Background: an optimization exercise with open tools, aiming at small area and a short achievable clock period. Do not read the settings as production practice.
In this exercise RTL edits were held to simulation tests only and were not proved equivalent to the original.
The series may have gaps, and a smaller design here may also do less where the tests do not look.

--- design.v ---
module MPCA_top (
    input              clk,
    input      [127:0] packets,
    input       [11:0] channel_load,
    input        [8:0] channel_capacity,
    input       [63:0] KEY,
    output reg  [15:0] grant_channel
);
reg [127:0] packets_r;
reg  [11:0] channel_load_r;
reg   [8:0] channel_capacity_r;
reg  [63:0] KEY_r;
wire [15:0] grant_channel_w;
always @(posedge clk) begin
    packets_r          <= packets;
    channel_load_r     <= channel_load;
    channel_capacity_r <= channel_capacity;
    KEY_r              <= KEY;
    grant_channel      <= grant_channel_w;
end
MPCA u_mpca (
    .packets          (packets_r),
    .channel_load     (channel_load_r),
    .channel_capacity (channel_capacity_r),
    .KEY              (KEY_r),
    .grant_channel    (grant_channel_w)
);
endmodule

module MPCA(
    input [127:0] packets,
    input  [11:0] channel_load,
    input   [8:0] channel_capacity,
    input  [63:0] KEY,
    output reg [15:0] grant_channel
);
genvar r;
wire [3:0] ch_load [0:2];         
wire [2:0] ch_cap [0:2];          
reg [15:0] k [0:3];      
wire [15:0] packet_y [0:3], packet_x [0:3];
wire [15:0] de_packet_y[0:3], de_packet_x[0:3];
reg req_valid [0:7];
reg [1:0] qos [0:7];
reg [3:0] pkt_len [0:7];
reg [1:0] congestion [0:7];
reg [1:0] prefer_ch [0:7];
reg [2:0] src_hint [0:7];
reg mode [0:7];
wire signed [6:0] qos_signed [0:7];
wire signed [6:0] pkt_len_signed [0:7];
wire signed [6:0] congestion_signed [0:7];
wire signed [6:0] src_hint_signed [0:7];
reg signed [6:0] priority_score [0:7];    
wire [6:0] congestion_signed_m3 [0:7];
wire [2:0] rank_idx [0:7];      
reg [1:0] alloc_channel [0:7];       
wire [2:0] ch_cap_final [0:2];
reg [2:0] cap0_stages [0:8];     
reg [2:0] cap1_stages [0:8];
reg [2:0] cap2_stages [0:8];
reg [1:0] pivot_stages [0:8];    
reg [1:0] alloc_channel_tmp [0:7];
reg [2:0] current_cap [0:3];     
reg [1:0] current_pivot [0:7];
reg [1:0] current_search_ch1 [0:7], current_search_ch2 [0:7], current_search_ch3 [0:7];
reg [1:0] current_channel;     
wire [3:0] mask_score [0:7];     
reg [4:0] mask [0:7];       
reg [3:0] threshold [0:7];   
wire [2:0] div_3_result [0:2];  
reg failed [0:7];
reg [4:0] ch_load_new [0:2];         
wire [1:0] max_ch;   
reg have_rebalance_packet [0:8];
reg [2:0] rebalance_packet [0:8];     
assign ch_load[0] = channel_load[3:0];
assign ch_load[1] = channel_load[7:4];
assign ch_load[2] = channel_load[11:8];
assign ch_cap[0] = channel_capacity[2:0];
assign ch_cap[1] = channel_capacity[5:3];
assign ch_cap[2] = channel_capacity[8:6];
always @(*) begin
    k[0] = KEY[15:0];
    k[1] = ({k[0][6:0], k[0][15:7]} + KEY[31:16]) ^ 16'd0;
    k[2] = ({k[1][6:0], k[1][15:7]} + KEY[47:32]) ^ 16'd1;
    k[3] = ({k[2][6:0], k[2][15:7]} + KEY[63:48]) ^ 16'd2;
end
assign packet_x[0] = packets[15:0];
assign packet_y[0] = packets[31:16];
assign packet_x[1] = packets[47:32];
assign packet_y[1] = packets[63:48];
assign packet_x[2] = packets[79:64];
assign packet_y[2] = packets[95:80];
assign packet_x[3] = packets[111:96];
assign packet_y[3] = packets[127:112];
generate
    for (r = 0; r < 4; r = r + 1) begin : de_packet_xy_gen
        wire [15:0] tmp_x_0, tmp_x_1, tmp_x_2;
        wire [15:0] tmp_y_0, tmp_y_1, tmp_y_2;
        wire [15:0] pre_ROR_y_0, pre_ROR_y_1, pre_ROR_y_2, pre_ROR_y_3;
        wire [15:0] pre_ROL_x_0, pre_ROL_x_1, pre_ROL_x_2, pre_ROL_x_3;
        assign pre_ROR_y_0 = packet_y[r] ^ packet_x[r];         assign tmp_y_0 = {pre_ROR_y_0[1:0], pre_ROR_y_0[15:2]};
        assign pre_ROL_x_0 = (packet_x[r] ^ k[3]) - tmp_y_0;    assign tmp_x_0 = {pre_ROL_x_0[8:0], pre_ROL_x_0[15:9]};
        assign pre_ROR_y_1 = tmp_y_0 ^ tmp_x_0;                 assign tmp_y_1 = {pre_ROR_y_1[1:0], pre_ROR_y_1[15:2]};
        assign pre_ROL_x_1 = (tmp_x_0 ^ k[2]) - tmp_y_1;        assign tmp_x_1 = {pre_ROL_x_1[8:0], pre_ROL_x_1[15:9]};
        assign pre_ROR_y_2 = tmp_y_1 ^ tmp_x_1;                 assign tmp_y_2 = {pre_ROR_y_2[1:0], pre_ROR_y_2[15:2]};
        assign pre_ROL_x_2 = (tmp_x_1 ^ k[1]) - tmp_y_2;        assign tmp_x_2 = {pre_ROL_x_2[8:0], pre_ROL_x_2[15:9]};
        assign pre_ROR_y_3 = tmp_y_2 ^ tmp_x_2;                 assign de_packet_y[r] = {pre_ROR_y_3[1:0], pre_ROR_y_3[15:2]};
        assign pre_ROL_x_3 = (tmp_x_2 ^ k[0]) - de_packet_y[r]; assign de_packet_x[r] = {pre_ROL_x_3[8:0], pre_ROL_x_3[15:9]};
    end
endgenerate
always @(*) begin
    integer i;
    for (i = 0; i < 4; i = i + 1) begin
        req_valid[2*i]   = de_packet_x[i][15];
        req_valid[2*i+1] = de_packet_y[i][15];
    end
end
always @(*) begin
    integer i;
    for (i = 0; i < 4; i = i + 1) begin
        qos[2*i]   = de_packet_x[i][14:13];
        qos[2*i+1] = de_packet_y[i][14:13];
    end
end
always @(*) begin
    integer i;
    for (i = 0; i < 4; i = i + 1) begin
        pkt_len[2*i]   = de_packet_x[i][12:9];
        pkt_len[2*i+1] = de_packet_y[i][12:9];
    end
end
always @(*) begin
    integer i;
    for (i = 0; i < 4; i = i + 1) begin
        congestion[2*i]   = de_packet_x[i][8:7];
        congestion[2*i+1] = de_packet_y[i][8:7];
    end
end
always @(*) begin
    integer i;
    for (i = 0; i < 4; i = i + 1) begin
        prefer_ch[2*i]   = de_packet_x[i][6:5];
        prefer_ch[2*i+1] = de_packet_y[i][6:5];
    end
end
always @(*) begin
    integer i;
    for (i = 0; i < 4; i = i + 1) begin
        src_hint[2*i]   = de_packet_x[i][4:2];
        src_hint[2*i+1] = de_packet_y[i][4:2];
    end
end
always @(*) begin
    integer i;
    for (i = 0; i < 4; i = i + 1) begin
        mode[2*i]   = de_packet_x[i][1];
        mode[2*i+1] = de_packet_y[i][1];
    end
end
generate
    for (r = 0; r < 8; r = r + 1) begin : unsigned_structure
        assign qos_signed[r]        = mode[r] ? {{5{qos[r][1]}}       , qos[r]        }: {5'b0, qos[r]};
        assign pkt_len_signed[r]    = mode[r] ? {{3{pkt_len[r][3]}}   , pkt_len[r]    }: {3'b0, pkt_len[r]};
        assign congestion_signed[r] = mode[r] ? {{5{congestion[r][1]}}, congestion[r] }: {5'b0, congestion[r]};
        assign src_hint_signed[r]   = mode[r] ? {{4{src_hint[r][2]}}  , src_hint[r]   }: {4'b0, src_hint[r]};
    end
endgenerate
wire [55:0] congestion_signed_p, congestion_signed_m3_p;
generate
    for (r = 0; r < 8; r = r + 1) begin : m3_port_pack
        assign congestion_signed_p[7*r +: 7] = congestion_signed[r];
        assign congestion_signed_m3[r] = congestion_signed_m3_p[7*r +: 7];
    end
endgenerate
MUL_SIGNED_3_TABLE m3_1 (.operand_p(congestion_signed_p), .result_p(congestion_signed_m3_p));
always @(*) begin
    integer i;
    for (i = 0; i < 8; i = i + 1) begin
        priority_score[i] = (qos_signed[i] <<< 2) - (pkt_len_signed[i] <<< 1) - congestion_signed_m3[i] + src_hint_signed[i] + 7;
    end
end
wire [7:0] req_valid_p;
wire [55:0] priority_score_p;
wire [23:0] rank_idx_p;
generate
    for (r = 0; r < 8; r = r + 1) begin : sort_port_pack
        assign req_valid_p[r] = req_valid[r];
        assign priority_score_p[7*r +: 7] = priority_score[r];
        assign rank_idx[r] = rank_idx_p[3*r +: 3];
    end
endgenerate
SORT_OPTIMIZED s1 (.req_valid_p(req_valid_p), .priority_score_p(priority_score_p), .rank_idx_p(rank_idx_p));
function [1:0] add1_mod3;      
    input [1:0] operand;
    add1_mod3 = {operand[0], (~operand[1] & ~operand[0])};       
endfunction
function [1:0] add2_mod3;      
    input [1:0] operand;
    add2_mod3 = {(~operand[1] & ~operand[0]), operand[1]};       
endfunction
always @(*) begin
    integer i;
    cap0_stages[0] = ch_cap[0];
    cap1_stages[0] = ch_cap[1];
    cap2_stages[0] = ch_cap[2];
    pivot_stages[0] = 2'd3;  
    for (i = 0; i < 8; i = i + 1) alloc_channel_tmp[i] = 2'b11;
    for (i = 0; i < 8; i = i + 1) begin
        current_cap[0] = cap0_stages[i];
        current_cap[1] = cap1_stages[i];
        current_cap[2] = cap2_stages[i];
        current_cap[3] = 3'd0;
        current_pivot[i]      = 2'd0;
        current_search_ch1[i] = 2'd0;
        current_search_ch2[i] = 2'd0;
        current_search_ch3[i] = 2'd0;
        if (req_valid[rank_idx[i]]) begin
            if (current_cap[prefer_ch[rank_idx[i]]] > 0) begin
                current_channel   = prefer_ch[rank_idx[i]];
                pivot_stages[i+1] = pivot_stages[i];
            end
            else begin
                current_pivot[i] = (pivot_stages[i] == 2'd3) ? prefer_ch[rank_idx[i]] : pivot_stages[i];
                current_search_ch1[i] = current_pivot[i];
                current_search_ch2[i] = add1_mod3(current_pivot[i]);
                current_search_ch3[i] = add2_mod3(current_pivot[i]);
                if      (current_cap[current_search_ch1[i]] > 0) current_channel = current_search_ch1[i];
                else if (current_cap[current_search_ch2[i]] > 0) current_channel = current_search_ch2[i];
                else if (current_cap[current_search_ch3[i]] > 0) current_channel = current_search_ch3[i];
                else                                             current_channel = 2'd3;
                if (current_cap[current_search_ch1[i]] > 0 || current_cap[current_search_ch2[i]] > 0 || current_cap[current_search_ch3[i]] > 0)
                     pivot_stages[i+1] = add1_mod3(current_pivot[i]);    
                else pivot_stages[i+1] = add2_mod3(current_pivot[i]);    
            end
        end
        else begin
            current_channel   = 2'b11;
            pivot_stages[i+1] = pivot_stages[i];
        end
        alloc_channel_tmp[rank_idx[i]] = current_channel;
        case(current_channel)
            2'd0:    begin cap0_stages[i+1] = current_cap[0] - 1; cap1_stages[i+1] = current_cap[1]    ; cap2_stages[i+1] = current_cap[2]    ; end
            2'd1:    begin cap0_stages[i+1] = current_cap[0]    ; cap1_stages[i+1] = current_cap[1] - 1; cap2_stages[i+1] = current_cap[2]    ; end
            2'd2:    begin cap0_stages[i+1] = current_cap[0]    ; cap1_stages[i+1] = current_cap[1]    ; cap2_stages[i+1] = current_cap[2] - 1; end
            default: begin cap0_stages[i+1] = current_cap[0]    ; cap1_stages[i+1] = current_cap[1]    ; cap2_stages[i+1] = current_cap[2]    ; end      
        endcase
    end
end
assign ch_cap_final[0] = cap0_stages[8];
assign ch_cap_final[1] = cap1_stages[8];
assign ch_cap_final[2] = cap2_stages[8];
always @(*) begin
    integer i;
    for (i = 0; i < 8; i = i + 1) begin
        mask[i] = ({priority_score[i][2:1], 1'b0} + prefer_ch[i]) + ((src_hint[i] ^ 3'd3) + ch_load[alloc_channel_tmp[i]]);
    end
end
wire [39:0] mask_p;
wire [31:0] mask_score_p;
generate
    for (r = 0; r < 8; r = r + 1) begin : m10_port_pack
        assign mask_p[5*r +: 5] = mask[r];
        assign mask_score[r] = mask_score_p[4*r +: 4];
    end
endgenerate
MOD_10_TABLE m10_1 (.operand_p(mask_p), .result_p(mask_score_p));
wire [8:0] div_3_result_p;
generate
    for (r = 0; r < 3; r = r + 1) begin : d3_port_pack
        assign div_3_result[r] = div_3_result_p[3*r +: 3];
    end
endgenerate
DIV_3_TABLE d3_1 (.operand_p(channel_load), .result_p(div_3_result_p));
always @(*) begin
    integer i;
    for (i = 0; i < 8; i = i + 1) begin
        threshold[i] = div_3_result[alloc_channel_tmp[i]] + 4'd7;
    end
end
always @(*) begin
    integer i;
    for (i = 0; i < 8; i = i + 1) begin
        failed[i] = (mask_score[i] >= threshold[i]) ? 1'b1 : 1'b0;
    end
end
always @(*) begin
    integer i;
    for (i = 0; i < 3; i = i + 1) begin      
        ch_load_new[i] = ch_load[i] +
                         (alloc_channel_tmp[0] == i) +
                         (alloc_channel_tmp[1] == i) +
                         (alloc_channel_tmp[2] == i) +
                         (alloc_channel_tmp[3] == i) +
                         (alloc_channel_tmp[4] == i) +
                         (alloc_channel_tmp[5] == i) +
                         (alloc_channel_tmp[6] == i) +
                         (alloc_channel_tmp[7] == i);
    end
end
wire tmp_ch;     
assign tmp_ch = ch_load_new[1] > ch_load_new[0];
assign max_ch = (ch_load_new[2] > ch_load_new[tmp_ch]) ? 2'd2 : tmp_ch;
always @(*) begin
    integer i;
    have_rebalance_packet[0] = 1'b0;
    rebalance_packet[0] = 3'd0;
    for (i = 0; i < 8; i = i + 1) begin
        if (~have_rebalance_packet[i] && ~failed[rank_idx[7-i]] && alloc_channel_tmp[rank_idx[7-i]] == max_ch) begin
            have_rebalance_packet[i+1] = 1'b1;
            rebalance_packet[i+1]      = rank_idx[7-i];
        end
        else begin
            have_rebalance_packet[i+1] = have_rebalance_packet[i];
            rebalance_packet[i+1]      = rebalance_packet[i];
        end
    end
end
wire [1:0] max_add1_ch, max_add2_ch;
assign max_add1_ch = add1_mod3(max_ch);
assign max_add2_ch = add2_mod3(max_ch);
always @(*) begin
    integer i;
    for (i = 0; i < 8; i = i + 1) alloc_channel[i] = alloc_channel_tmp[i];
    if (have_rebalance_packet[8] && ~(ch_load_new[0] == ch_load_new[1] && ch_load_new[1] == ch_load_new[2])) begin
        if      (ch_cap_final[max_add1_ch] > 0 && ch_load_new[max_add1_ch] < 15) alloc_channel[rebalance_packet[8]] = max_add1_ch;
        else if (ch_cap_final[max_add2_ch] > 0 && ch_load_new[max_add2_ch] < 15) alloc_channel[rebalance_packet[8]] = max_add2_ch;
        else                                                                     alloc_channel[rebalance_packet[8]] = 2'd3;
    end
end
always @(*) begin
    grant_channel = {alloc_channel[7], alloc_channel[6], alloc_channel[5], alloc_channel[4],
                     alloc_channel[3], alloc_channel[2], alloc_channel[1], alloc_channel[0]};
end
endmodule
module SORT_OPTIMIZED(
    input [7:0] req_valid_p,
    input [55:0] priority_score_p,
    output [23:0] rank_idx_p
);
wire req_valid [0:7];
wire signed [6:0] priority_score [0:7];
wire [2:0] rank_idx [0:7];
genvar gp;
generate
    for (gp = 0; gp < 8; gp = gp + 1) begin : port_unpack
        assign req_valid[gp] = req_valid_p[gp];
        assign priority_score[gp] = priority_score_p[7*gp +: 7];
        assign rank_idx_p[3*gp +: 3] = rank_idx[gp];
    end
endgenerate
reg [10:0] layer0_0, layer0_1, layer0_2, layer0_3, layer0_4, layer0_5, layer0_6, layer0_7;
reg [10:0] layer1_0, layer1_1, layer1_2, layer1_3, layer1_4, layer1_5, layer1_6, layer1_7;
reg [10:0] layer2_0, layer2_1, layer2_2, layer2_3, layer2_4, layer2_5, layer2_6, layer2_7;
reg [10:0]                     layer3_2, layer3_3, layer3_4, layer3_5                    ;
reg [10:0]           layer4_1,           layer4_3, layer4_4,           layer4_6          ;
reg [10:0]           layer5_1, layer5_2, layer5_3, layer5_4, layer5_5, layer5_6          ;
wire [10:0] input_pack [0:7];
assign input_pack[0] = {req_valid[0], priority_score[0], 3'd0};
assign input_pack[1] = {req_valid[1], priority_score[1], 3'd1};
assign input_pack[2] = {req_valid[2], priority_score[2], 3'd2};
assign input_pack[3] = {req_valid[3], priority_score[3], 3'd3};
assign input_pack[4] = {req_valid[4], priority_score[4], 3'd4};
assign input_pack[5] = {req_valid[5], priority_score[5], 3'd5};
assign input_pack[6] = {req_valid[6], priority_score[6], 3'd6};
assign input_pack[7] = {req_valid[7], priority_score[7], 3'd7};
function should_swap_packed;
    input [10:0] pack_a, pack_b;
    reg req_a, req_b;
    reg signed [6:0] score_a, score_b;
    reg [2:0] idx_a, idx_b;
    begin        
        req_a = pack_a[10];
        req_b = pack_b[10];
        score_a = pack_a[9:3];
        score_b = pack_b[9:3];
        idx_a = pack_a[2:0];
        idx_b = pack_b[2:0];
        if (req_b && (~req_a || 
                     (score_a < score_b) || 
                     (score_a == score_b && idx_a > idx_b))) should_swap_packed = 1;
        else should_swap_packed = 0;
    end
endfunction
always @(*) begin
    if (should_swap_packed(input_pack[0], input_pack[2])) begin
        layer0_0 = input_pack[2];
        layer0_2 = input_pack[0];
    end
    else begin
        layer0_0 = input_pack[0];
        layer0_2 = input_pack[2];
    end
    if (should_swap_packed(input_pack[1], input_pack[3])) begin
        layer0_1 = input_pack[3];
        layer0_3 = input_pack[1];
    end
    else begin
        layer0_1 = input_pack[1];
        layer0_3 = input_pack[3];
    end
    if (should_swap_packed(input_pack[4], input_pack[6])) begin
        layer0_4 = input_pack[6];
        layer0_6 = input_pack[4];
    end
    else begin
        layer0_4 = input_pack[4];
        layer0_6 = input_pack[6];
    end
    if (should_swap_packed(input_pack[5], input_pack[7])) begin
        layer0_5 = input_pack[7];
        layer0_7 = input_pack[5];
    end
    else begin
        layer0_5 = input_pack[5];
        layer0_7 = input_pack[7];
    end
    if (should_swap_packed(layer0_0, layer0_4)) begin
        layer1_0 = layer0_4;
        layer1_4 = layer0_0;
    end
    else begin
        layer1_0 = layer0_0;
        layer1_4 = layer0_4;
    end
    if (should_swap_packed(layer0_1, layer0_5)) begin
        layer1_1 = layer0_5;
        layer1_5 = layer0_1;
    end
    else begin
        layer1_1 = layer0_1;
        layer1_5 = layer0_5;
    end
    if (should_swap_packed(layer0_2, layer0_6)) begin
        layer1_2 = layer0_6;
        layer1_6 = layer0_2;
    end
    else begin
        layer1_2 = layer0_2;
        layer1_6 = layer0_6;
    end
    if (should_swap_packed(layer0_3, layer0_7)) begin
        layer1_3 = layer0_7;
        layer1_7 = layer0_3;
    end
    else begin
        layer1_3 = layer0_3;
        layer1_7 = layer0_7;
    end
    if (should_swap_packed(layer1_0, layer1_1)) begin
        layer2_0 = layer1_1;
        layer2_1 = layer1_0;
    end
    else begin
        layer2_0 = layer1_0;
        layer2_1 = layer1_1;
    end
    if (should_swap_packed(layer1_2, layer1_3)) begin
        layer2_2 = layer1_3;
        layer2_3 = layer1_2;
    end
    else begin
        layer2_2 = layer1_2;
        layer2_3 = layer1_3;
    end
    if (should_swap_packed(layer1_4, layer1_5)) begin
        layer2_4 = layer1_5;
        layer2_5 = layer1_4;
    end
    else begin
        layer2_4 = layer1_4;
        layer2_5 = layer1_5;
    end
    if (should_swap_packed(layer1_6, layer1_7)) begin
        layer2_6 = layer1_7;
        layer2_7 = layer1_6;
    end
    else begin
        layer2_6 = layer1_6;
        layer2_7 = layer1_7;
    end
    if (should_swap_packed(layer2_2, layer2_4)) begin
        layer3_2 = layer2_4;
        layer3_4 = layer2_2;
    end
    else begin
        layer3_2 = layer2_2;
        layer3_4 = layer2_4;
    end
    if (should_swap_packed(layer2_3, layer2_5)) begin
        layer3_3 = layer2_5;
        layer3_5 = layer2_3;
    end
    else begin
        layer3_3 = layer2_3;
        layer3_5 = layer2_5;
    end
    if (should_swap_packed(layer2_1, layer3_4)) begin
        layer4_1 = layer3_4;
        layer4_4 = layer2_1;
    end
    else begin
        layer4_1 = layer2_1;
        layer4_4 = layer3_4;
    end
    if (should_swap_packed(layer3_3, layer2_6)) begin
        layer4_3 = layer2_6;
        layer4_6 = layer3_3;
    end
    else begin
        layer4_3 = layer3_3;
        layer4_6 = layer2_6;
    end
    if (should_swap_packed(layer4_1, layer3_2)) begin
        layer5_1 = layer3_2;
        layer5_2 = layer4_1;
    end
    else begin
        layer5_1 = layer4_1;
        layer5_2 = layer3_2;
    end
    if (should_swap_packed(layer4_3, layer4_4)) begin
        layer5_3 = layer4_4;
        layer5_4 = layer4_3;
    end
    else begin
        layer5_3 = layer4_3;
        layer5_4 = layer4_4;
    end
    if (should_swap_packed(layer3_5, layer4_6)) begin
        layer5_5 = layer4_6;
        layer5_6 = layer3_5;
    end
    else begin
        layer5_5 = layer3_5;
        layer5_6 = layer4_6;
    end
end
assign rank_idx[0] = layer2_0[2:0];      
assign rank_idx[1] = layer5_1[2:0];
assign rank_idx[2] = layer5_2[2:0];
assign rank_idx[3] = layer5_3[2:0];
assign rank_idx[4] = layer5_4[2:0];
assign rank_idx[5] = layer5_5[2:0];
assign rank_idx[6] = layer5_6[2:0];
assign rank_idx[7] = layer2_7[2:0];      
endmodule
module MUL_SIGNED_3_TABLE(
    input [55:0] operand_p,        
    output [55:0] result_p     
);
wire signed [6:0] operand [0:7];
reg [6:0] result [0:7];
genvar r;
generate
    for (r = 0; r < 8; r = r + 1) begin : port_unpack
        assign operand[r] = operand_p[7*r +: 7];
        assign result_p[7*r +: 7] = result[r];
    end
endgenerate
generate
    for (r = 0; r < 8; r = r + 1) begin : MUL_SIGNED_3_TABLE_gen
        always @(*) begin
            case (operand[r])
                -2: result[r] = 7'b1111010;
                -1: result[r] = 7'b1111101;
                0:  result[r] = 7'b0000000;
                1:  result[r] = 7'b0000011;
                2:  result[r] = 7'b0000110;
                3:  result[r] = 7'b0001001;
                default: result[r] = 7'b1111111;
            endcase
        end
    end
endgenerate
endmodule
module MOD_10_TABLE(
    input [39:0] operand_p,       
    output [31:0] result_p    
);
wire [4:0] operand [0:7];
reg [3:0] result [0:7];
genvar r;
generate
    for (r = 0; r < 8; r = r + 1) begin : port_unpack
        assign operand[r] = operand_p[5*r +: 5];
        assign result_p[4*r +: 4] = result[r];
    end
endgenerate
generate
    for (r = 0; r < 8; r = r + 1) begin : MOD_10_TABLE_gen
        always @(*) begin
            case (operand[r])
                0, 10, 20, 30: result[r] = 4'd0;
                1, 11, 21    : result[r] = 4'd1;
                2, 12, 22    : result[r] = 4'd2;
                3, 13, 23    : result[r] = 4'd3;
                4, 14, 24    : result[r] = 4'd4;
                5, 15, 25    : result[r] = 4'd5;
                6, 16, 26    : result[r] = 4'd6;
                7, 17, 27    : result[r] = 4'd7;
                8, 18, 28    : result[r] = 4'd8;
                9, 19, 29    : result[r] = 4'd9;
                default: result[r] = 4'b1111;
            endcase
        end
    end
endgenerate
endmodule
module DIV_3_TABLE(
	input [11:0] operand_p,       
	output [8:0] result_p    
);
wire [3:0] operand [0:2];
reg [2:0] result [0:2];
genvar r;
generate
    for (r = 0; r < 3; r = r + 1) begin : port_unpack
        assign operand[r] = operand_p[4*r +: 4];
        assign result_p[3*r +: 3] = result[r];
    end
endgenerate
generate
    for (r = 0; r < 3; r = r + 1) begin
        always @(*) begin
            case(operand[r])
                0, 1, 2:    result[r] = 3'd0;
                3, 4, 5:    result[r] = 3'd1;
                6, 7, 8:    result[r] = 3'd2;
                9, 10, 11:  result[r] = 3'd3;
                12, 13, 14: result[r] = 3'd4;
                15:         result[r] = 3'd5;
                default: result[r] = 3'b111;
            endcase
        end
    end
endgenerate
endmodule
--- run.sh ---
#!/bin/bash
# synth_recipe.tcl (not shown) runs the flow's synth.tcl, then flattens the netlist and writes it again
# the make line also repeats each setting of config.mk as NAME=value (left out here)
make -C /OpenROAD-flow-scripts/flow DESIGN_CONFIG=/design/flow/config.mk WORK_HOME=/design/flow/orfs CLKGATE_MAP_FILE= SYNTH_SCRIPT=/design/flow/synth_recipe.tcl finish
--- config.mk ---
export PLATFORM = sky130hd
export DESIGN_NAME = MPCA_top
export DESIGN_NICKNAME = MPCA_top
export VERILOG_FILES = /design/flow/design.v
export SDC_FILE = /design/flow/constraint.sdc
export NUM_CORES = 4
export LEC_CHECK = 0
export CAP_MARGIN = 20
export CORE_MARGIN = 2
export CORE_UTILIZATION = 40
export SLEW_MARGIN = 20
--- constraint.sdc ---
create_clock -name core_clock -period 55.0 [get_ports {clk}]
set_input_delay 11.0000 -clock core_clock [delete_from_list [all_inputs] [get_ports {clk}]]
set_output_delay 11.0000 -clock core_clock [all_outputs]
set_load 0.01 [all_outputs]
==> notes.md, run 1 <==
The run finished with no timing, DRC or antenna violations. TritonCTS built the clock tree. The routability congestion estimate from global placement is 1.02.

Counting flops with a built-in enable in the synthesized netlist gives 0. After synthesis, the cell types taking the most area are ha_1 18%, xnor2_1 9.9%, dfxtp_1 9.5%, xor2_1 6.5%, fa_1 5.8%. The via count of the first global-routing pass was 47063; the HPWL after detailed placement was 167000 um. Entering global routing, the biggest net connects 27 pins. The area growth from synthesis to layout is 11.8%.

The synthesized netlist contains 135 unique library cells. Initial core utilization: 0.402. After the last flow step, the layout net total stands at 7717. The number of max-capacitance violations reported came out at 0. Total iterations of the first detailed-routing run: 7. The run gives 125000 um^2 as the floorplan core area.

At the later pin of the worst-skew pair, clock insertion delay measures 630 ps. Counting instances in the post-synthesis netlist gives the leading cell types as 710 x ha_1, 570 x inv_1, 567 x xnor2_1, 471 x a21oi_1, 465 x nor2_1. For the clock net sink count, the log shows 238. Largest buffer count on any clock path: 3.

The remaining number of nets flagged by the antenna check after routing is 0, and the async set-or-reset flop fraction in the synthesized netlist is 0. The first global-routing pass estimated 291000 um of wire. The count of final setup violators was 0. Dividing the detail-routed via count by the number of cells gives 5.86. 0 antenna diodes ended up in the layout. Initial antenna violation count: 1.

In this run the worst hold path is classified as register to register. For the setup total negative slack, the log shows 0 ps. Worst relative slew slack: 0.175.

The cell at the root of the clock tree was clkbuf_16. The number of ports placed on the die boundary came out at 230. Counting flops and latches in the post-synthesis netlist gives 238.

The number of nets in the synthesized netlist is 7484. For the post-synth design cell area, the log shows 50400 um^2. Global routing finished with a remaining overflow of 0. The worst setup path is captured at a register. The clock period minus worst slack came out at 51490 ps. Critical path class: register to register.

The number of H-tree branching levels came out at 1. The tools report the remaining routing DRC violations as 0. Data on the critical path is required at its endpoint by 55560 ps. Counting the buffers created by CTS gives 25. The final number of max-transition violations is 0.

The initial DRC count is 4473. The largest individual stage delay along the critical path comes from the cell o21ai_0. The layout cell share with drive strength beyond 1 came out at 0.0684. The worst setup path is launched from a register.

The area share of the largest cell type after synthesis was 0.176; the worst clock skew on the final layout was 43.3 ps. A synthesized cell averages 7.86 um^2. Clock-pin slew was measured on the worst setup and hold paths at 90 ps.

The peak per-stage delay on the critical path was 740 ps. Among all flip-flop cells after synthesis, the most frequent one is dfxtp_1. At the worst endpoint, the arrival time is 52050 ps.

Derived from the worst setup path, the maximum achievable clock frequency is 0.0194 GHz. The number of hold-slack violations in the final timing report is 0. The share of the yosys chip area belonging to registers was 0.0945; the top fanout value on the critical path was 25. The critical path's most frequent cell was o21ai_0.

During synthesis, Yosys emitted a total of 35 warnings. The number of cells produced by synthesis came out at 6414. The final critical-path share of the clock period was 0.936.

Summed over all instances, the cell type with the most area after synthesis is ha_1. ha_1 is the most common cell in the netlist. The slew of the pin with the lowest slew margin is 1230 ps.
## run 1: metal layers
layer  vias to the layer above  track usage  wire [um]
li1                      23234            -          -
met1                     23001        0.364      80800
met2                      2037        0.490      88800
met3                       443       0.0305      12200
met4                         0        0.154      12500
met5                         -            0          0
## run 1: cell usage in the layout, fill, tap and decap left out, types with 94 or more instances in the layout
cell type        synthesis  layout
xor2_1                 374     363
ha_1                   710     709
nor2_1                 465     464
xnor2_1                567     556
a21o_1                 168     168
nand2_1                425     424
nand3_1                119     118
a21oi_1                471     467
mux2i_1                163     154
inv_1                  570     569
dfxtp_1                238     238
buf_4                   12     156
clkdlybuf4s50_1          0     229
nor2b_1                 95      94
o21ai_0                356     350
fa_1                   146     146
## run 1: critical path: cells and delay by family, from the launching register on
| family | cells | cell delay, ps |
|---|---|---|
| muxes | 10 | 3080 |
| AOI/OAI and AO/OA | 105 | 20810 |
| xor gates and xnor gates | 13 | 3710 |
| and+or+nand+nor | 59 | 11130 |
| adders and majority gates | 28 | 9760 |
| buffers and inverters | 18 | 2430 |
| DFF | 1 | 410 |
## run 1: stage by stage
step	hold WS [ps]	cells	setup slack, ps	utilization	area, um^2
floorplan	999	6414	6370	-	50400
global placement	1640	8251	2210	0.440	55100
detailed placement	1650	8251	1570	0.440	55100
CTS	1670	8297	1340	0.446	55900
global route	1820	8316	-68.4	0.450	56300
finish	1690	8316	3510	0.450	56300
## run 1: area by class of cell
class	count	area (um^2)
multi-input combinational	5418	43100
sequential	238	4760
fill	12616	68900
clock buffer	35	713
tap	1650	2060
timing repair buffer	385	3460
inverter	579	2180
clock inverter	11	93.8
## run 1: state kept, by name (all words and copies together), names as in the netlist
signal	flops
KEY_r	64
channel_capacity_r	9
channel_load_r	12
grant_channel	16
packets_r	128
u_mpca.div_3_result	9
## run 1: path summary, 6_finish.rpt
path | slack, ps | to | cells past startpoint | from
setup / recovery | 3510 | grant_channel[13]$_DFF_P_ | 233 | KEY_r[7]$_DFF_P_
hold / removal | 1690 | grant_channel[0]$_DFF_P_ | 6 | channel_load_r[3]$_DFF_P_
setup reg to reg | 3510 | grant_channel[13]$_DFF_P_ | 233 | KEY_r[7]$_DFF_P_
hold reg to reg | 1690 | grant_channel[0]$_DFF_P_ | 6 | channel_load_r[3]$_DFF_P_
## run 1: cell families after synthesis
kind of cell	synth area share
muxes	0.0503
DFF	0.0945
and+or+nand+nor	0.147
buffers and inverters	0.0582
AOI/OAI and AO/OA	0.243
xor gates and xnor gates	0.171
adders and majority gates	0.236
## run 1: timing repair
item | in CTS | in global routing
resized for setup | 0 | 65
setup buffers | 0 | 18
hold buffers | 0 | 0
endpoints found under the setup margin | 0 | 16
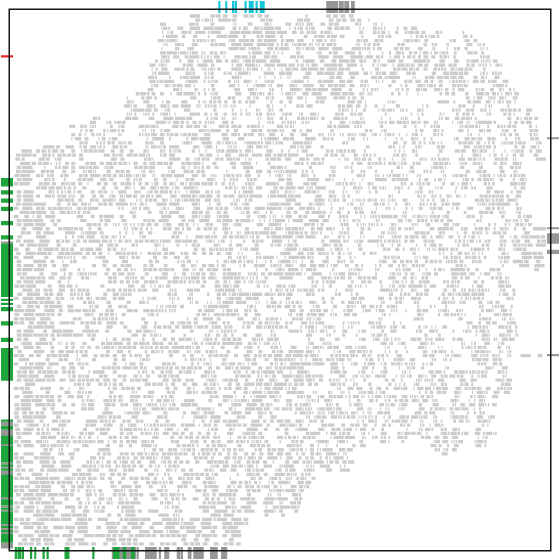
Figure 1: run 1, pin placement.
Pins as bars across the die edge, other pins in grey.
- red: `clk` (pins 1; direction input; edge left)
- cyan: `channel_load` (pins 12; direction input; edge top)
- green: `packets` (pins 128; direction input; edge 108 left, 20 bottom)
overall die width: 359 um
height of the chip: 359 um
Port-buffer cells: 229

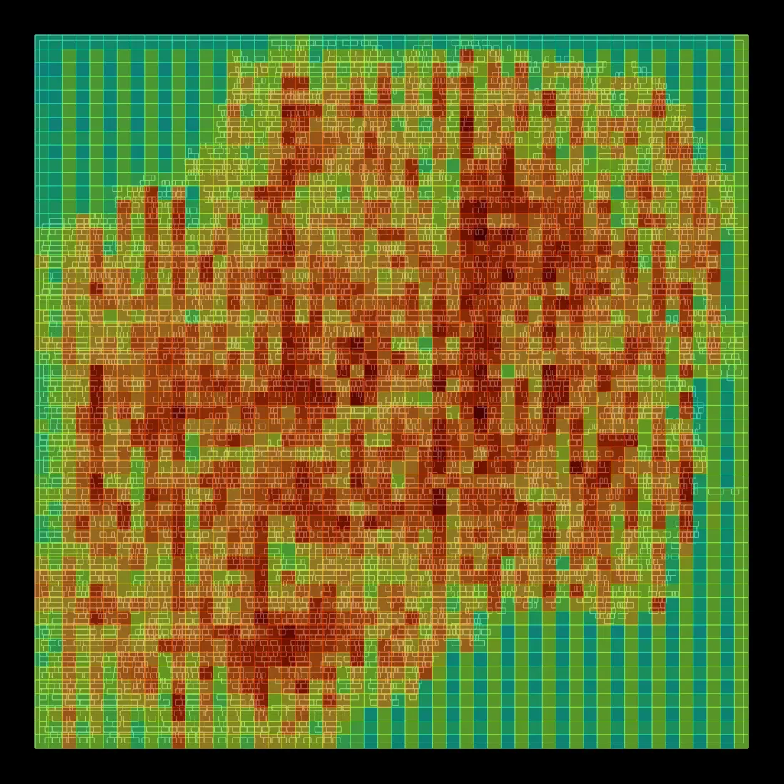
Figure 2: run 1, routing congestion.
total track usage: 0.290
most used routing layer: met2
routing usage on met3: 0.0305
final standard cell utilization of the core: 0.450

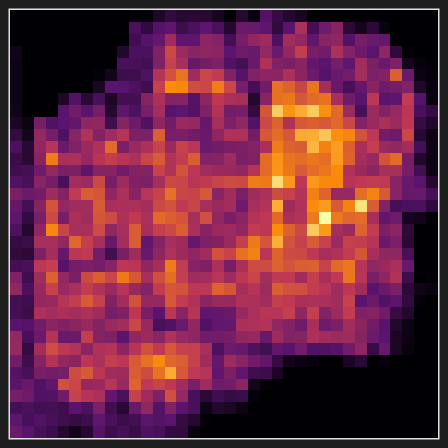
Figure 3: run 1, wiring heat map.
The die is cut into 36 by 36 equal tiles; black is low, pale yellow is high, scaled to the fullest tile. Values are wire area over tile area, all layers added.
- nearly empty tiles: 17%
- mean over tiles: 0.25
- fullest tile: 0.78
- tiles over half the peak: 21%
- emptiest ninth of the die: lower right
- densest ninth of the die: centre
Total Wirelength: 194000 um
wire per inst: 23.4 um
detailed-route via count: 48715

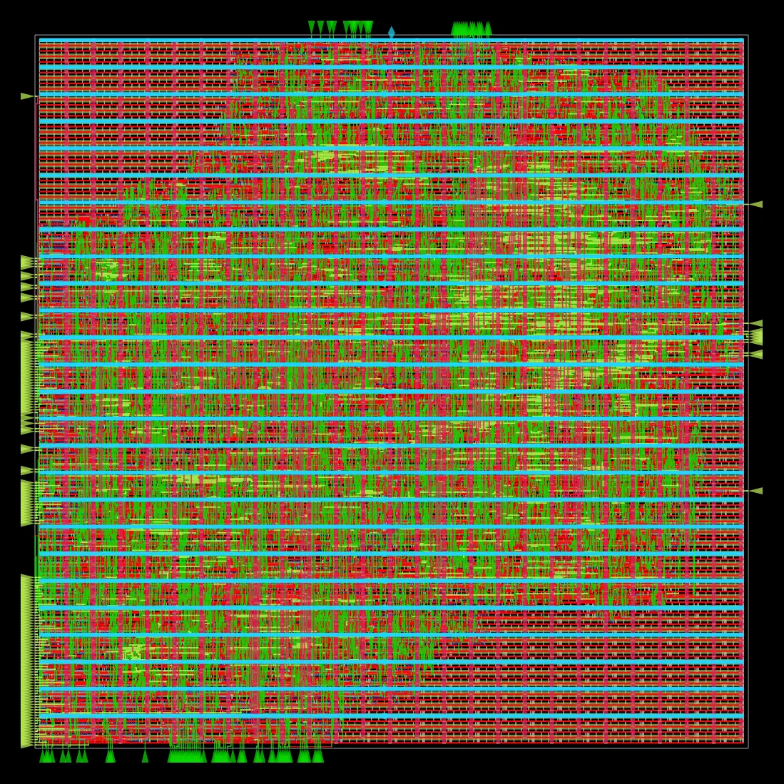
Figure 4: run 1, full-chip view from the flow's report step.
site row count: 130
final cell area excluding filler cells: 56300 um^2
final instance count without filler cells: 8316
die outline area: 129000 um^2

--- run 2 (changed files replaced; the others as in run 1) ---
==> design.v <==
module MPCA_top (
    input              clk,
    input      [127:0] packets,
    input       [11:0] channel_load,
    input        [8:0] channel_capacity,
    input       [63:0] KEY,
    output reg  [15:0] grant_channel
);
reg [127:0] packets_r;
reg  [11:0] channel_load_r;
reg   [8:0] channel_capacity_r;
reg  [63:0] KEY_r;
wire [15:0] grant_channel_w;
always @(posedge clk) begin
    packets_r          <= packets;
    channel_load_r     <= channel_load;
    channel_capacity_r <= channel_capacity;
    KEY_r              <= KEY;
    grant_channel      <= grant_channel_w;
end
MPCA u_mpca (
    .packets          (packets_r),
    .channel_load     (channel_load_r),
    .channel_capacity (channel_capacity_r),
    .KEY              (KEY_r),
    .grant_channel    (grant_channel_w)
);
endmodule

module MPCA(
    input [127:0] packets,
    input  [11:0] channel_load,
    input   [8:0] channel_capacity,
    input  [63:0] KEY,
    output [15:0] grant_channel
);
integer i, j, p, c;
wire [15:0] k0 = KEY[15:0];
wire [15:0] k1 = ({k0[6:0], k0[15:7]} + KEY[31:16]);
wire [15:0] k2 = ({k1[6:0], k1[15:7]} + KEY[47:32]) ^ 16'd1;
wire [15:0] k3 = ({k2[6:0], k2[15:7]} + KEY[63:48]) ^ 16'd2;
wire [15:0] w [0:7];
genvar r;
generate
    for (r = 0; r < 4; r = r + 1) begin : dec
        wire [15:0] x0 = packets[32*r +: 16];
        wire [15:0] y0 = packets[32*r+16 +: 16];
        wire [15:0] ty1 = y0 ^ x0;              wire [15:0] y1 = {ty1[1:0], ty1[15:2]};
        wire [15:0] tx1 = (x0 ^ k3) - y1;       wire [15:0] x1 = {tx1[8:0], tx1[15:9]};
        wire [15:0] ty2 = y1 ^ x1;              wire [15:0] y2 = {ty2[1:0], ty2[15:2]};
        wire [15:0] tx2 = (x1 ^ k2) - y2;       wire [15:0] x2 = {tx2[8:0], tx2[15:9]};
        wire [15:0] ty3 = y2 ^ x2;              wire [15:0] y3 = {ty3[1:0], ty3[15:2]};
        wire [15:0] tx3 = (x2 ^ k1) - y3;       wire [15:0] x3 = {tx3[8:0], tx3[15:9]};
        wire [15:0] ty4 = y3 ^ x3;              wire [15:0] y4 = {ty4[1:0], ty4[15:2]};
        wire [15:0] tx4 = (x3 ^ k0) - y4;       wire [15:0] x4 = {tx4[8:0], tx4[15:9]};
        assign w[2*r]   = x4;
        assign w[2*r+1] = y4;
    end
endgenerate
reg        valid [0:7];
reg  [1:0] pref  [0:7];
reg  [6:0] score [0:7];
reg  [4:0] base  [0:7];    
reg  [7:0] key   [0:7];    
reg  [6:0] qe, le, ce, se;
always @(*) begin
    for (i = 0; i < 8; i = i + 1) begin
        valid[i] = w[i][15];
        pref[i]  = w[i][6:5];
        qe = w[i][1] ? {{5{w[i][14]}}, w[i][14:13]} : {5'b0, w[i][14:13]};
        le = w[i][1] ? {{3{w[i][12]}}, w[i][12:9]}  : {3'b0, w[i][12:9]};
        ce = w[i][1] ? {{5{w[i][8]}},  w[i][8:7]}   : {5'b0, w[i][8:7]};
        se = w[i][1] ? {{4{w[i][4]}},  w[i][4:2]}   : {4'b0, w[i][4:2]};
        score[i] = (qe << 2) - (le << 1) - (ce + (ce << 1)) + se + 7'd7;
        base[i]  = {2'b0, score[i][2:1], 1'b0} + {3'b0, w[i][6:5]} + {2'b0, w[i][4:2] ^ 3'd3};
        key[i]   = {w[i][15], ~score[i][6], score[i][5:0]};
    end
end
reg [63:0] bf;
reg [2:0] pos [0:7];
reg [63:0] sel;    
always @(*) begin
    for (i = 0; i < 8; i = i + 1) begin
        for (j = 0; j < 8; j = j + 1) begin
            if (j < i)      bf[8*j+i] = key[j] >= key[i];
            else if (j > i) bf[8*j+i] = key[j] >  key[i];
            else            bf[8*j+i] = 1'b0;
        end
    end
    for (i = 0; i < 8; i = i + 1) begin
        pos[i] = 3'd0;
        for (j = 0; j < 8; j = j + 1) pos[i] = pos[i] + bf[8*j+i];
    end
    for (p = 0; p < 8; p = p + 1)
        for (i = 0; i < 8; i = i + 1)
            sel[8*p+i] = (pos[i] == p);
end
reg       vs [0:7];
reg [1:0] ps [0:7];
reg [4:0] bs [0:7];
always @(*) begin
    for (p = 0; p < 8; p = p + 1) begin
        vs[p] = 1'b0; ps[p] = 2'd0; bs[p] = 5'd0;
        for (i = 0; i < 8; i = i + 1) begin
            vs[p] = vs[p] | (sel[8*p+i] & valid[i]);
            ps[p] = ps[p] | ({2{sel[8*p+i]}} & pref[i]);
            bs[p] = bs[p] | ({5{sel[8*p+i]}} & base[i]);
        end
    end
end
function [1:0] fa;   
    input [1:0] s;
    fa = {s[0], ~s[1] & ~s[0]};
endfunction
function [1:0] fb;   
    input [1:0] s;
    fb = {~s[1] & ~s[0], s[1]};
endfunction
wire [3:0] ld [0:2];
assign ld[0] = channel_load[3:0];
assign ld[1] = channel_load[7:4];
assign ld[2] = channel_load[11:8];
reg [6:0] T [0:2];       
reg [1:0] pv;            
reg [3:0] av;            
reg [1:0] g [0:7];       
reg [1:0] s;
reg       found;
always @(*) begin
    for (c = 0; c < 3; c = c + 1)
        for (j = 0; j < 7; j = j + 1)
            T[c][j] = channel_capacity[3*c +: 3] > j;
    pv = 2'd3;
    for (p = 0; p < 8; p = p + 1) begin
        av = {1'b0, T[2][0], T[1][0], T[0][0]};
        s = (pv == 2'd3) ? ps[p] : pv;
        found = av[s] | av[fa(s)] | av[fb(s)];
        if (!vs[p])            g[p] = 2'd3;
        else if (av[ps[p]])    g[p] = ps[p];
        else if (av[s])        g[p] = s;
        else if (av[fa(s)])    g[p] = fa(s);
        else if (av[fb(s)])    g[p] = fb(s);
        else                   g[p] = 2'd3;
        if (vs[p] && !av[ps[p]]) pv = found ? fa(s) : fb(s);
        for (c = 0; c < 3; c = c + 1)
            if (g[p] == c) T[c] = {1'b0, T[c][6:1]};
    end
end
reg [4:0] nw [0:2];      
reg [1:0] M;
reg       tmp;
reg       alleq;
reg [4:0] m;
reg [3:0] d;
reg [3:0] thr;
reg       fl [0:7];
reg       has;
reg [2:0] cand;
reg [1:0] dest;
reg [1:0] c1, c2;
reg [1:0] fin [0:7];
reg [3:0] cnt;
always @(*) begin
    for (c = 0; c < 3; c = c + 1) begin
        cnt = 4'd0;
        for (p = 0; p < 8; p = p + 1) cnt = cnt + (g[p] == c);
        nw[c] = ld[c] + cnt;
    end
    tmp = nw[1] > nw[0];
    M = (nw[2] > nw[tmp]) ? 2'd2 : {1'b0, tmp};
    alleq = (nw[0] == nw[1]) && (nw[1] == nw[2]);
    for (p = 0; p < 8; p = p + 1) begin
        m = bs[p] + ld[g[p][1:0] == 2'd3 ? 2'd0 : g[p]];
        d = (m == 5'd31) ? 4'd15 : m % 10;
        thr = ld[g[p][1:0] == 2'd3 ? 2'd0 : g[p]] / 3 + 4'd7;
        fl[p] = d >= thr;
    end
    has = 1'b0; cand = 3'd0;
    for (p = 7; p >= 0; p = p - 1)
        if (!has && g[p] == M && !fl[p]) begin has = 1'b1; cand = p; end
    c1 = fa(M); c2 = fb(M);
    if      (T[c1][0] && nw[c1] < 5'd15) dest = c1;
    else if (T[c2][0] && nw[c2] < 5'd15) dest = c2;
    else                                 dest = 2'd3;
    for (p = 0; p < 8; p = p + 1)
        fin[p] = (has && !alleq && cand == p) ? dest : g[p];
end
reg [15:0] gc;
always @(*) begin
    for (i = 0; i < 8; i = i + 1) begin
        gc[2*i +: 2] = 2'd0;
        for (p = 0; p < 8; p = p + 1)
            gc[2*i +: 2] = gc[2*i +: 2] | ({2{sel[8*p+i]}} & fin[p]);
    end
end
assign grant_channel = gc;
endmodule
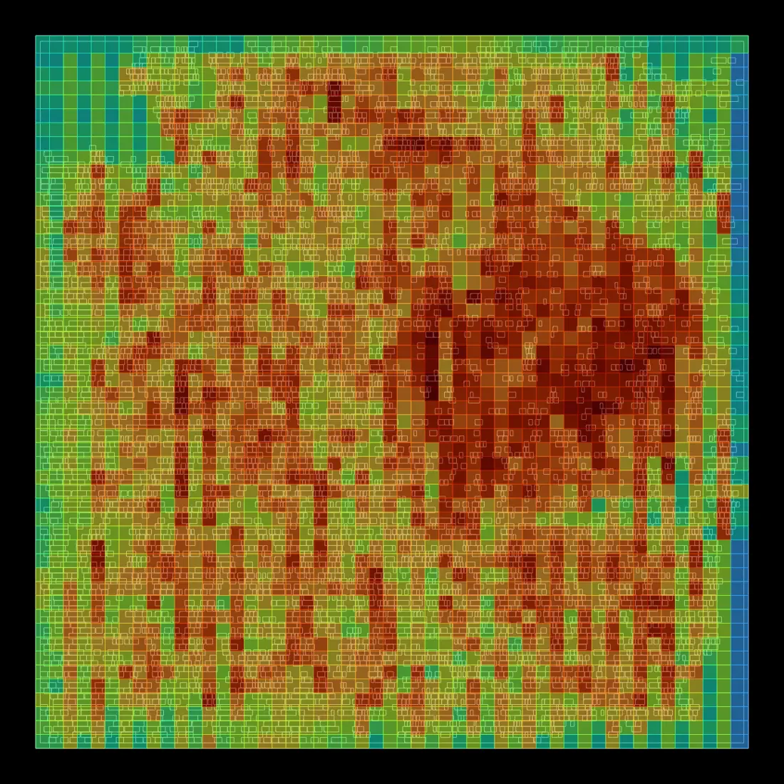
Figure 5: run 2, routing congestion.
wire per inst: 28.1 um
routing usage on met3: 0.0780
total track usage: 0.349
final standard cell utilization of the core: 0.453
GR Layer Usage met2: 0.542

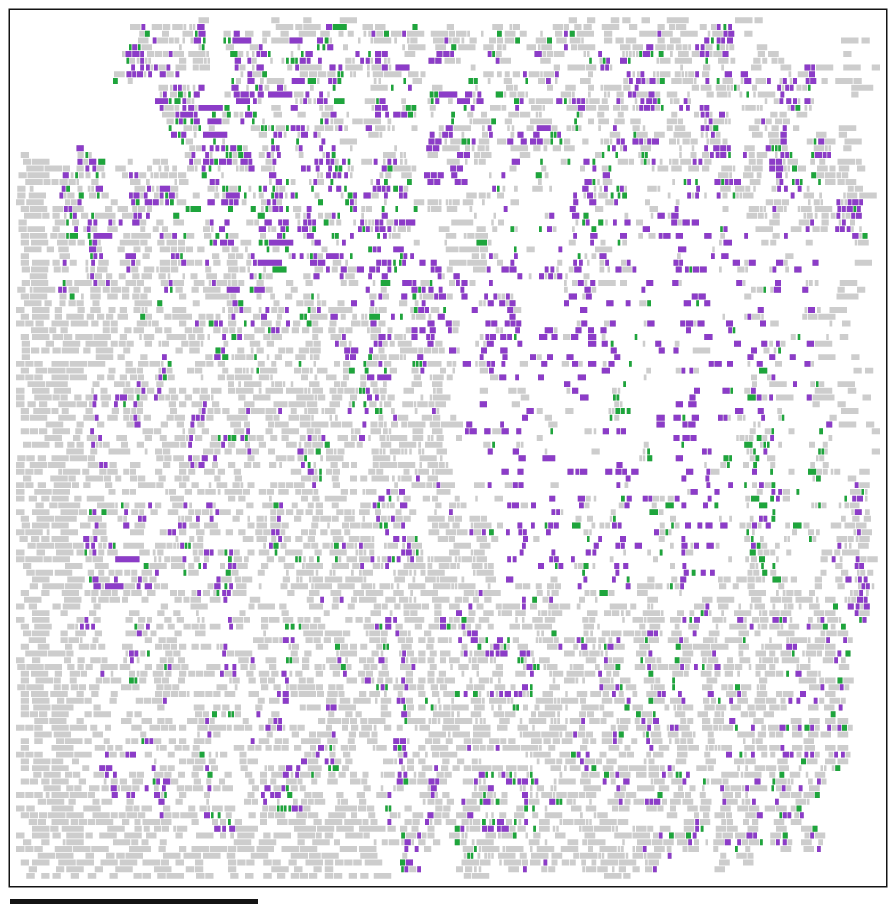
Figure 6: run 2, logic cells by family.
Scale bar: 100 um.
- purple: aoi and oai cells (cells 1402; most used a21oi_1; where all over the die)
- green: nor cells (cells 570; most used nor2_1; where all over the die)
share of cell area taken by multi-input logic gates: 0.758
final instance count without filler cells: 8059
most frequent standard cell in the layout excluding fill and tap cells: ha_1

==> run 2 against run 1 <==
Critical path type unchanged. Critical endpoint is now grant_channel[9]$_DFF_P_. Setup slack got worse by 210 ps. First-iteration DRC count increased by 9.3%. Non-clock buffer count increased by 3. Largest cell class unchanged. Die area decreased by 2.9%. Sequential share of layout area decreased by 0.14 points. Sequential cell count decreased by 9. Via count decreased by 0.90%.
==> notes.md, run 2 <==
The run finished with no timing, DRC or antenna violations. For the floorplan die area, the log shows 125000 um^2 (-2.9%). The number of synthesized flops with an enable pin was 0 (unchanged). The floorplan core area came out at 122000 um^2 (-2.9%). The family of cells with the greatest summed delay on the critical path was compound AO/OA/AOI/OAI gates.

The number of cells on the worst reg-to-reg path is 208 (-11%). For this run, the leading register cell type out of synthesis is dfxtp_1. The number of hold-slack violations in the final timing report was 0 (unchanged).

For the total iterations of the first detailed-routing run, the log shows 10 (+3). Tracing the worst setup path back leads to its startpoint at KEY_r[7]$_DFF_P_. After synthesis, the largest family of logic cells by area is adder cells.

The count of final setup violators is 0 (unchanged). The flip-flop count of the largest register after layout is 128 (unchanged). The post-synthesis to final-layout area growth works out to 12.6%.

The setup path with the least slack is of type register to register. The xor and xnor area share after synthesis was 0.170 (-0.00134). The hold path depth is 6 (unchanged). The number of warnings reported in the yosys synthesis log is 16 (-54%). The share of the yosys chip area belonging to registers was 0.0937 (-0.000820); the clock net sink count was 229 (-3.8%).

The number of buffers inserted by port buffering works out to 229 (unchanged). The standard-cell row count came out at 128 (-1.5%). The HPWL after detailed placement is 191000 um (+14%). The initial antenna violation count was 4 (+3); the via density per instance was 5.99 (+2.3%).

The flip-flop and latch count after synthesis works out to 229 (-3.8%). The worst clock skew on the final layout was 84.2 ps (+40.9 ps). The worst path required time was 55470 ps (-90 ps). The cell depth of the worst setup path is 208 (-11%). The largest register by flop count is packets_r. The tools report the number of cells produced by synthesis as 6125 (-4.5%).

The most numerous cell in the Yosys netlist was ha_1. The tools report the number of CTS-inserted buffers as 27 (+8.0%). Basic-gate share of the synthesized area counting and, or, nand and nor cells: 0.140 (-0.00689).

The arithmetic-cell share of the synthesized area counting full adders, half adders and majority gates was 0.282 (+0.0456). In this run the clock root is driven by a clkbuf_16. The layout cell share with drive strength beyond 1 was 0.0577 (-0.0107). The worst setup path endpoint is grant_channel[9]$_DFF_P_.

The run gives 0 (unchanged) as the residual overflow from global routing. The initial core utilization was 0.402 (about the same); the wire length of the first global-routing pass was 323000 um (+11%). The tools report the final number of max-transition violations as 0 (unchanged). Average footprint of a synthesized cell: 7.99 um^2 (+1.6%). The multiplexer share of the synthesized area was 0.00911 (-0.0411); the remaining routing DRC violations was 0 (unchanged).

The number of inserted filler cells in the final layout was 12091 (-4.2%). The clock transition time at the flip-flop clock pins of the worst setup and hold paths is 100 ps (about the same), and the number of max-capacitance violations reported is 0 (unchanged). The tools report the highest clock rate as 0.0193 GHz (-0.40%).
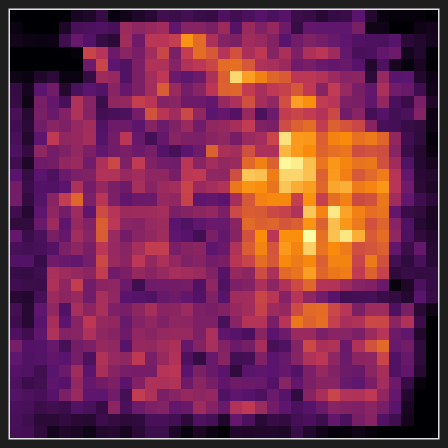
Figure 7: run 2, wiring heat map.
The die is cut into 35 by 35 equal tiles; black is low, pale yellow is high, scaled to the fullest tile. Values are wire area over tile area, all layers added.
- mean over tiles: 0.30
- fullest tile: 0.88
- tiles over half the peak: 19%
- emptiest ninth of the die: upper left
Total Wirelength: 226000 um
detailed-route via count: 48276

-- run 2: how the worst min path moves through the flow --
stage / slack, ps / from / endpoint
finish: 1500 / channel_capacity_r[3]$_DFF_P_ / grant_channel[3]$_DFF_P_
global route: 1590 / channel_capacity_r[3]$_DFF_P_ / grant_channel[3]$_DFF_P_
CTS: 1470 / channel_capacity_r[3]$_DFF_P_ / grant_channel[3]$_DFF_P_
detailed placement: 1470 / channel_capacity_r[3]$_DFF_P_ / grant_channel[3]$_DFF_P_
global placement: 1400 / channel_capacity_r[3]$_DFF_P_ / grant_channel[3]$_DFF_P_
floorplan: 1010 / channel_capacity_r[8]$_DFF_P_ / grant_channel[3]$_DFF_P_
-- run 2: worst register-to-register path, delay by kind of cell, from the launching register on --
family	cells	cell delay, ps
buffers and inverters	22	3090
XOR/XNOR	13	4140
flip-flops	1	400
adder cells (fa/ha/maj)	34	13470
AO/OA/AOI/OAI	99	21300
multiplexers	3	1280
AND/OR/NAND/NOR	37	7820
-- run 2: stage by stage --
stage	cells	util	setup WS [ps]	hold WS [ps]
after floorplan	6125	-	12270	1010
after global placement	8004	0.445	3730	1400
after detailed placement	8005	0.445	3000	1470
after CTS	8054	0.452	2690	1470
after global routing	8056	0.453	-10.3	1590
final	8059	0.453	3300	1500
-- run 2: area by class of cell --
class,count,area [um^2],area share
multi-input cells,5150,41800,0.758
clock buffers,34,742,0.0135
inverters,615,2310,0.0419
well taps,1625,2030,0.0369
repair buffers,388,3480,0.0632
flip-flops and latches,229,4580,0.0832
diodes,3,7.51,0.000136
clock inverters,15,159,0.00288
-- run 2: cell families (layout without fill, tap and decap cells) --
logic type / count (synthesis) / count (layout)
other: 0 / 3
AO/OA/AOI/OAI: 1801 / 1801
adder cells (fa/ha/maj): 1005 / 1005
XOR/XNOR: 925 / 925
flip-flops: 229 / 229
buffers and inverters: 746 / 1052
multiplexers: 40 / 40
AND/OR/NAND/NOR: 1379 / 1379
-- run 2: repair_timing --
item | 4_1_cts | 5_1_grt
endpoints found under the setup margin | 0 | 16
buffers inserted | 0 | 1
gates resized for setup | 0 | 21
-- run 2: metal layers --
layer,part of all wire,GRT usage
met1,0.43,0.460
met2,0.43,0.542
met3,0.089,0.0780
met4,0.054,0.158
met5,0.00018,0
--- run 3 (changed files replaced; the others as in run 2) ---
==> design.v <==
module MPCA_top (
    input              clk,
    input      [127:0] packets,
    input       [11:0] channel_load,
    input        [8:0] channel_capacity,
    input       [63:0] KEY,
    output reg  [15:0] grant_channel
);
reg [127:0] packets_r;
reg  [11:0] channel_load_r;
reg   [8:0] channel_capacity_r;
reg  [63:0] KEY_r;
wire [15:0] grant_channel_w;
always @(posedge clk) begin
    packets_r          <= packets;
    channel_load_r     <= channel_load;
    channel_capacity_r <= channel_capacity;
    KEY_r              <= KEY;
    grant_channel      <= grant_channel_w;
end
MPCA u_mpca (
    .packets          (packets_r),
    .channel_load     (channel_load_r),
    .channel_capacity (channel_capacity_r),
    .KEY              (KEY_r),
    .grant_channel    (grant_channel_w)
);
endmodule

module MPCA(
    input [127:0] packets,
    input  [11:0] channel_load,
    input   [8:0] channel_capacity,
    input  [63:0] KEY,
    output [15:0] grant_channel
);
integer i, j, p, c;
genvar r;
wire [15:0] k0 = KEY[15:0];
wire [15:0] k1, k2s, k3s;
add16 ka (.a({k0[6:0], k0[15:7]}), .b(KEY[31:16]), .cin(1'b0), .s(k1));
add16 kb (.a({k1[6:0], k1[15:7]}), .b(KEY[47:32]), .cin(1'b0), .s(k2s));
wire [15:0] k2 = k2s ^ 16'd1;
add16 kc (.a({k2[6:0], k2[15:7]}), .b(KEY[63:48]), .cin(1'b0), .s(k3s));
wire [15:0] k3 = k3s ^ 16'd2;
wire [15:0] w [0:7];
generate
    for (r = 0; r < 4; r = r + 1) begin : dec
        wire [15:0] x0 = packets[32*r +: 16];
        wire [15:0] y0 = packets[32*r+16 +: 16];
        wire [15:0] ty1 = y0 ^ x0;  wire [15:0] y1 = {ty1[1:0], ty1[15:2]};
        wire [15:0] tx1;  add16 s1 (.a(x0 ^ k3), .b(~y1), .cin(1'b1), .s(tx1));
        wire [15:0] x1 = {tx1[8:0], tx1[15:9]};
        wire [15:0] ty2 = y1 ^ x1;  wire [15:0] y2 = {ty2[1:0], ty2[15:2]};
        wire [15:0] tx2;  add16 s2 (.a(x1 ^ k2), .b(~y2), .cin(1'b1), .s(tx2));
        wire [15:0] x2 = {tx2[8:0], tx2[15:9]};
        wire [15:0] ty3 = y2 ^ x2;  wire [15:0] y3 = {ty3[1:0], ty3[15:2]};
        wire [15:0] tx3;  add16 s3 (.a(x2 ^ k1), .b(~y3), .cin(1'b1), .s(tx3));
        wire [15:0] x3 = {tx3[8:0], tx3[15:9]};
        wire [15:0] ty4 = y3 ^ x3;  wire [15:0] y4 = {ty4[1:0], ty4[15:2]};
        wire [15:0] tx4;  add16 s4 (.a(x3 ^ k0), .b(~y4), .cin(1'b1), .s(tx4));
        wire [15:0] x4 = {tx4[8:0], tx4[15:9]};
        assign w[2*r]   = x4;
        assign w[2*r+1] = y4;
    end
endgenerate
wire [7:0] rk [0:7];      
wire [4:0] base [0:7];    
wire [1:0] pref [0:7];
wire [7:0] valid;
generate
    for (r = 0; r < 8; r = r + 1) begin : fld
        wire m  = w[r][1];
        wire q0 = w[r][13], q1 = w[r][14];
        wire l0 = w[r][9], l1 = w[r][10], l2 = w[r][11], l3 = w[r][12];
        wire c0 = w[r][7], c1 = w[r][8];
        wire s0 = w[r][2], s1 = w[r][3], s2 = w[r][4];
        wire mc = m & c1;
    wire kk_t1 = ~c0 ^ s0;
    wire kk_t2 = ~c0 & s0;
    wire kk_t3 = ~l0 ^ ~c1 ^ ~c0;
    wire kk_t4 = (~l0 & ~c1) | (~l0 & ~c0) | (~c1 & ~c0);
    wire kk_t5 = s1 ^ kk_t2 ^ kk_t3;
    wire kk_t6 = (s1 & kk_t2) | (s1 & kk_t3) | (kk_t2 & kk_t3);
    wire kk_t7 = q0 ^ ~l1 ^ ~c1;
    wire kk_t8 = (q0 & ~l1) | (q0 & ~c1) | (~l1 & ~c1);
    wire kk_t9 = s2 ^ mc ^ kk_t4;
    wire kk_t10 = (s2 & mc) | (s2 & kk_t4) | (mc & kk_t4);
    wire kk_t11 = kk_t6 ^ kk_t7 ^ kk_t9;
    wire kk_t12 = (kk_t6 & kk_t7) | (kk_t6 & kk_t9) | (kk_t7 & kk_t9);
    wire kk_t13 = q1 ^ ~l2 ^ ~(m & s2);
    wire kk_t14 = (q1 & ~l2) | (q1 & ~(m & s2)) | (~l2 & ~(m & s2));
    wire kk_t15 = mc ^ kk_t8 ^ kk_t10;
    wire kk_t16 = (mc & kk_t8) | (mc & kk_t10) | (kk_t8 & kk_t10);
    wire kk_t17 = kk_t12 ^ kk_t13 ^ kk_t15;
    wire kk_t18 = (kk_t12 & kk_t13) | (kk_t12 & kk_t15) | (kk_t13 & kk_t15);
    wire kk_t19 = ~l3 ^ ~(m & q1) ^ kk_t14;
    wire kk_t20 = (~l3 & ~(m & q1)) | (~l3 & kk_t14) | (~(m & q1) & kk_t14);
    wire kk_t21 = kk_t16 ^ kk_t18 ^ kk_t19;
    wire kk_t22 = (kk_t16 & kk_t18) | (kk_t16 & kk_t19) | (kk_t18 & kk_t19);
    wire kk_t23 = m & l3 ^ kk_t20 ^ kk_t22;
    wire kk_t24 = (m & l3 & kk_t20) | (m & l3 & kk_t22) | (kk_t20 & kk_t22);
    wire [6:0] kk = {kk_t24, kk_t23, kk_t21, kk_t17, kk_t11, kk_t5, kk_t1};
        assign rk[r] = {w[r][15], kk};
    wire bb_t1 = w[r][5] ^ ~w[r][2];
    wire bb_t2 = w[r][5] & ~w[r][2];
    wire bb_t3 = kk[1] ^ w[r][6] ^ ~w[r][3];
    wire bb_t4 = (kk[1] & w[r][6]) | (kk[1] & ~w[r][3]) | (w[r][6] & ~w[r][3]);
    wire bb_t5 = bb_t2 ^ bb_t3;
    wire bb_t6 = bb_t2 & bb_t3;
    wire bb_t7 = kk[2] ^ w[r][4] ^ bb_t4;
    wire bb_t8 = (kk[2] & w[r][4]) | (kk[2] & bb_t4) | (w[r][4] & bb_t4);
    wire bb_t9 = bb_t6 ^ bb_t7;
    wire bb_t10 = bb_t6 & bb_t7;
    wire bb_t11 = bb_t8 ^ bb_t10;
    wire bb_t12 = bb_t8 & bb_t10;
    wire [4:0] bb = {bb_t12, bb_t11, bb_t9, bb_t5, bb_t1};
        assign base[r] = bb;
        assign pref[r] = w[r][6:5];
        assign valid[r] = w[r][15];
    end
endgenerate
function ge8;    
    input [7:0] a, b;
    integer n;
    reg t;
    begin
        t = 1'b1;
        for (n = 0; n < 8; n = n + 1) t = (a[n] & ~b[n]) | ((a[n] | ~b[n]) & t);
        ge8 = t;
    end
endfunction
function [1:0] fadd;
    input a, b, c;
    fadd = {(a & b) | (a & c) | (b & c), a ^ b ^ c};
endfunction
reg [63:0] bf;
always @(*) begin
    bf = 64'd0;
    for (i = 0; i < 8; i = i + 1)
        for (j = i + 1; j < 8; j = j + 1) begin
            bf[8*i+j] = ge8(rk[i], rk[j]);
            bf[8*j+i] = ~bf[8*i+j];
        end
end
wire [2:0] pos [0:7];
wire [63:0] sel;     
generate
    for (r = 0; r < 8; r = r + 1) begin : rnk
        wire [6:0] x;
        genvar t;
        for (t = 0; t < 7; t = t + 1) begin : cb
            assign x[t] = bf[8*(t < r ? t : t + 1) + r];
        end
        wire [1:0] a0 = fadd(x[0], x[1], x[2]);
        wire [1:0] a1 = fadd(x[3], x[4], x[5]);
        wire [1:0] a2 = fadd(a0[0], a1[0], x[6]);
        wire [1:0] a3 = fadd(a0[1], a1[1], a2[1]);
        assign pos[r] = {a3[1], a3[0], a2[0]};
        for (t = 0; t < 8; t = t + 1) begin : dc
            assign sel[8*t + r] = (pos[r] == t);
        end
    end
endgenerate
wire [1:0] v0 = fadd(valid[0], valid[1], valid[2]);
wire [1:0] v1 = fadd(valid[3], valid[4], valid[5]);
wire [1:0] v2 = fadd(valid[6], valid[7], v0[0]);
wire [1:0] v3 = fadd(v0[1], v1[1], v2[1]);
wire [1:0] v4 = fadd(v1[0], v2[0], 1'b0);
wire [1:0] v5 = fadd(v3[0], v4[1], 1'b0);
wire [1:0] v6 = fadd(v3[1], v5[1], 1'b0);
wire [3:0] nv = {v6[1], v6[0], v5[0], v4[0]};
reg       vs [0:7];
reg [1:0] ps [0:7];
always @(*) begin
    for (p = 0; p < 8; p = p + 1) begin
        vs[p] = (p == 0) ? |nv : (p < 4) ? (nv[3] | nv[2] | (p == 1 ? nv[1] : (p == 2 ? nv[1] & nv[0] : 1'b0))) :
                (p < 7) ? (nv[3] | (nv[2] & (p == 4 ? (nv[1] | nv[0]) : (p == 5 ? nv[1] : nv[1] & nv[0])))) : nv[3];
        ps[p] = 2'd0;
        for (i = 0; i < 8; i = i + 1)
            ps[p] = ps[p] | ({2{sel[8*p+i]}} & pref[i]);
    end
end
function [1:0] fa;   
    input [1:0] s;
    fa = {s[0], ~s[1] & ~s[0]};
endfunction
function [1:0] fb;   
    input [1:0] s;
    fb = {~s[1] & ~s[0], s[1]};
endfunction
wire [3:0] ld [0:2];
assign ld[0] = channel_load[3:0];
assign ld[1] = channel_load[7:4];
assign ld[2] = channel_load[11:8];
function cgt;    
    input [2:0] v;
    input integer k;
    case (k)
        0: cgt = |v;
        1: cgt = v[2] | v[1];
        2: cgt = v[2] | (v[1] & v[0]);
        3: cgt = v[2];
        4: cgt = v[2] & (v[1] | v[0]);
        5: cgt = v[2] & v[1];
        default: cgt = &v;
    endcase
endfunction
reg [6:0] T [0:2];       
reg [1:0] pv;            
reg [3:0] av;            
reg [1:0] g [0:7];       
reg [1:0] s;
reg       found;
always @(*) begin
    for (c = 0; c < 3; c = c + 1)
        for (j = 0; j < 7; j = j + 1)
            T[c][j] = cgt(channel_capacity[3*c +: 3], j);
    pv = 2'd3;
    for (p = 0; p < 8; p = p + 1) begin
        av = {1'b0, T[2][0], T[1][0], T[0][0]};
        s = (pv == 2'd3) ? ps[p] : pv;
        found = av[s] | av[fa(s)] | av[fb(s)];
        if (!vs[p])            g[p] = 2'd3;
        else if (av[ps[p]])    g[p] = ps[p];
        else if (av[s])        g[p] = s;
        else if (av[fa(s)])    g[p] = fa(s);
        else if (av[fb(s)])    g[p] = fb(s);
        else                   g[p] = 2'd3;
        if (vs[p] && !av[ps[p]]) pv = found ? fa(s) : fb(s);
        for (c = 0; c < 3; c = c + 1)
            if (g[p] == c) T[c] = {1'b0, T[c][6:1]};
    end
end
function [16:0] ft;
    input [3:0] L;
    case (L)
        4'd0: ft = 17'h00380;
        4'd1: ft = 17'h101c0;
        4'd2: ft = 17'h180e0;
        4'd3: ft = 17'h18060;
        4'd4: ft = 17'h0c030;
        4'd5: ft = 17'h06018;
        4'd6: ft = 17'h02008;
        4'd7: ft = 17'h01004;
        4'd8: ft = 17'h00802;
        4'd9: ft = 17'h00000;
        4'd10: ft = 17'h00000;
        4'd11: ft = 17'h00000;
        4'd12: ft = 17'h00000;
        4'd13: ft = 17'h00000;
        4'd14: ft = 17'h00000;
        4'd15: ft = 17'h10000;
    endcase
endfunction
reg [16:0] ftab [0:2];
reg [2:0] fl [0:7];      
always @(*) begin
    for (c = 0; c < 3; c = c + 1) ftab[c] = ft(ld[c]);
    for (i = 0; i < 8; i = i + 1)
        for (c = 0; c < 3; c = c + 1)
            fl[i][c] = ftab[c][base[i]];
end
function gt5;    
    input [4:0] a, b;
    integer n;
    reg t;
    begin
        t = 1'b0;
        for (n = 0; n < 5; n = n + 1) t = (a[n] & ~b[n]) | ((a[n] | ~b[n]) & t);
        gt5 = t;
    end
endfunction
reg [4:0] nw [0:2];      
reg [7:0] eqc;
reg [1:0] a0, a1, a2, a3, a4, a5, a6;
reg [3:0] cnt;
reg [1:0] M;
reg       g10, g01, g21, g12, g20, g02;
reg       alleq;
reg [1:0] gr [0:7];      
reg [7:0] el [0:2];      
reg [7:0] cr [0:2];      
reg       hs [0:2];
reg [7:0] isc;
reg       mv;
reg [1:0] dest;
reg [1:0] c1, c2;
reg       cy;
reg [15:0] gc;
always @(*) begin
    for (i = 0; i < 8; i = i + 1) begin
        gr[i] = 2'd0;
        for (p = 0; p < 8; p = p + 1)
            gr[i] = gr[i] | ({2{sel[8*p+i]}} & g[p]);
    end
    for (c = 0; c < 3; c = c + 1) begin
        for (p = 0; p < 8; p = p + 1) eqc[p] = (g[p] == c);
        a0 = fadd(eqc[0], eqc[1], eqc[2]);
        a1 = fadd(eqc[3], eqc[4], eqc[5]);
        a2 = fadd(eqc[6], eqc[7], a0[0]);
        a3 = fadd(a0[1], a1[1], a2[1]);
        a4 = fadd(a1[0], a2[0], 1'b0);
        a5 = fadd(a3[0], a4[1], 1'b0);
        a6 = fadd(a3[1], a5[1], 1'b0);
        cnt = {a6[1], a6[0], a5[0], a4[0]};
        cy = 1'b0;
        for (j = 0; j < 4; j = j + 1) begin
            {cy, nw[c][j]} = fadd(ld[c][j], cnt[j], cy);
        end
        nw[c][4] = cy;
        for (i = 0; i < 8; i = i + 1) el[c][i] = (gr[i] == c) & ~fl[i][c];
        for (i = 0; i < 8; i = i + 1) begin
            cr[c][i] = el[c][i];
            for (j = 0; j < 8; j = j + 1)
                if (j != i) cr[c][i] = cr[c][i] & (~el[c][j] | bf[8*j+i]);
        end
        hs[c] = |el[c];
    end
    g10 = gt5(nw[1], nw[0]); g01 = gt5(nw[0], nw[1]);
    g21 = gt5(nw[2], nw[1]); g12 = gt5(nw[1], nw[2]);
    g20 = gt5(nw[2], nw[0]); g02 = gt5(nw[0], nw[2]);
    M = (g10 ? g21 : g20) ? 2'd2 : {1'b0, g10};
    alleq = ~g10 & ~g01 & ~g21 & ~g12;
    isc = cr[M];
    mv = hs[M] & ~alleq;
    c1 = fa(M); c2 = fb(M);
    if      (T[c1][0] && !(nw[c1][4] | &nw[c1][3:0])) dest = c1;
    else if (T[c2][0] && !(nw[c2][4] | &nw[c2][3:0])) dest = c2;
    else                                              dest = 2'd3;
    for (i = 0; i < 8; i = i + 1)
        gc[2*i +: 2] = (mv & isc[i]) ? dest : gr[i];
end
assign grant_channel = gc;
endmodule
module add16(input [15:0] a, input [15:0] b, input cin, output [15:0] s);
wire [15:0] p = a ^ b;
wire [15:0] g0;
assign g0[0] = (a[0] & b[0]) | (p[0] & cin);
assign g0[15:1] = a[15:1] & b[15:1];
wire [15:0] t0 = p;
wire g1_15 = g0[15] | (t0[15] & g0[14]);
wire t1_15 = t0[15] & t0[14];
wire g1_14 = g0[14] | (t0[14] & g0[13]);
wire t1_14 = t0[14] & t0[13];
wire g1_13 = g0[13] | (t0[13] & g0[12]);
wire t1_13 = t0[13] & t0[12];
wire g1_12 = g0[12] | (t0[12] & g0[11]);
wire t1_12 = t0[12] & t0[11];
wire g1_11 = g0[11] | (t0[11] & g0[10]);
wire t1_11 = t0[11] & t0[10];
wire g1_10 = g0[10] | (t0[10] & g0[9]);
wire t1_10 = t0[10] & t0[9];
wire g1_9 = g0[9] | (t0[9] & g0[8]);
wire t1_9 = t0[9] & t0[8];
wire g1_8 = g0[8] | (t0[8] & g0[7]);
wire t1_8 = t0[8] & t0[7];
wire g1_7 = g0[7] | (t0[7] & g0[6]);
wire t1_7 = t0[7] & t0[6];
wire g1_6 = g0[6] | (t0[6] & g0[5]);
wire t1_6 = t0[6] & t0[5];
wire g1_5 = g0[5] | (t0[5] & g0[4]);
wire t1_5 = t0[5] & t0[4];
wire g1_4 = g0[4] | (t0[4] & g0[3]);
wire t1_4 = t0[4] & t0[3];
wire g1_3 = g0[3] | (t0[3] & g0[2]);
wire t1_3 = t0[3] & t0[2];
wire g1_2 = g0[2] | (t0[2] & g0[1]);
wire t1_2 = t0[2] & t0[1];
wire g1_1 = g0[1] | (t0[1] & g0[0]);
wire g2_15 = g1_15 | (t1_15 & g1_13);
wire t2_15 = t1_15 & t1_13;
wire g2_14 = g1_14 | (t1_14 & g1_12);
wire t2_14 = t1_14 & t1_12;
wire g2_13 = g1_13 | (t1_13 & g1_11);
wire t2_13 = t1_13 & t1_11;
wire g2_12 = g1_12 | (t1_12 & g1_10);
wire t2_12 = t1_12 & t1_10;
wire g2_11 = g1_11 | (t1_11 & g1_9);
wire t2_11 = t1_11 & t1_9;
wire g2_10 = g1_10 | (t1_10 & g1_8);
wire t2_10 = t1_10 & t1_8;
wire g2_9 = g1_9 | (t1_9 & g1_7);
wire t2_9 = t1_9 & t1_7;
wire g2_8 = g1_8 | (t1_8 & g1_6);
wire t2_8 = t1_8 & t1_6;
wire g2_7 = g1_7 | (t1_7 & g1_5);
wire t2_7 = t1_7 & t1_5;
wire g2_6 = g1_6 | (t1_6 & g1_4);
wire t2_6 = t1_6 & t1_4;
wire g2_5 = g1_5 | (t1_5 & g1_3);
wire t2_5 = t1_5 & t1_3;
wire g2_4 = g1_4 | (t1_4 & g1_2);
wire t2_4 = t1_4 & t1_2;
wire g2_3 = g1_3 | (t1_3 & g1_1);
wire g2_2 = g1_2 | (t1_2 & g0[0]);
wire g3_15 = g2_15 | (t2_15 & g2_11);
wire t3_15 = t2_15 & t2_11;
wire g3_14 = g2_14 | (t2_14 & g2_10);
wire t3_14 = t2_14 & t2_10;
wire g3_13 = g2_13 | (t2_13 & g2_9);
wire t3_13 = t2_13 & t2_9;
wire g3_12 = g2_12 | (t2_12 & g2_8);
wire t3_12 = t2_12 & t2_8;
wire g3_11 = g2_11 | (t2_11 & g2_7);
wire t3_11 = t2_11 & t2_7;
wire g3_10 = g2_10 | (t2_10 & g2_6);
wire t3_10 = t2_10 & t2_6;
wire g3_9 = g2_9 | (t2_9 & g2_5);
wire t3_9 = t2_9 & t2_5;
wire g3_8 = g2_8 | (t2_8 & g2_4);
wire t3_8 = t2_8 & t2_4;
wire g3_7 = g2_7 | (t2_7 & g2_3);
wire g3_6 = g2_6 | (t2_6 & g2_2);
wire g3_5 = g2_5 | (t2_5 & g1_1);
wire g3_4 = g2_4 | (t2_4 & g0[0]);
wire g4_15 = g3_15 | (t3_15 & g3_7);
wire g4_14 = g3_14 | (t3_14 & g3_6);
wire g4_13 = g3_13 | (t3_13 & g3_5);
wire g4_12 = g3_12 | (t3_12 & g3_4);
wire g4_11 = g3_11 | (t3_11 & g2_3);
wire g4_10 = g3_10 | (t3_10 & g2_2);
wire g4_9 = g3_9 | (t3_9 & g1_1);
wire g4_8 = g3_8 | (t3_8 & g0[0]);
assign s[0] = p[0] ^ cin;
assign s[1] = p[1] ^ g0[0];
assign s[2] = p[2] ^ g1_1;
assign s[3] = p[3] ^ g2_2;
assign s[4] = p[4] ^ g2_3;
assign s[5] = p[5] ^ g3_4;
assign s[6] = p[6] ^ g3_5;
assign s[7] = p[7] ^ g3_6;
assign s[8] = p[8] ^ g3_7;
assign s[9] = p[9] ^ g4_8;
assign s[10] = p[10] ^ g4_9;
assign s[11] = p[11] ^ g4_10;
assign s[12] = p[12] ^ g4_11;
assign s[13] = p[13] ^ g4_12;
assign s[14] = p[14] ^ g4_13;
assign s[15] = p[15] ^ g4_14;
endmodule
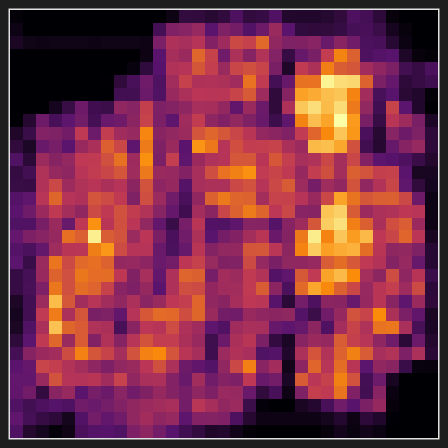
Figure 8: run 3, wiring heat map.
The die is cut into 33 by 33 equal tiles; black is low, pale yellow is high, scaled to the fullest tile. Values are wire area over tile area, all layers added.
- nearly empty tiles: 9.4%
- emptiest ninth of the die: upper left
- densest ninth of the die: middle right
- tiles over half the peak: 25%
- fullest tile: 0.75
Total Wirelength: 177000 um
wire per inst: 26.4 um
detailed-route via count: 40973
total track usage: 0.317

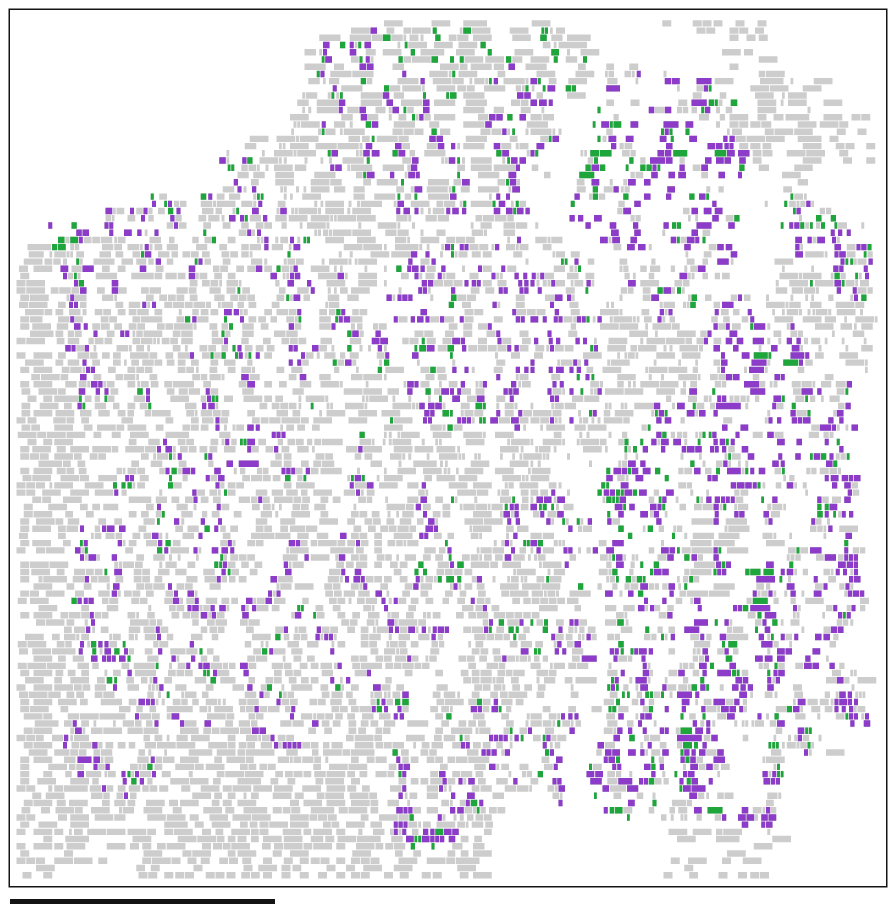
Figure 9: run 3, logic cells by family.
Scale bar: 100 um.
- purple: aoi and oai cells (cells 1211; most used a21oi_1; where all over the die)
- green: nor cells (cells 478; most used nor2_1; where all over the die)
share of cell area taken by multi-input logic gates: 0.737
most frequent standard cell in the layout excluding fill and tap cells: inv_1
final instance count without filler cells: 6710

==> run 3 against run 2 <==
Still clean on timing, DRC and antenna. Sequential share of layout area up 2.6 points. Non-clock buffer count is 100 lower. Critical endpoint is now grant_channel[4]$_DFF_P_. Area after synthesis shrank 13%. First-iteration DRC count fell by 20%. Global-route usage shrank 3.2 points. Cell count fell by 17%. Critical path type unchanged. Clock-buffer cell count increased by 3.
==> notes.md, run 3 <==
The run finished with no timing, DRC or antenna violations. The clock transition time at the flip-flop clock pins of the worst setup and hold paths came out at 70 ps (-30 ps). The via density per instance is 6.11 (+1.9%). The number of max-capacitance violations reported was 0 (unchanged); the remaining routing DRC violations was 0 (unchanged). The register cell area after layout is 5180 um^2 (+13%), and the multi-input logic area is 35000 um^2 (-16%). Wire length of the first global-routing pass: 259000 um (-20%). Worst path required time: 55500 ps (+30 ps). The average footprint of a synthesized cell works out to 8.30 um^2 (+4.0%). The count of final setup violators is 0 (unchanged). The residual overflow from global routing came out at 0 (unchanged).

The flip-flop count of the largest register after layout was 128 (unchanged); the number of instances resized during post-cts repair was 0 (unchanged). The worst hold path endpoint was grant_channel[1]$_DFF_P_. The smallest clock period supported by the final layout is computed as 41580 ps. Leading area contributor after synthesis: dfxtp_1.

The number of placed instances with taps included is 6653 (-17%), and the number of CTS-inserted buffers is 29 (+7.4%). The number of inserted filler cells in the final layout was 10543 (-13%). The clock net sink count is 259 (+13%).

Number of synthesized flops with an enable pin: 0 (unchanged). The kind of cell with the highest combined delay along the critical path is compound AO/OA/AOI/OAI gates. The number of setup buffers added after CTS was 0 (unchanged); the highest clock rate was 0.0241 GHz (+24%).

The hold path depth is 4 (-2). The critical path starts at KEY_r[8]$_DFF_P_. The run gives 0.122 (+0.0282) as the share of the yosys chip area belonging to registers. The critical path class is register to register. The number of buffers inserted by port buffering works out to 229 (unchanged). The total iterations of the first detailed-routing run was 18 (+8). The slack of the worst reg-to-reg path came out at 13420 ps. The startpoint identified for the worst hold timing path is u_mpca.ftab[2][16]$_DFF_P_. In the post-synthesis netlist, the cell with the most instances is inv_1. The most used flip-flop cell after synthesis is dfxtp_1. The HPWL after detailed placement was 149000 um (-22%). The post-synthesis to final-layout area growth is 11.6%. The cell sitting at the root of the clock tree is a clkbuf_16.

The number of cells on the worst reg-to-reg path works out to 158 (-24%). Number of warnings reported in the yosys synthesis log: 13 (-3). The tools report the floorplan core area as 105000 um^2 (-13%). The flip-flop and latch count after synthesis is 259 (+13%), and the initial antenna violation count is 4 (unchanged). Number of cells produced by synthesis: 5123 (-16%). The worst clock skew on the final layout was 15.9 ps (-68.3 ps). The layout cell share with drive strength beyond 1 is 0.0677 (+0.0100), and the pin count of the biggest net entering global routing is 24. The run gives 0.403 (+0.00111) as the initial core utilization.

The tools report the number of hold-slack violations in the final timing report as 0 (unchanged).
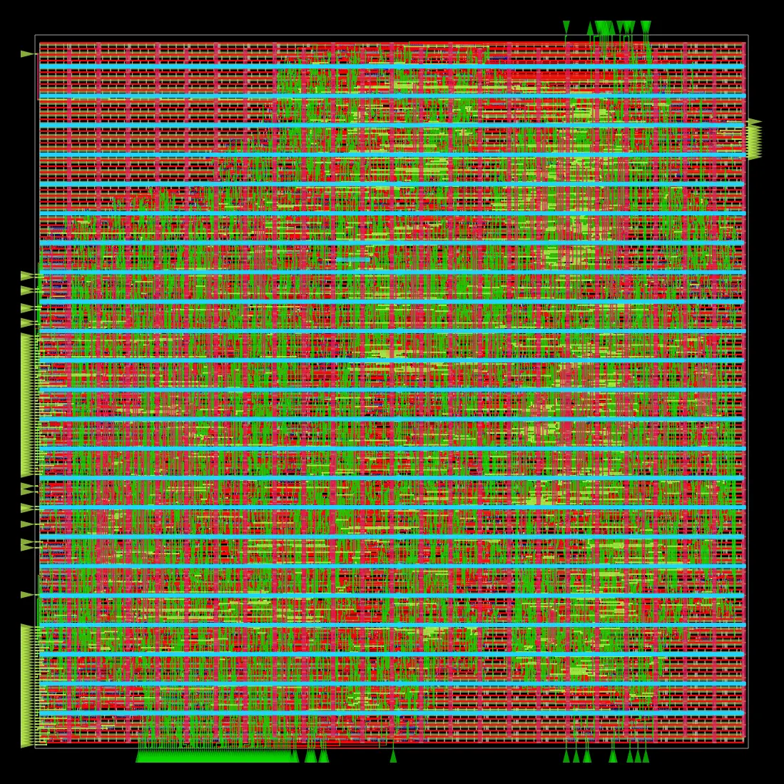
Figure 10: run 3, full-chip view from the flow's report step.
site row count: 119
die outline area: 109000 um^2
final standard cell utilization of the core: 0.450
final cell area excluding filler cells: 47500 um^2

run 3: worst max-delay path by stage:
stage                                     endpoint  cells past startpoint
after floorplan           grant_channel[0]$_DFF_P_                    161
after global placement    grant_channel[0]$_DFF_P_                    157
after detailed placement  grant_channel[4]$_DFF_P_                    158
after CTS                 grant_channel[4]$_DFF_P_                    158
after global routing      grant_channel[4]$_DFF_P_                    161
final                     grant_channel[4]$_DFF_P_                    158
run 3: cell type report:
| class | count | share of cell area |
|---|---|---|
| Multi-Input combinational cell | 4232 | 0.737 |
| Timing Repair Buffer | 288 | 0.0576 |
| Antenna cell | 2 | 0.000105 |
| Sequential cell | 259 | 0.109 |
| Clock inverter | 17 | 0.00417 |
| Tap cell | 1391 | 0.0367 |
| Inverter | 484 | 0.0384 |
| Clock buffer | 37 | 0.0168 |
run 3: kinds of logic after synthesis:
logic type	Yosys count	synth area share
flops	259	0.122
fa+ha+maj	667	0.221
xor+xnor	781	0.168
compound gates	1513	0.245
mux	144	0.0540
buf+inv	632	0.0577
simple gates	1127	0.133
run 3: per-layer routing:
| metal | vias to the layer above | wire, um | track usage |
|---|---|---|---|
| li1 | 18862 | - | - |
| met5 | - | 13 | 0 |
| met3 | 477 | 11200 | 0.0385 |
| met4 | 2 | 11500 | 0.171 |
| met1 | 19682 | 71100 | 0.386 |
| met2 | 1950 | 83300 | 0.544 |
run 3: worst min-delay path: stages, from the launching register on:
cell,delay [ps]
dfxtp_1,470
a2111o_1,540
nand2_1,110
a31oi_1,110
mux2i_1,140
run 3: metrics by stage:
stage                     utilization  hold slack [ps]  worst slack, ps
after detailed placement        0.441             1320            13910
after global routing            0.450             1410            10720
final                           0.450             1420            13420
after floorplan                     -             1050            20870
after CTS                       0.450             1360            13780
after global placement          0.441             1350            14180
==> run 4, diff against run 3 <==
--- a/design.v
+++ b/design.v
@@ -232,34 +232,39 @@
             if (g[p] == c) T[c] = {1'b0, T[c][6:1]};
     end
 end
-function [16:0] ft;
+function [10:0] fw;    
     input [3:0] L;
     case (L)
-        4'd0: ft = 17'h00380;
-        4'd1: ft = 17'h101c0;
-        4'd2: ft = 17'h180e0;
-        4'd3: ft = 17'h18060;
-        4'd4: ft = 17'h0c030;
-        4'd5: ft = 17'h06018;
-        4'd6: ft = 17'h02008;
-        4'd7: ft = 17'h01004;
-        4'd8: ft = 17'h00802;
-        4'd9: ft = 17'h00000;
-        4'd10: ft = 17'h00000;
-        4'd11: ft = 17'h00000;
-        4'd12: ft = 17'h00000;
-        4'd13: ft = 17'h00000;
-        4'd14: ft = 17'h00000;
-        4'd15: ft = 17'h10000;
+        4'd0: fw = {1'b0, 10'h380};
+        4'd1: fw = {1'b1, 10'h1c0};
+        4'd2: fw = {1'b1, 10'h0e0};
+        4'd3: fw = {1'b1, 10'h060};
+        4'd4: fw = {1'b0, 10'h030};
+        4'd5: fw = {1'b0, 10'h018};
+        4'd6: fw = {1'b0, 10'h008};
+        4'd7: fw = {1'b0, 10'h004};
+        4'd8: fw = {1'b0, 10'h002};
+        4'd9: fw = {1'b0, 10'h000};
+        4'd10: fw = {1'b0, 10'h000};
+        4'd11: fw = {1'b0, 10'h000};
+        4'd12: fw = {1'b0, 10'h000};
+        4'd13: fw = {1'b0, 10'h000};
+        4'd14: fw = {1'b0, 10'h000};
+        4'd15: fw = {1'b1, 10'h000};
     endcase
 endfunction
-reg [16:0] ftab [0:2];
+reg [10:0] fwin [0:2];
+reg [10:0] bm [0:7];     
 reg [2:0] fl [0:7];      
 always @(*) begin
-    for (c = 0; c < 3; c = c + 1) ftab[c] = ft(ld[c]);
-    for (i = 0; i < 8; i = i + 1)
+    for (c = 0; c < 3; c = c + 1) fwin[c] = fw(ld[c]);
+    for (i = 0; i < 8; i = i + 1) begin
+        for (j = 0; j < 10; j = j + 1)
+            bm[i][j] = (base[i] == j) | (base[i] == j + 10);
+        bm[i][10] = base[i][4];
         for (c = 0; c < 3; c = c + 1)
-            fl[i][c] = ftab[c][base[i]];
+            fl[i][c] = |(bm[i] & fwin[c]);
+    end
 end
 function gt5;    
     input [4:0] a, b;
==> flow/run.sh (new file) <==
#!/bin/bash
# The standard layout (standard.sh) with two changes to how it is made:
# - synthesis maps no full/half adder cells (ADDER_MAP_FILE empty), so ABC
#   maps all of the arbiter's logic itself, seeing whole paths; registers,
#   flattening and names are as in the standard synthesis;
# - every input and output port is still buffered, with the smallest buffer
#   (sky130_fd_sc_hd__buf_1) instead of the resizer's pick.
# The clock, the SDC and all other settings are left as they are.
set -euo pipefail
export ADDER_MAP_FILE=
export BUFFER_PORTS_ARGS="-buffer_cell sky130_fd_sc_hd__buf_1"
bash standard.sh > standard_flow.log 2>&1
==> standard.sh (new file) <==
#!/bin/bash
# synth_recipe.tcl (not shown) runs the flow's synth.tcl, then flattens the netlist and writes it again
# the make line also repeats each setting of config.mk as NAME=value (left out here)
make -C /OpenROAD-flow-scripts/flow DESIGN_CONFIG=/design/flow/config.mk WORK_HOME=/design/flow/orfs CLKGATE_MAP_FILE= SYNTH_SCRIPT=/design/flow/synth_recipe.tcl "${@:-finish}"
--- a/config.mk
+++ b/config.mk
@@ -5,6 +5,7 @@
 export SDC_FILE = /design/flow/constraint.sdc
 export NUM_CORES = 4
 export LEC_CHECK = 0
+export ABC_AREA = 1
 export CAP_MARGIN = 20
 export CORE_MARGIN = 2
 export CORE_UTILIZATION = 40
removed: run.sh
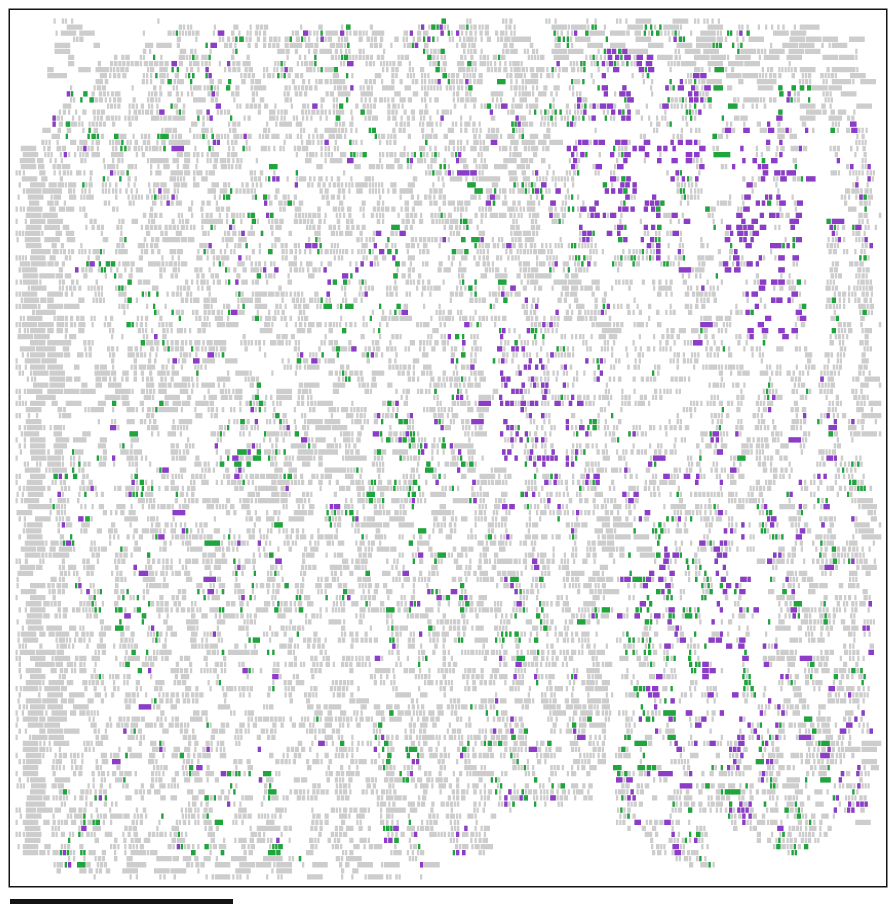
Figure 11: run 4, logic cells by family.
Scale bar: 100 um.
- green: nor cells (cells 947; most used nor2_1; where all over the die)
- purple: aoi and oai cells (cells 827; most used o21ai_0; where all over the die)
final instance count without filler cells: 13054
most frequent standard cell in the layout excluding fill and tap cells: nand2_1
share of cell area taken by multi-input logic gates: 0.756

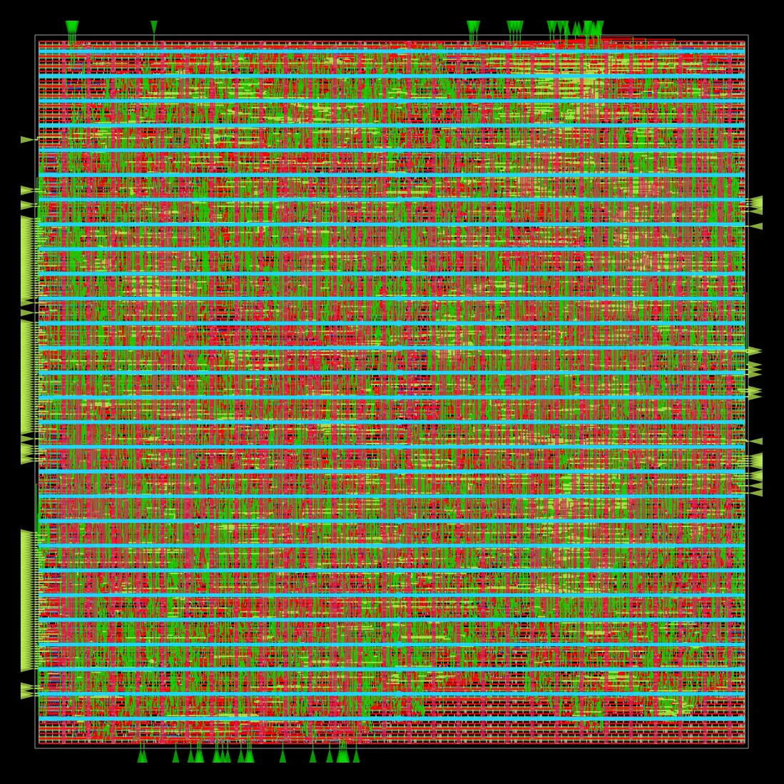
Figure 12: run 4, full-chip view from the flow's report step.
Total Wirelength: 298000 um
die outline area: 154000 um^2
site row count: 142
final cell area excluding filler cells: 64900 um^2

==> run 4 against run 3 <==
Final area rose by 37%. Fmax rose by 59%. Register-to-register slack improved by 15000 ps. Cell count rose by 95%. Die area rose by 41%.
==> notes.md, run 4 <==
The run finished with no timing, DRC or antenna violations. Startpoint of the worst-slack reg-to-reg timing path: KEY_r[1]$_DFF_P_. The tools report the initial antenna violation count as 10 (+6). The run gives 11224 as the net count of the finished layout. The area growth from synthesis to layout is 7.43%. The HPWL after detailed placement was 260000 um (+74%).

The final critical-path share of the clock period works out to 0.476. The run gives 1.07 as the routability congestion estimate from global placement. In this run the worst hold path is classified as register to register. The post-detailed-route wirelength per cell was 22.8 um (-13%). In the layout the commonest cells are 3487 x nand2_1, 1485 x nand3_1, 1152 x inv_1, 903 x nand2_2, 661 x nor2_1. The startpoint identified for the worst hold timing path is channel_load_r[3]$_DFF_P_.

The cell sitting at the root of the clock tree is a clkbuf_16. The number of synthesized flops with an enable pin was 0 (unchanged). The async set-or-reset flop fraction in the synthesized netlist is 0, and the number of CTS-inserted buffers is 31 (+6.9%).

The run gives 28800 ps (+15370 ps) as the slack of the worst reg-to-reg path. The logs give 0.0859 (-0.0360) for the share of the yosys chip area belonging to registers and 3 for the largest buffer count on any clock path. Buffers inserted to repair hold after CTS numbered 0.

The worst path required time is 55570 ps (+70 ps). Tracing the worst setup path back leads to its startpoint at KEY_r[1]$_DFF_P_. For the worst clock skew on the final layout, the log shows 26.7 ps (+10.8 ps). The logs give 0 (unchanged) for the count of final setup violators and 9 (-9) for the total iterations of the first detailed-routing run. The number of cells on the worst reg-to-reg path is 181 (+15%). The number of hold-slack violations in the final timing report was 0 (unchanged).

The initial core utilization is 0.403 (-0.000778), and the final number of max-transition violations is 0. For the total via count in the routed design, the log shows 72198 (+76%). By startpoint and endpoint, the worst setup path is classified as register to register. Number of buffers inserted by port buffering: 229 (unchanged). The worst register-to-register path ends at grant_channel[1]$_DFF_P_.

Setup repair after global routing left no endpoint under its margin. For the remaining routing DRC violations, the log shows 0 (unchanged). The worst relative slew slack was 0.136; the post-synth design cell area was 60400 um^2.

For the number of instances resized during post-cts repair, the log shows 0 (unchanged). The via count of the first global-routing pass was 66351; the endpoint arrival time on the critical path was 26780 ps. By instance count, the cell type seen most on the critical path is nand2_1. The floorplan core area is 150000 um^2 (+42%). The run gives 14 (+1) as the number of warnings reported in the yosys synthesis log. On the worst path, the slowest cell contributes a delay of 920 ps. During I/O placement, the number of pins put on the boundary was 230.

After routing, the total negative slack on setup checks comes to 0 ps. The slowest stage of the critical path belongs to the cell dfxtp_1. Slew of the pin with the lowest slew margin: 1280 ps.

The tools report the later-pin clock latency in the skew report as 690 ps. The most numerous cell in the Yosys netlist is nand2_1. The average footprint of a synthesized cell is 5.62 um^2 (-32%). The detail route stage leaves a number of antenna-violating nets equal to 0.

The hold path depth is 9 (+5). STA classifies the critical path endpoint as a register. Of all cell types, the one taking the most synthesized area is nand2_1. The pin count of the biggest net entering global routing was 25 (+4.2%). The worst hold path terminates at grant_channel[11]$_DFF_P_. The tools report the startpoint type of the worst setup path as a register. The number of cells produced by synthesis is 10745 (+110%). The number of setup buffers added after CTS is 0 (unchanged). After synthesis, the cell types taking the most area are nand2_1 22%, nand3_1 12%, nand2_2 9.4%, dfxtp_1 8.6%, inv_1 7.2%. Clock net sink count: 259 (unchanged). The largest register by flop count was packets_r. The area share of the largest cell type after synthesis was 0.217; the flip-flop count of the largest register after layout was 128 (unchanged). The number of inserted filler cells in the final layout was 16664 (+58%); the via density per instance was 5.53 (-9.4%). For this run, the leading register cell type out of synthesis is dfxtp_1. The layout cell share with drive strength beyond 1 was 0.208 (+0.140).

The top fanout value on the critical path is 24. The logs give 0.374 (+0.0569) for the total routing resource utilization after global routing and 6344 for the initial DRC count. The highest clock rate came out at 0.0382 GHz (+59%). The number of nets in the synthesized netlist is 10959, and the clock period minus worst slack is 26200 ps (-15370 ps). The run gives 0 (unchanged) as the number of max-capacitance violations reported. The commonest cells after synthesis are 3487 x nand2_1, 1485 x nand3_1, 1152 x inv_1, 903 x nand2_2, 661 x nor2_1. The clock transition time at the flip-flop clock pins of the worst setup and hold paths came out at 60 ps (about the same).

The residual overflow from global routing was 0 (unchanged). The number of different library cells used by synthesis comes to 102. The number of H-tree branching levels is 1, and the flip-flop and latch count after synthesis is 259 (unchanged). The wire length of the first global-routing pass is 429000 um (+66%), and the fraction of the core area covered by cells at the end of the flow is 0.433 (-0.0176). TritonCTS built the clock tree.
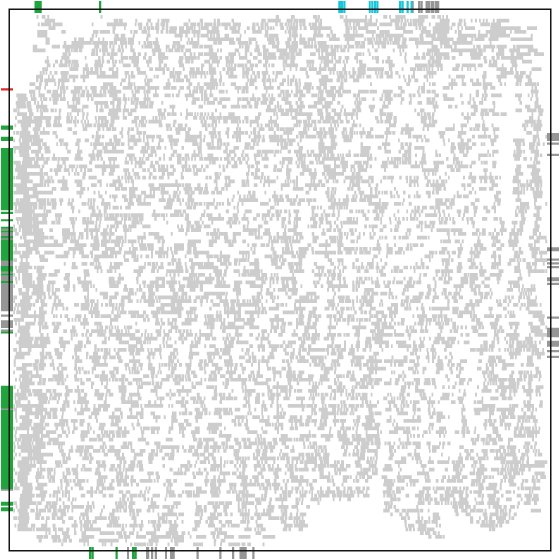
Figure 13: run 4, pin placement.
Pins as bars across the die edge, other pins in grey.
- green: `packets` (pins 128; direction input; edge 117 left, 6 top, 5 bottom)
- cyan: `channel_load` (pins 12; direction input; edge top)
- red: `clk` (pins 1; direction input; edge left)
overall die width: 393 um
height of the chip: 393 um

[run 4: changes by cell type in the layout (fill, tap and decap cells not counted), sizes merged, moves of 178 or more]
cell           change
inv              +943
fa               -178
ha               -368
nor2             +602
buf              +217
clkdlybuf4s50    -229
a21oi            -192
xnor2            -281
nand3           +1699
nand2           +4296
[run 4: worst max-delay path by stage]
stage                                    end  slack, ps  depth (start not counted)
floorplan           grant_channel[5]$_DFF_P_      36920                        185
global placement    grant_channel[3]$_DFF_P_      29530                        181
detailed placement  grant_channel[1]$_DFF_P_      29350                        179
CTS                 grant_channel[1]$_DFF_P_      29210                        179
global route        grant_channel[1]$_DFF_P_      26760                        185
finish              grant_channel[1]$_DFF_P_      28800                        181
[run 4: layout make-up]
cell class | instances | area (um^2) | share of cell area
diodes | 5 | 12.5 | 0.000193
clock buffers | 36 | 835 | 0.0129
clock inverters | 20 | 268 | 0.00413
inverters | 1478 | 5830 | 0.0899
multi-input cells | 8965 | 49000 | 0.756
flip-flops and latches | 259 | 5180 | 0.0799
well taps | 2016 | 2520 | 0.0389
repair buffers | 275 | 1210 | 0.0186
[run 4: per-stage QoR]
step           area, um^2  hold WS [ps]  instances  setup slack (ps)
2_1_floorplan       60400           942      10745             36920
3_3_place_gp        63700          1200      12991             29530
3_5_place_dp        63700          1210      12993             29350
4_1_cts             64900          1220      13049             29210
5_1_grt             64900          1300      13051             26760
6_report            64900          1240      13054             28800
[run 4: cell families (layout without fill, tap and decap cells)]
kind of cell / Yosys count / in the layout / share of synthesized area
and+or+nand+nor: 7662 / 7662 / 0.641
AOI/OAI and AO/OA: 853 / 853 / 0.0926
adders and majority gates: 1 / 1 / 0.000166
muxes: 1 / 1 / 0.000166
buffers and inverters: 1521 / 1809 / 0.103
xor gates and xnor gates: 448 / 448 / 0.0767
DFF: 259 / 259 / 0.0859
other: 0 / 5 / 0
[run 4: worst max-delay path, delay by kind of cell (launching register included)]
family          cells  cell delay, ps
simple gates      154           19410
compound gates      9            2100
flops               1             920
buf+inv            14            1590
xor+xnor            4            1860
[run 4: layer usage]
metal,part of all wire,GRT usage
met1,0.37,0.412
met2,0.45,0.619
met3,0.064,0.0481
met4,0.12,0.357
met5,0,0
==> run 5, diff against run 4 <==
==> flow/run.sh (replaced) <==
#!/bin/bash
# The standard layout (standard.sh) with three changes to how it is made:
# - synthesis maps no full/half adder cells (ADDER_MAP_FILE empty), so ABC
#   maps all of the arbiter's logic itself, seeing whole paths; registers,
#   flattening and names are as in the standard synthesis;
# - every input and output port is still buffered, with the smallest buffer
#   (sky130_fd_sc_hd__buf_1) instead of the resizer's pick;
# - the resizer's setup repair aims at a shorter period than the clock's:
#   SETUP_SLACK_MARGIN asks repair_timing for that much positive slack.
# The clock, the SDC and all other settings are left as they are.
set -euo pipefail
export ADDER_MAP_FILE=
export BUFFER_PORTS_ARGS="-buffer_cell sky130_fd_sc_hd__buf_1"
export SETUP_SLACK_MARGIN=32
export TNS_END_PERCENT=5
bash standard.sh > standard_flow.log 2>&1
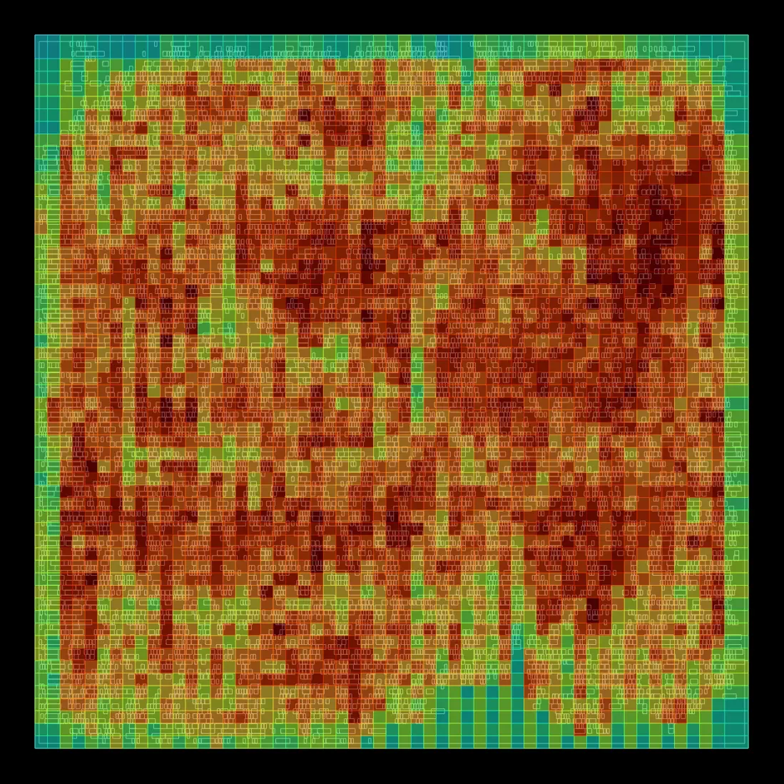
Figure 14: run 5, routing congestion.
routing usage on met3: 0.0467
GR Layer Usage met2: 0.621

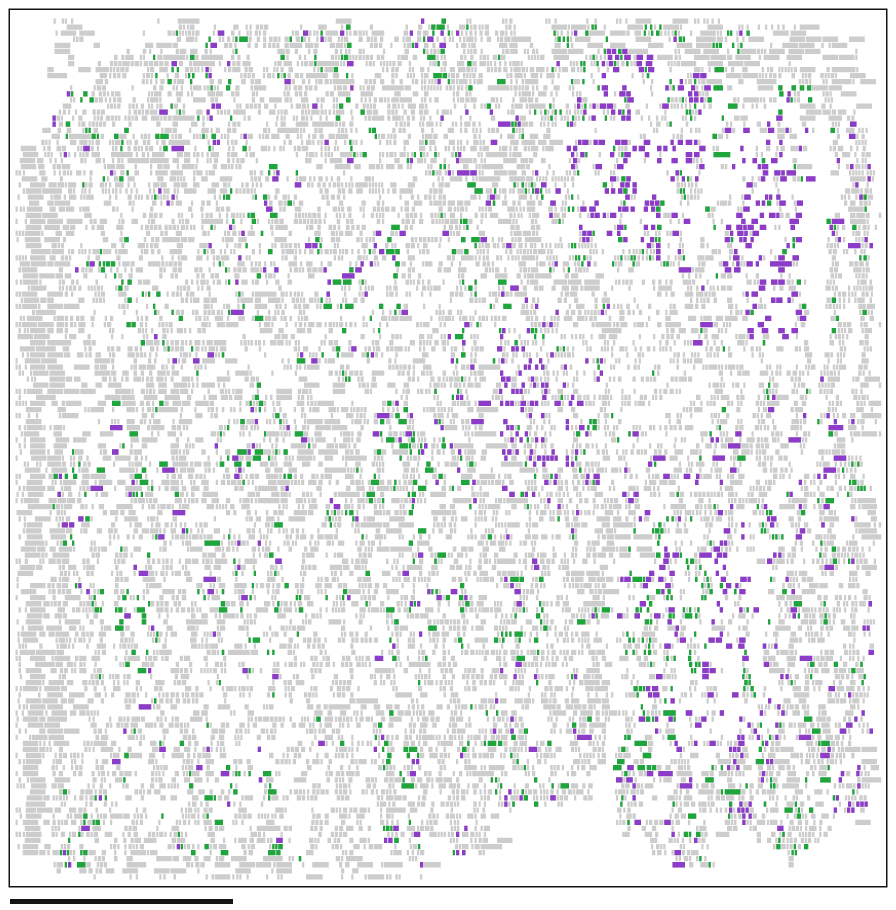
Figure 15: run 5, logic cells by family.
Scale bar: 100 um.
- purple: aoi and oai cells (cells 827; most used o21ai_0; where all over the die)
- green: nor cells (cells 947; most used nor2_1; where all over the die)
share of cell area taken by multi-input logic gates: 0.747
final instance count without filler cells: 13245

==> run 5 against run 4 <==
Clock-buffer cell count is the same. Critical endpoint unchanged. Non-clock buffer count up 186. First-iteration DRC count is 2.2% higher. Critical path depth rose by 5. Critical path type unchanged. Routed wire length up 1.7%. Still clean. Utilization rose by 3.2 points. Clock skew rose by 4.8 ps. Worst hold slack better by 5.6 ps. Global-route usage is 0.20 points higher.
==> notes.md, run 5 <==
The flow ran to the end and the layout has no timing, DRC or antenna violations. The horizontal die dimension was 393 um (unchanged). The most critical setup path has its startpoint at KEY_r[0]$_DFF_P_. The tools report the net count of the finished layout as 11415 (+1.7%). The setup path with the least slack is of type register to register. Clock transition time at the flip-flop clock pins of the worst setup and hold paths: 70 ps (about the same). Total iterations of the first detailed-routing run: 7 (-2).

The final critical-path share of the clock period was 0.408 (-0.0683). The number of placed instances with taps included is 12993 (unchanged). Among all cell types in the netlist, the one instantiated most often is nand2_1. The die height was 393 um (unchanged); the number of hold-slack violations in the final timing report was 0 (unchanged). The run gives 0.0859 (unchanged) as the share of the yosys chip area belonging to registers. The number of H-tree branching levels was 1 (unchanged); the worst clock skew on the final layout was 31.4 ps (+4.75 ps). On the critical path, the stage with the largest delay is an instance of dfxtp_1. Post-synthesis to final-layout area growth: 15.4%.

The worst relative slew slack was 0.152 (+0.0159). For the fraction of the core area covered by cells at the end of the flow, the log shows 0.465 (+0.0320). For the setup total negative slack, the log shows 0 ps (unchanged). The number of max-capacitance violations reported was 0 (unchanged); the initial antenna violation count was 10 (unchanged). TritonCTS built the clock tree.

Initial core utilization: 0.403 (unchanged). The endpoint arrival time on the critical path was 23030 ps (-3750 ps). The flip-flop and latch count after synthesis came out at 259 (unchanged). Clock tree synthesis selected as its root buffer the cell clkbuf_16. The number of ports placed on the die boundary is 230 (unchanged), and the number of cells produced by synthesis is 10745 (unchanged). In the layout the commonest cells are 3338 x nand2_1, 1413 x nand3_1, 1143 x inv_1, 960 x nand2_2, 596 x nor2_1. The flip-flop count of the largest register after layout was 128 (unchanged).

The dominant register cell in the synthesized netlist is dfxtp_1. The startpoint identified for the worst register-to-register timing path is KEY_r[0]$_DFF_P_. The logs give 66790 (+0.66%) for the via count of the first global-routing pass and 17 (-32%) for the pin count of the biggest net entering global routing.

The HPWL after detailed placement is 260000 um (unchanged). The number of synthesized flops with an enable pin was 0 (unchanged); the average footprint of a synthesized cell was 5.62 um^2 (unchanged). The clock period minus worst slack came out at 22450 ps (-3760 ps).

The layout cell share with drive strength beyond 1 is 0.258 (+0.0497), and the residual overflow from global routing is 0 (unchanged). The remaining number of nets flagged by the antenna check after routing was 0 (unchanged). The count of different cell masters after synthesis was 102 (unchanged); the wire length of the first global-routing pass was 431000 um (+0.53%). The final number of max-transition violations is 0 (unchanged). In the post-synthesis netlist, the biggest area contributors are nand2_1 22%, nand3_1 12%, nand2_2 9.4%, dfxtp_1 8.6%, inv_1 7.2%. Number of nets in the synthesized netlist: 10959 (unchanged). The largest total area in the synthesized netlist belongs to nand2_1. The worst setup path is launched from a register. The via density per instance is 5.53 (about the same).

The largest buffer count on any clock path is 3 (unchanged). The run gives 0.376 (+0.00198) as the total routing resource utilization after global routing. The worst min-delay path startpoint is channel_load_r[3]$_DFF_P_.

Setup repair after global routing could not meet its margin everywhere. The highest clock rate is 0.0445 GHz (+17%). In the synthesized netlist, the cells that appear most often are 3487 x nand2_1, 1485 x nand3_1, 1152 x inv_1, 903 x nand2_2, 661 x nor2_1.

The routability congestion estimate from global placement was 1.07 (unchanged). The peak per-stage delay on the critical path came out at 360 ps (-560 ps). The slew of the pin with the lowest slew margin came out at 1260 ps (-23.6 ps). The tools report the floorplan core area as 150000 um^2 (unchanged). The standard-cell row count is 142 (unchanged).

The floorplan die area was 154000 um^2 (unchanged). More flip-flops sit in one register than any other, and that register is packets_r. The area share of the largest cell type after synthesis is 0.217 (unchanged). The overall routed net length is 303000 um (+1.7%). The async set-or-reset flop fraction in the synthesized netlist came out at 0 (unchanged). The post-synth design cell area is 60400 um^2 (unchanged), and the initial DRC count is 6484 (+2.2%). The worst path required time was 55580 ps (about the same). The number of CTS-inserted buffers is 31 (unchanged), and the total via count in the routed design is 73235 (+1.4%).

The clock net sink count is 259 (unchanged). The library cell used most frequently in the layout, excluding fill and tap cells, is nand2_1. The tightest min-delay check is of the register to register type. The tools report the number of warnings reported in the yosys synthesis log as 14 (unchanged).

The number of buffers inserted by port buffering was 229 (unchanged). The post-detailed-route wirelength per cell was 22.9 um (+0.22%). By instance count, the cell type seen most on the critical path is nand2_1. The top fanout value on the critical path is 9 (-63%). The tools report the type of destination of the critical path as a register.
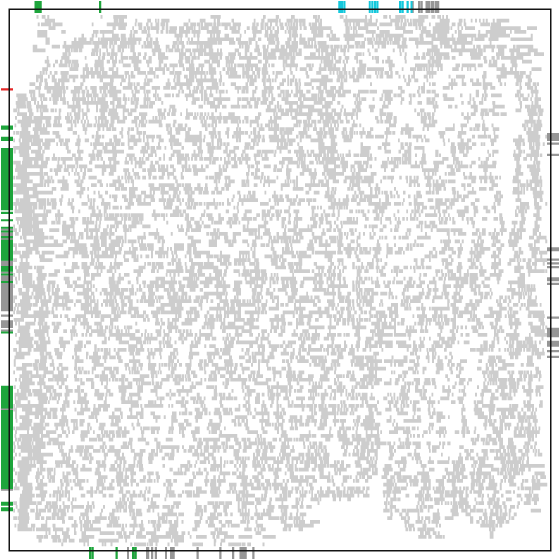
Figure 16: run 5, pin placement.
Pins as bars across the die edge, other pins in grey.
- red: `clk` (pins 1; direction input; edge left)
- cyan: `channel_load` (pins 12; direction input; edge top)
- green: `packets` (pins 128; direction input; edge 117 left, 6 top, 5 bottom)
- all pins by edge: 152 left, 29 top, 25 right, 24 bottom

-- run 5: cell count changes in the layout (fill, tap and decap cells not counted), sizes merged --
cell / delta
inv: -3
buf: +186
nand2: +5
clkinv: -3
clkinvlp: +6
-- run 5: repair_timing --
action,4_1_cts,5_1_grt
endpoints found under the setup margin,16,16
buffers inserted,39,147
pin swaps,21,132
hold buffers,0,0
cloned,1,4
resized for setup,155,543
-- run 5: area by class of cell --
cell class,instances,area [um^2]
Antenna cell,5,12.5
Clock inverter,20,268
Inverter,1478,5910
Fill cell,16416,80300
Clock buffer,36,835
Timing Repair Buffer,461,2870
Sequential cell,259,5220
Multi-Input combinational cell,8970,52000
Tap cell,2016,2520
-- run 5: critical path: cells and delay by family, from the launching register on --
kind | cells | cell delay, ps
AO/OA/AOI/OAI | 10 | 1870
XOR/XNOR | 4 | 750
buffers and inverters | 24 | 2920
flip-flops | 1 | 360
AND/OR/NAND/NOR | 148 | 16340
-- run 5: worst paths after layout --
check,end,slack (ps),cells past startpoint
min,grant_channel[11]$_DFF_P_,1240,8
max,grant_channel[1]$_DFF_P_,32550,186
min reg2reg,grant_channel[11]$_DFF_P_,1240,8
max reg2reg,grant_channel[1]$_DFF_P_,32550,186
-- run 5: through the flow --
stage / worst slack, ps / hold WS (ps) / area (um^2)
CTS: 32000 / 1220 / 66000
detailed placement: 29350 / 1210 / 63700
finish: 32550 / 1240 / 69700
global placement: 29530 / 1200 / 63700
floorplan: 36920 / 942 / 60400
global route: 30990 / 1330 / 69700
-- run 5: layer usage --
metal | routed length [um] | part of all wire | vias up | global-route usage
li1 | - | - | 35438 | -
met2 | 135000 | 0.45 | 3285 | 0.621
met3 | 19000 | 0.063 | 1062 | 0.0467
met5 | 0 | 0 | - | 0
met4 | 37000 | 0.12 | 0 | 0.362
met1 | 112000 | 0.37 | 33450 | 0.414
-- run 5: logic make-up (layout without fill, tap and decap cells) --
kind of cell | count (synthesis) | in the layout | synth area share
adder cells (fa/ha/maj) | 1 | 1 | 0.000166
XOR/XNOR | 448 | 448 | 0.0767
flip-flops | 259 | 259 | 0.0859
multiplexers | 1 | 1 | 0.000166
AND/OR/NAND/NOR | 7662 | 7667 | 0.641
other | 0 | 5 | 0
AO/OA/AOI/OAI | 853 | 853 | 0.0926
buffers and inverters | 1521 | 1995 | 0.103
--- run 6: outline of the changes from run 5 ---
design.v: 446 -> 458 lines; modules unchanged: 1
  MPCA: edited, 311 -> 369 lines
  add16: edited, 106 -> 60 lines
==> flow/run.sh (replaced) <==
#!/bin/bash
# The standard layout (standard.sh) with two changes to how it is made:
# - synthesis maps no full/half adder cells (ADDER_MAP_FILE empty), so ABC
#   maps all of the arbiter's logic itself, seeing whole paths; registers,
#   flattening and names are as in the standard synthesis;
# - every input and output port is still buffered, with the smallest buffer
#   (sky130_fd_sc_hd__buf_1) instead of the resizer's pick.
# The clock, the SDC and all other settings are left as they are.
set -euo pipefail
export ADDER_MAP_FILE=
export BUFFER_PORTS_ARGS="-buffer_cell sky130_fd_sc_hd__buf_1"
bash standard.sh > standard_flow.log 2>&1
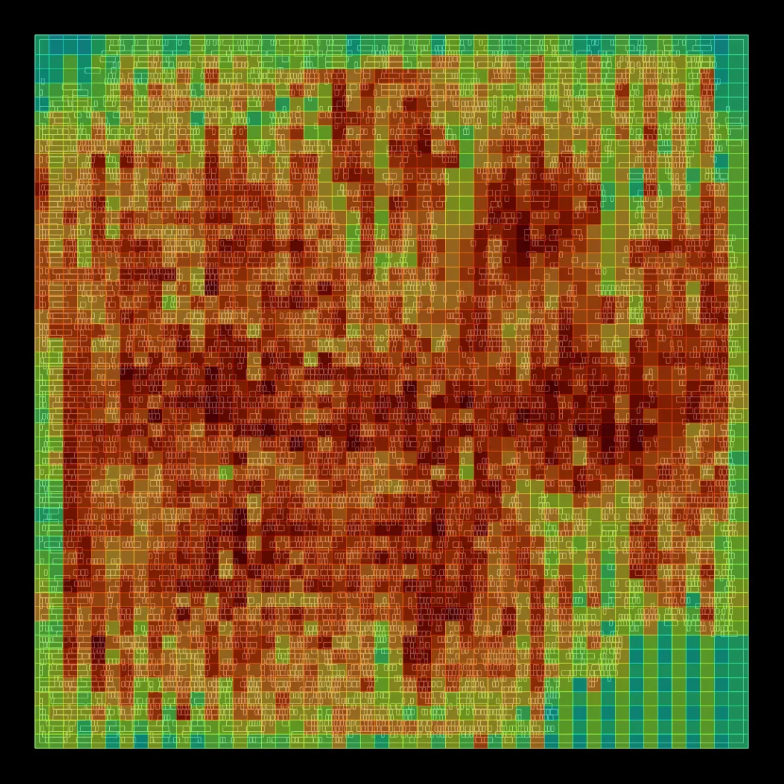
Figure 17: run 6, routing congestion.
total track usage: 0.365
routing usage on met3: 0.0461
wire per inst: 22.0 um

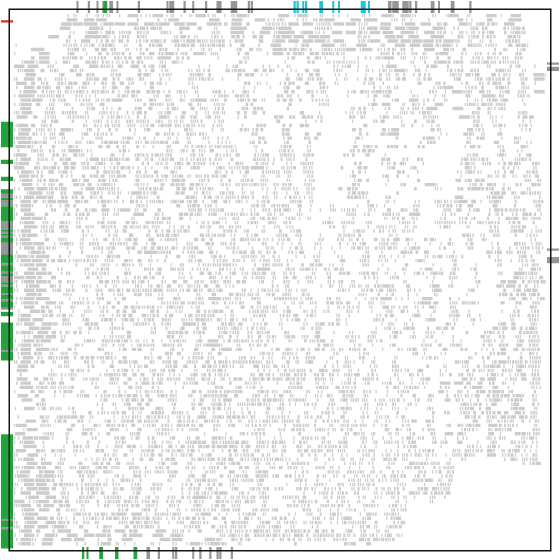
Figure 18: run 6, pin placement.
Pins as bars across the die edge, other pins in grey.
- red: `clk` (pins 1; direction input; edge left)
- green: `packets` (pins 128; direction input; edge 118 left, 8 bottom, 2 top)
- cyan: `channel_load` (pins 12; direction input; edge top)
- all pins by edge: 148 left, 56 top, 19 bottom, 7 right
height of the chip: 348 um
overall die width: 348 um

==> run 6 against run 5 <==
Non-clock buffer count fell by 189. Fmax down 19%. Clock-buffer cell count increased by 1. Global-route usage decreased by 1.0 points. First-iteration DRC count fell by 18%. Critical endpoint is now grant_channel[11]$_DFF_P_. Sequential cell count unchanged. Register-to-register slack worse by 5100 ps. Setup slack got worse by 5100 ps. Die area decreased by 22%. Area after synthesis decreased by 22%. Critical path type unchanged. Highest routed layer unchanged.
==> notes.md, run 6 <==
In the post-synthesis netlist, the biggest area contributors are nand2_1 24%, nand3_1 12%, dfxtp_1 11%, inv_1 8.2%, xor2_1 6.8%. The worst relative slew slack was 0.115 (-0.0368).

CTS placed an instance of clkbuf_16 at the clock tree root. The number of setup buffers added after CTS was 0 (-100%). For the placed standard-cell area, the log shows 50100 um^2 (-21%).

The initial DRC count came out at 5329 (-18%). The overall routed net length is 230000 um (-24%). The cell type of the slowest stage on the worst timing path was xor2_1. The most common cell after layout, fill and taps aside was nand2_1. Detailed-route wire length on metal 1: 82300 um (-26%). The routed length on met2 was 106000 um (-21%); the average footprint of a synthesized cell was 5.49 um^2 (-2.3%).

The run finished with no timing, DRC or antenna violations. TritonCTS built the clock tree.

Final critical-path share of the clock period: 0.501 (+0.0931). For the number of CTS-inserted buffers, the log shows 29 (-6.5%).

The count of different cell masters after synthesis was 95 (-6.9%); the number of warnings reported in the yosys synthesis log was 14 (unchanged). Share of the yosys chip area belonging to registers: 0.110 (+0.0239).

The flip-flop count of the largest register after layout works out to 128 (unchanged).
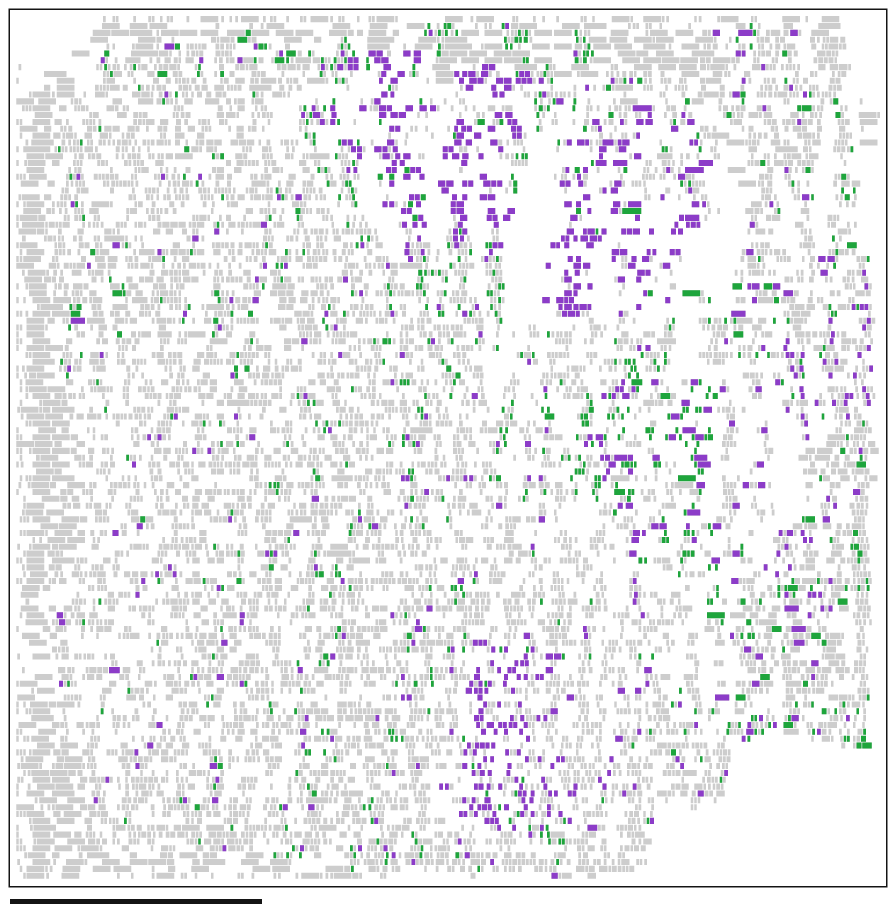
Figure 19: run 6, logic cells by family.
Scale bar: 100 um.
- green: nor cells (cells 712; most used nor2_1; where all over the die)
- purple: aoi and oai cells (cells 759; most used o21ai_0)
final instance count without filler cells: 10434
share of cell area taken by multi-input logic gates: 0.722

-- run 6: cell types whose count changed in the layout (fill, tap and decap cells not counted), sizes merged, moves of 22 or more --
cell	delta
a21oi	-49
or2	+67
nor2	-218
inv	-195
xnor2	+22
nand3	-527
nand4	-106
xor2	+54
o22ai	+42
o21ai	-54
buf	-189
nand2	-1134
-- run 6: area by class of cell --
| class | count | area (um^2) | share of cell area |
|---|---|---|---|
| multi-input cells | 7051 | 36900 | 0.722 |
| repair buffers | 272 | 1180 | 0.0231 |
| diodes | 4 | 10.0 | 0.000196 |
| clock inverters | 17 | 218 | 0.00426 |
| inverters | 1258 | 4900 | 0.0960 |
| flip-flops and latches | 259 | 5180 | 0.101 |
| well taps | 1536 | 1920 | 0.0376 |
| clock buffers | 37 | 776 | 0.0152 |
-- run 6: logic make-up (layout without fill, tap and decap cells) --
logic type               after synthesis  in the layout  share of synthesized area
XOR/XNOR                             525            525                      0.100
adder cells (fa/ha/maj)                2              2                   0.000477
AO/OA/AOI/OAI                        776            776                      0.106
multiplexers                           5              5                    0.00109
other                                  0              4                          0
flip-flops                           259            259                      0.110
AND/OR/NAND/NOR                     5743           5743                      0.571
buffers and inverters               1292           1584                      0.111
-- run 6: final timing paths --
check        cells past startpoint  slack (ps)                       start                        end
min reg2reg                     10        1170  channel_load_r[11]$_DFF_P_   grant_channel[3]$_DFF_P_
min                             10        1170  channel_load_r[11]$_DFF_P_   grant_channel[3]$_DFF_P_
max reg2reg                    194       27430            KEY_r[8]$_DFF_P_  grant_channel[11]$_DFF_P_
max                            194       27430            KEY_r[8]$_DFF_P_  grant_channel[11]$_DFF_P_
-- run 6: critical path: cells and delay by family (launching register included) --
family                 cells  cell delay, ps
AND/OR/NAND/NOR          168           21030
AO/OA/AOI/OAI              7            1610
XOR/XNOR                   3            1890
buffers and inverters     16            2000
flip-flops                 1             780

==> screenshots <==
Full-chip view from the flow's report step.
picture 1
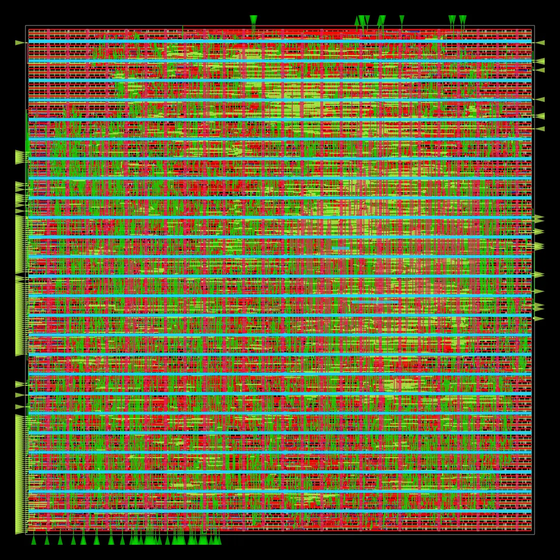
picture 2
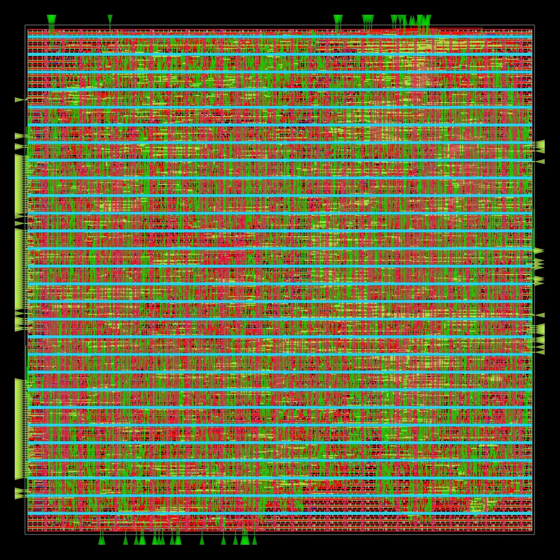
- largest die: picture 2
Picture 2 comes from run 5.
Picture 1 comes from run 2.


## Gallery

Routed metal, one colour a layer.
Scale bar: 100 um. Two of the layers only.
panel A
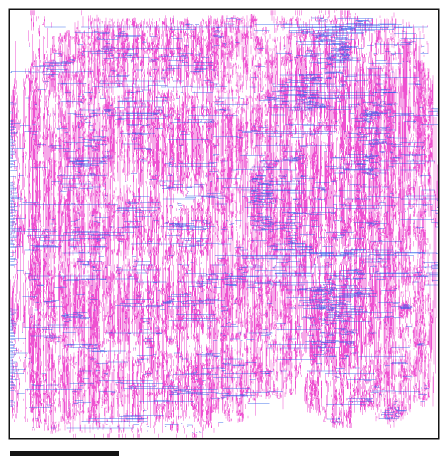
panel B
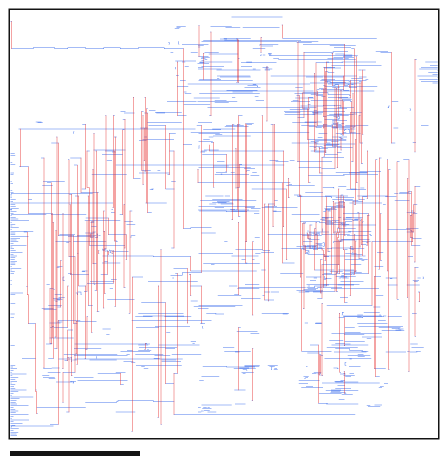
panel C
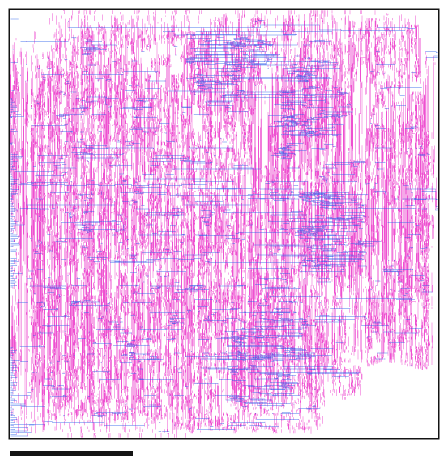
panel D
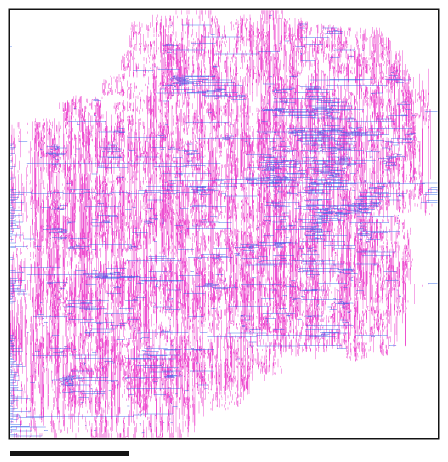
panel E
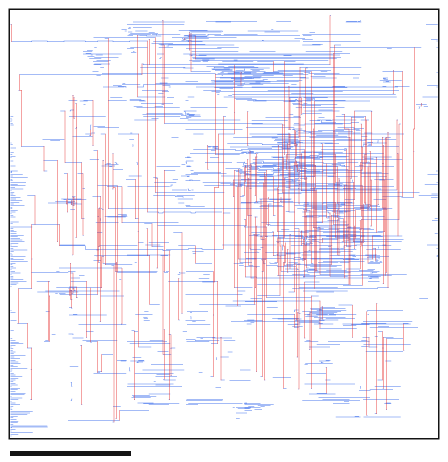
For run 1, see panel D.
For run 5, see panel A.
For run 6, see panel C.
For run 3, see panel B.
For run 2, see panel E.
The one with the most wire is panel A.
The one with the largest die is panel A.

Key to panel E:
- red: M4 (wire length 12300 um)
- blue: M3 (wire length 20.1 mm)

port drivers added, routing unchanged:
Ports are ideal in the flow. The routed layouts listed here were re-timed in OpenROAD. Step 1: set_driving_cell puts a clkbuf_16 on clk and a buf_2 on each other input, an assumption about the parent block. Step 2, shift: input delay + t, output delay - t, t = (earliest + latest rising clock arrival at the registers) / 2. This alone moves slack from input paths to output paths. Three values: ideal, step 1, step 2; two values: the first two.
| run | shift t [ns] | setup slack, ns | worst register clock-pin slew, ns | cell pins on the clock port's net |
|---|---|---|---|---|
| run 1 | 0.701 | 3.510 / 3.510 / 3.510 | 0.09 / 0.09 | 1 |
| run 2 | 0.716 | 3.301 / 3.301 / 3.301 | 0.10 / 0.10 | 1 |
| run 3 | 0.688 | 13.423 / 13.423 / 13.423 | 0.07 / 0.07 | 1 |
| run 4 | 0.768 | 28.795 / 28.795 / 28.795 | 0.08 / 0.08 | 1 |
| run 5 | 0.768 | 32.553 / 32.553 / 32.553 | 0.08 / 0.08 | 1 |
| run 6 | 0.691 | 27.434 / 27.434 / 27.434 | 0.08 / 0.08 | 1 |
After both steps every run listed still meets setup and hold.
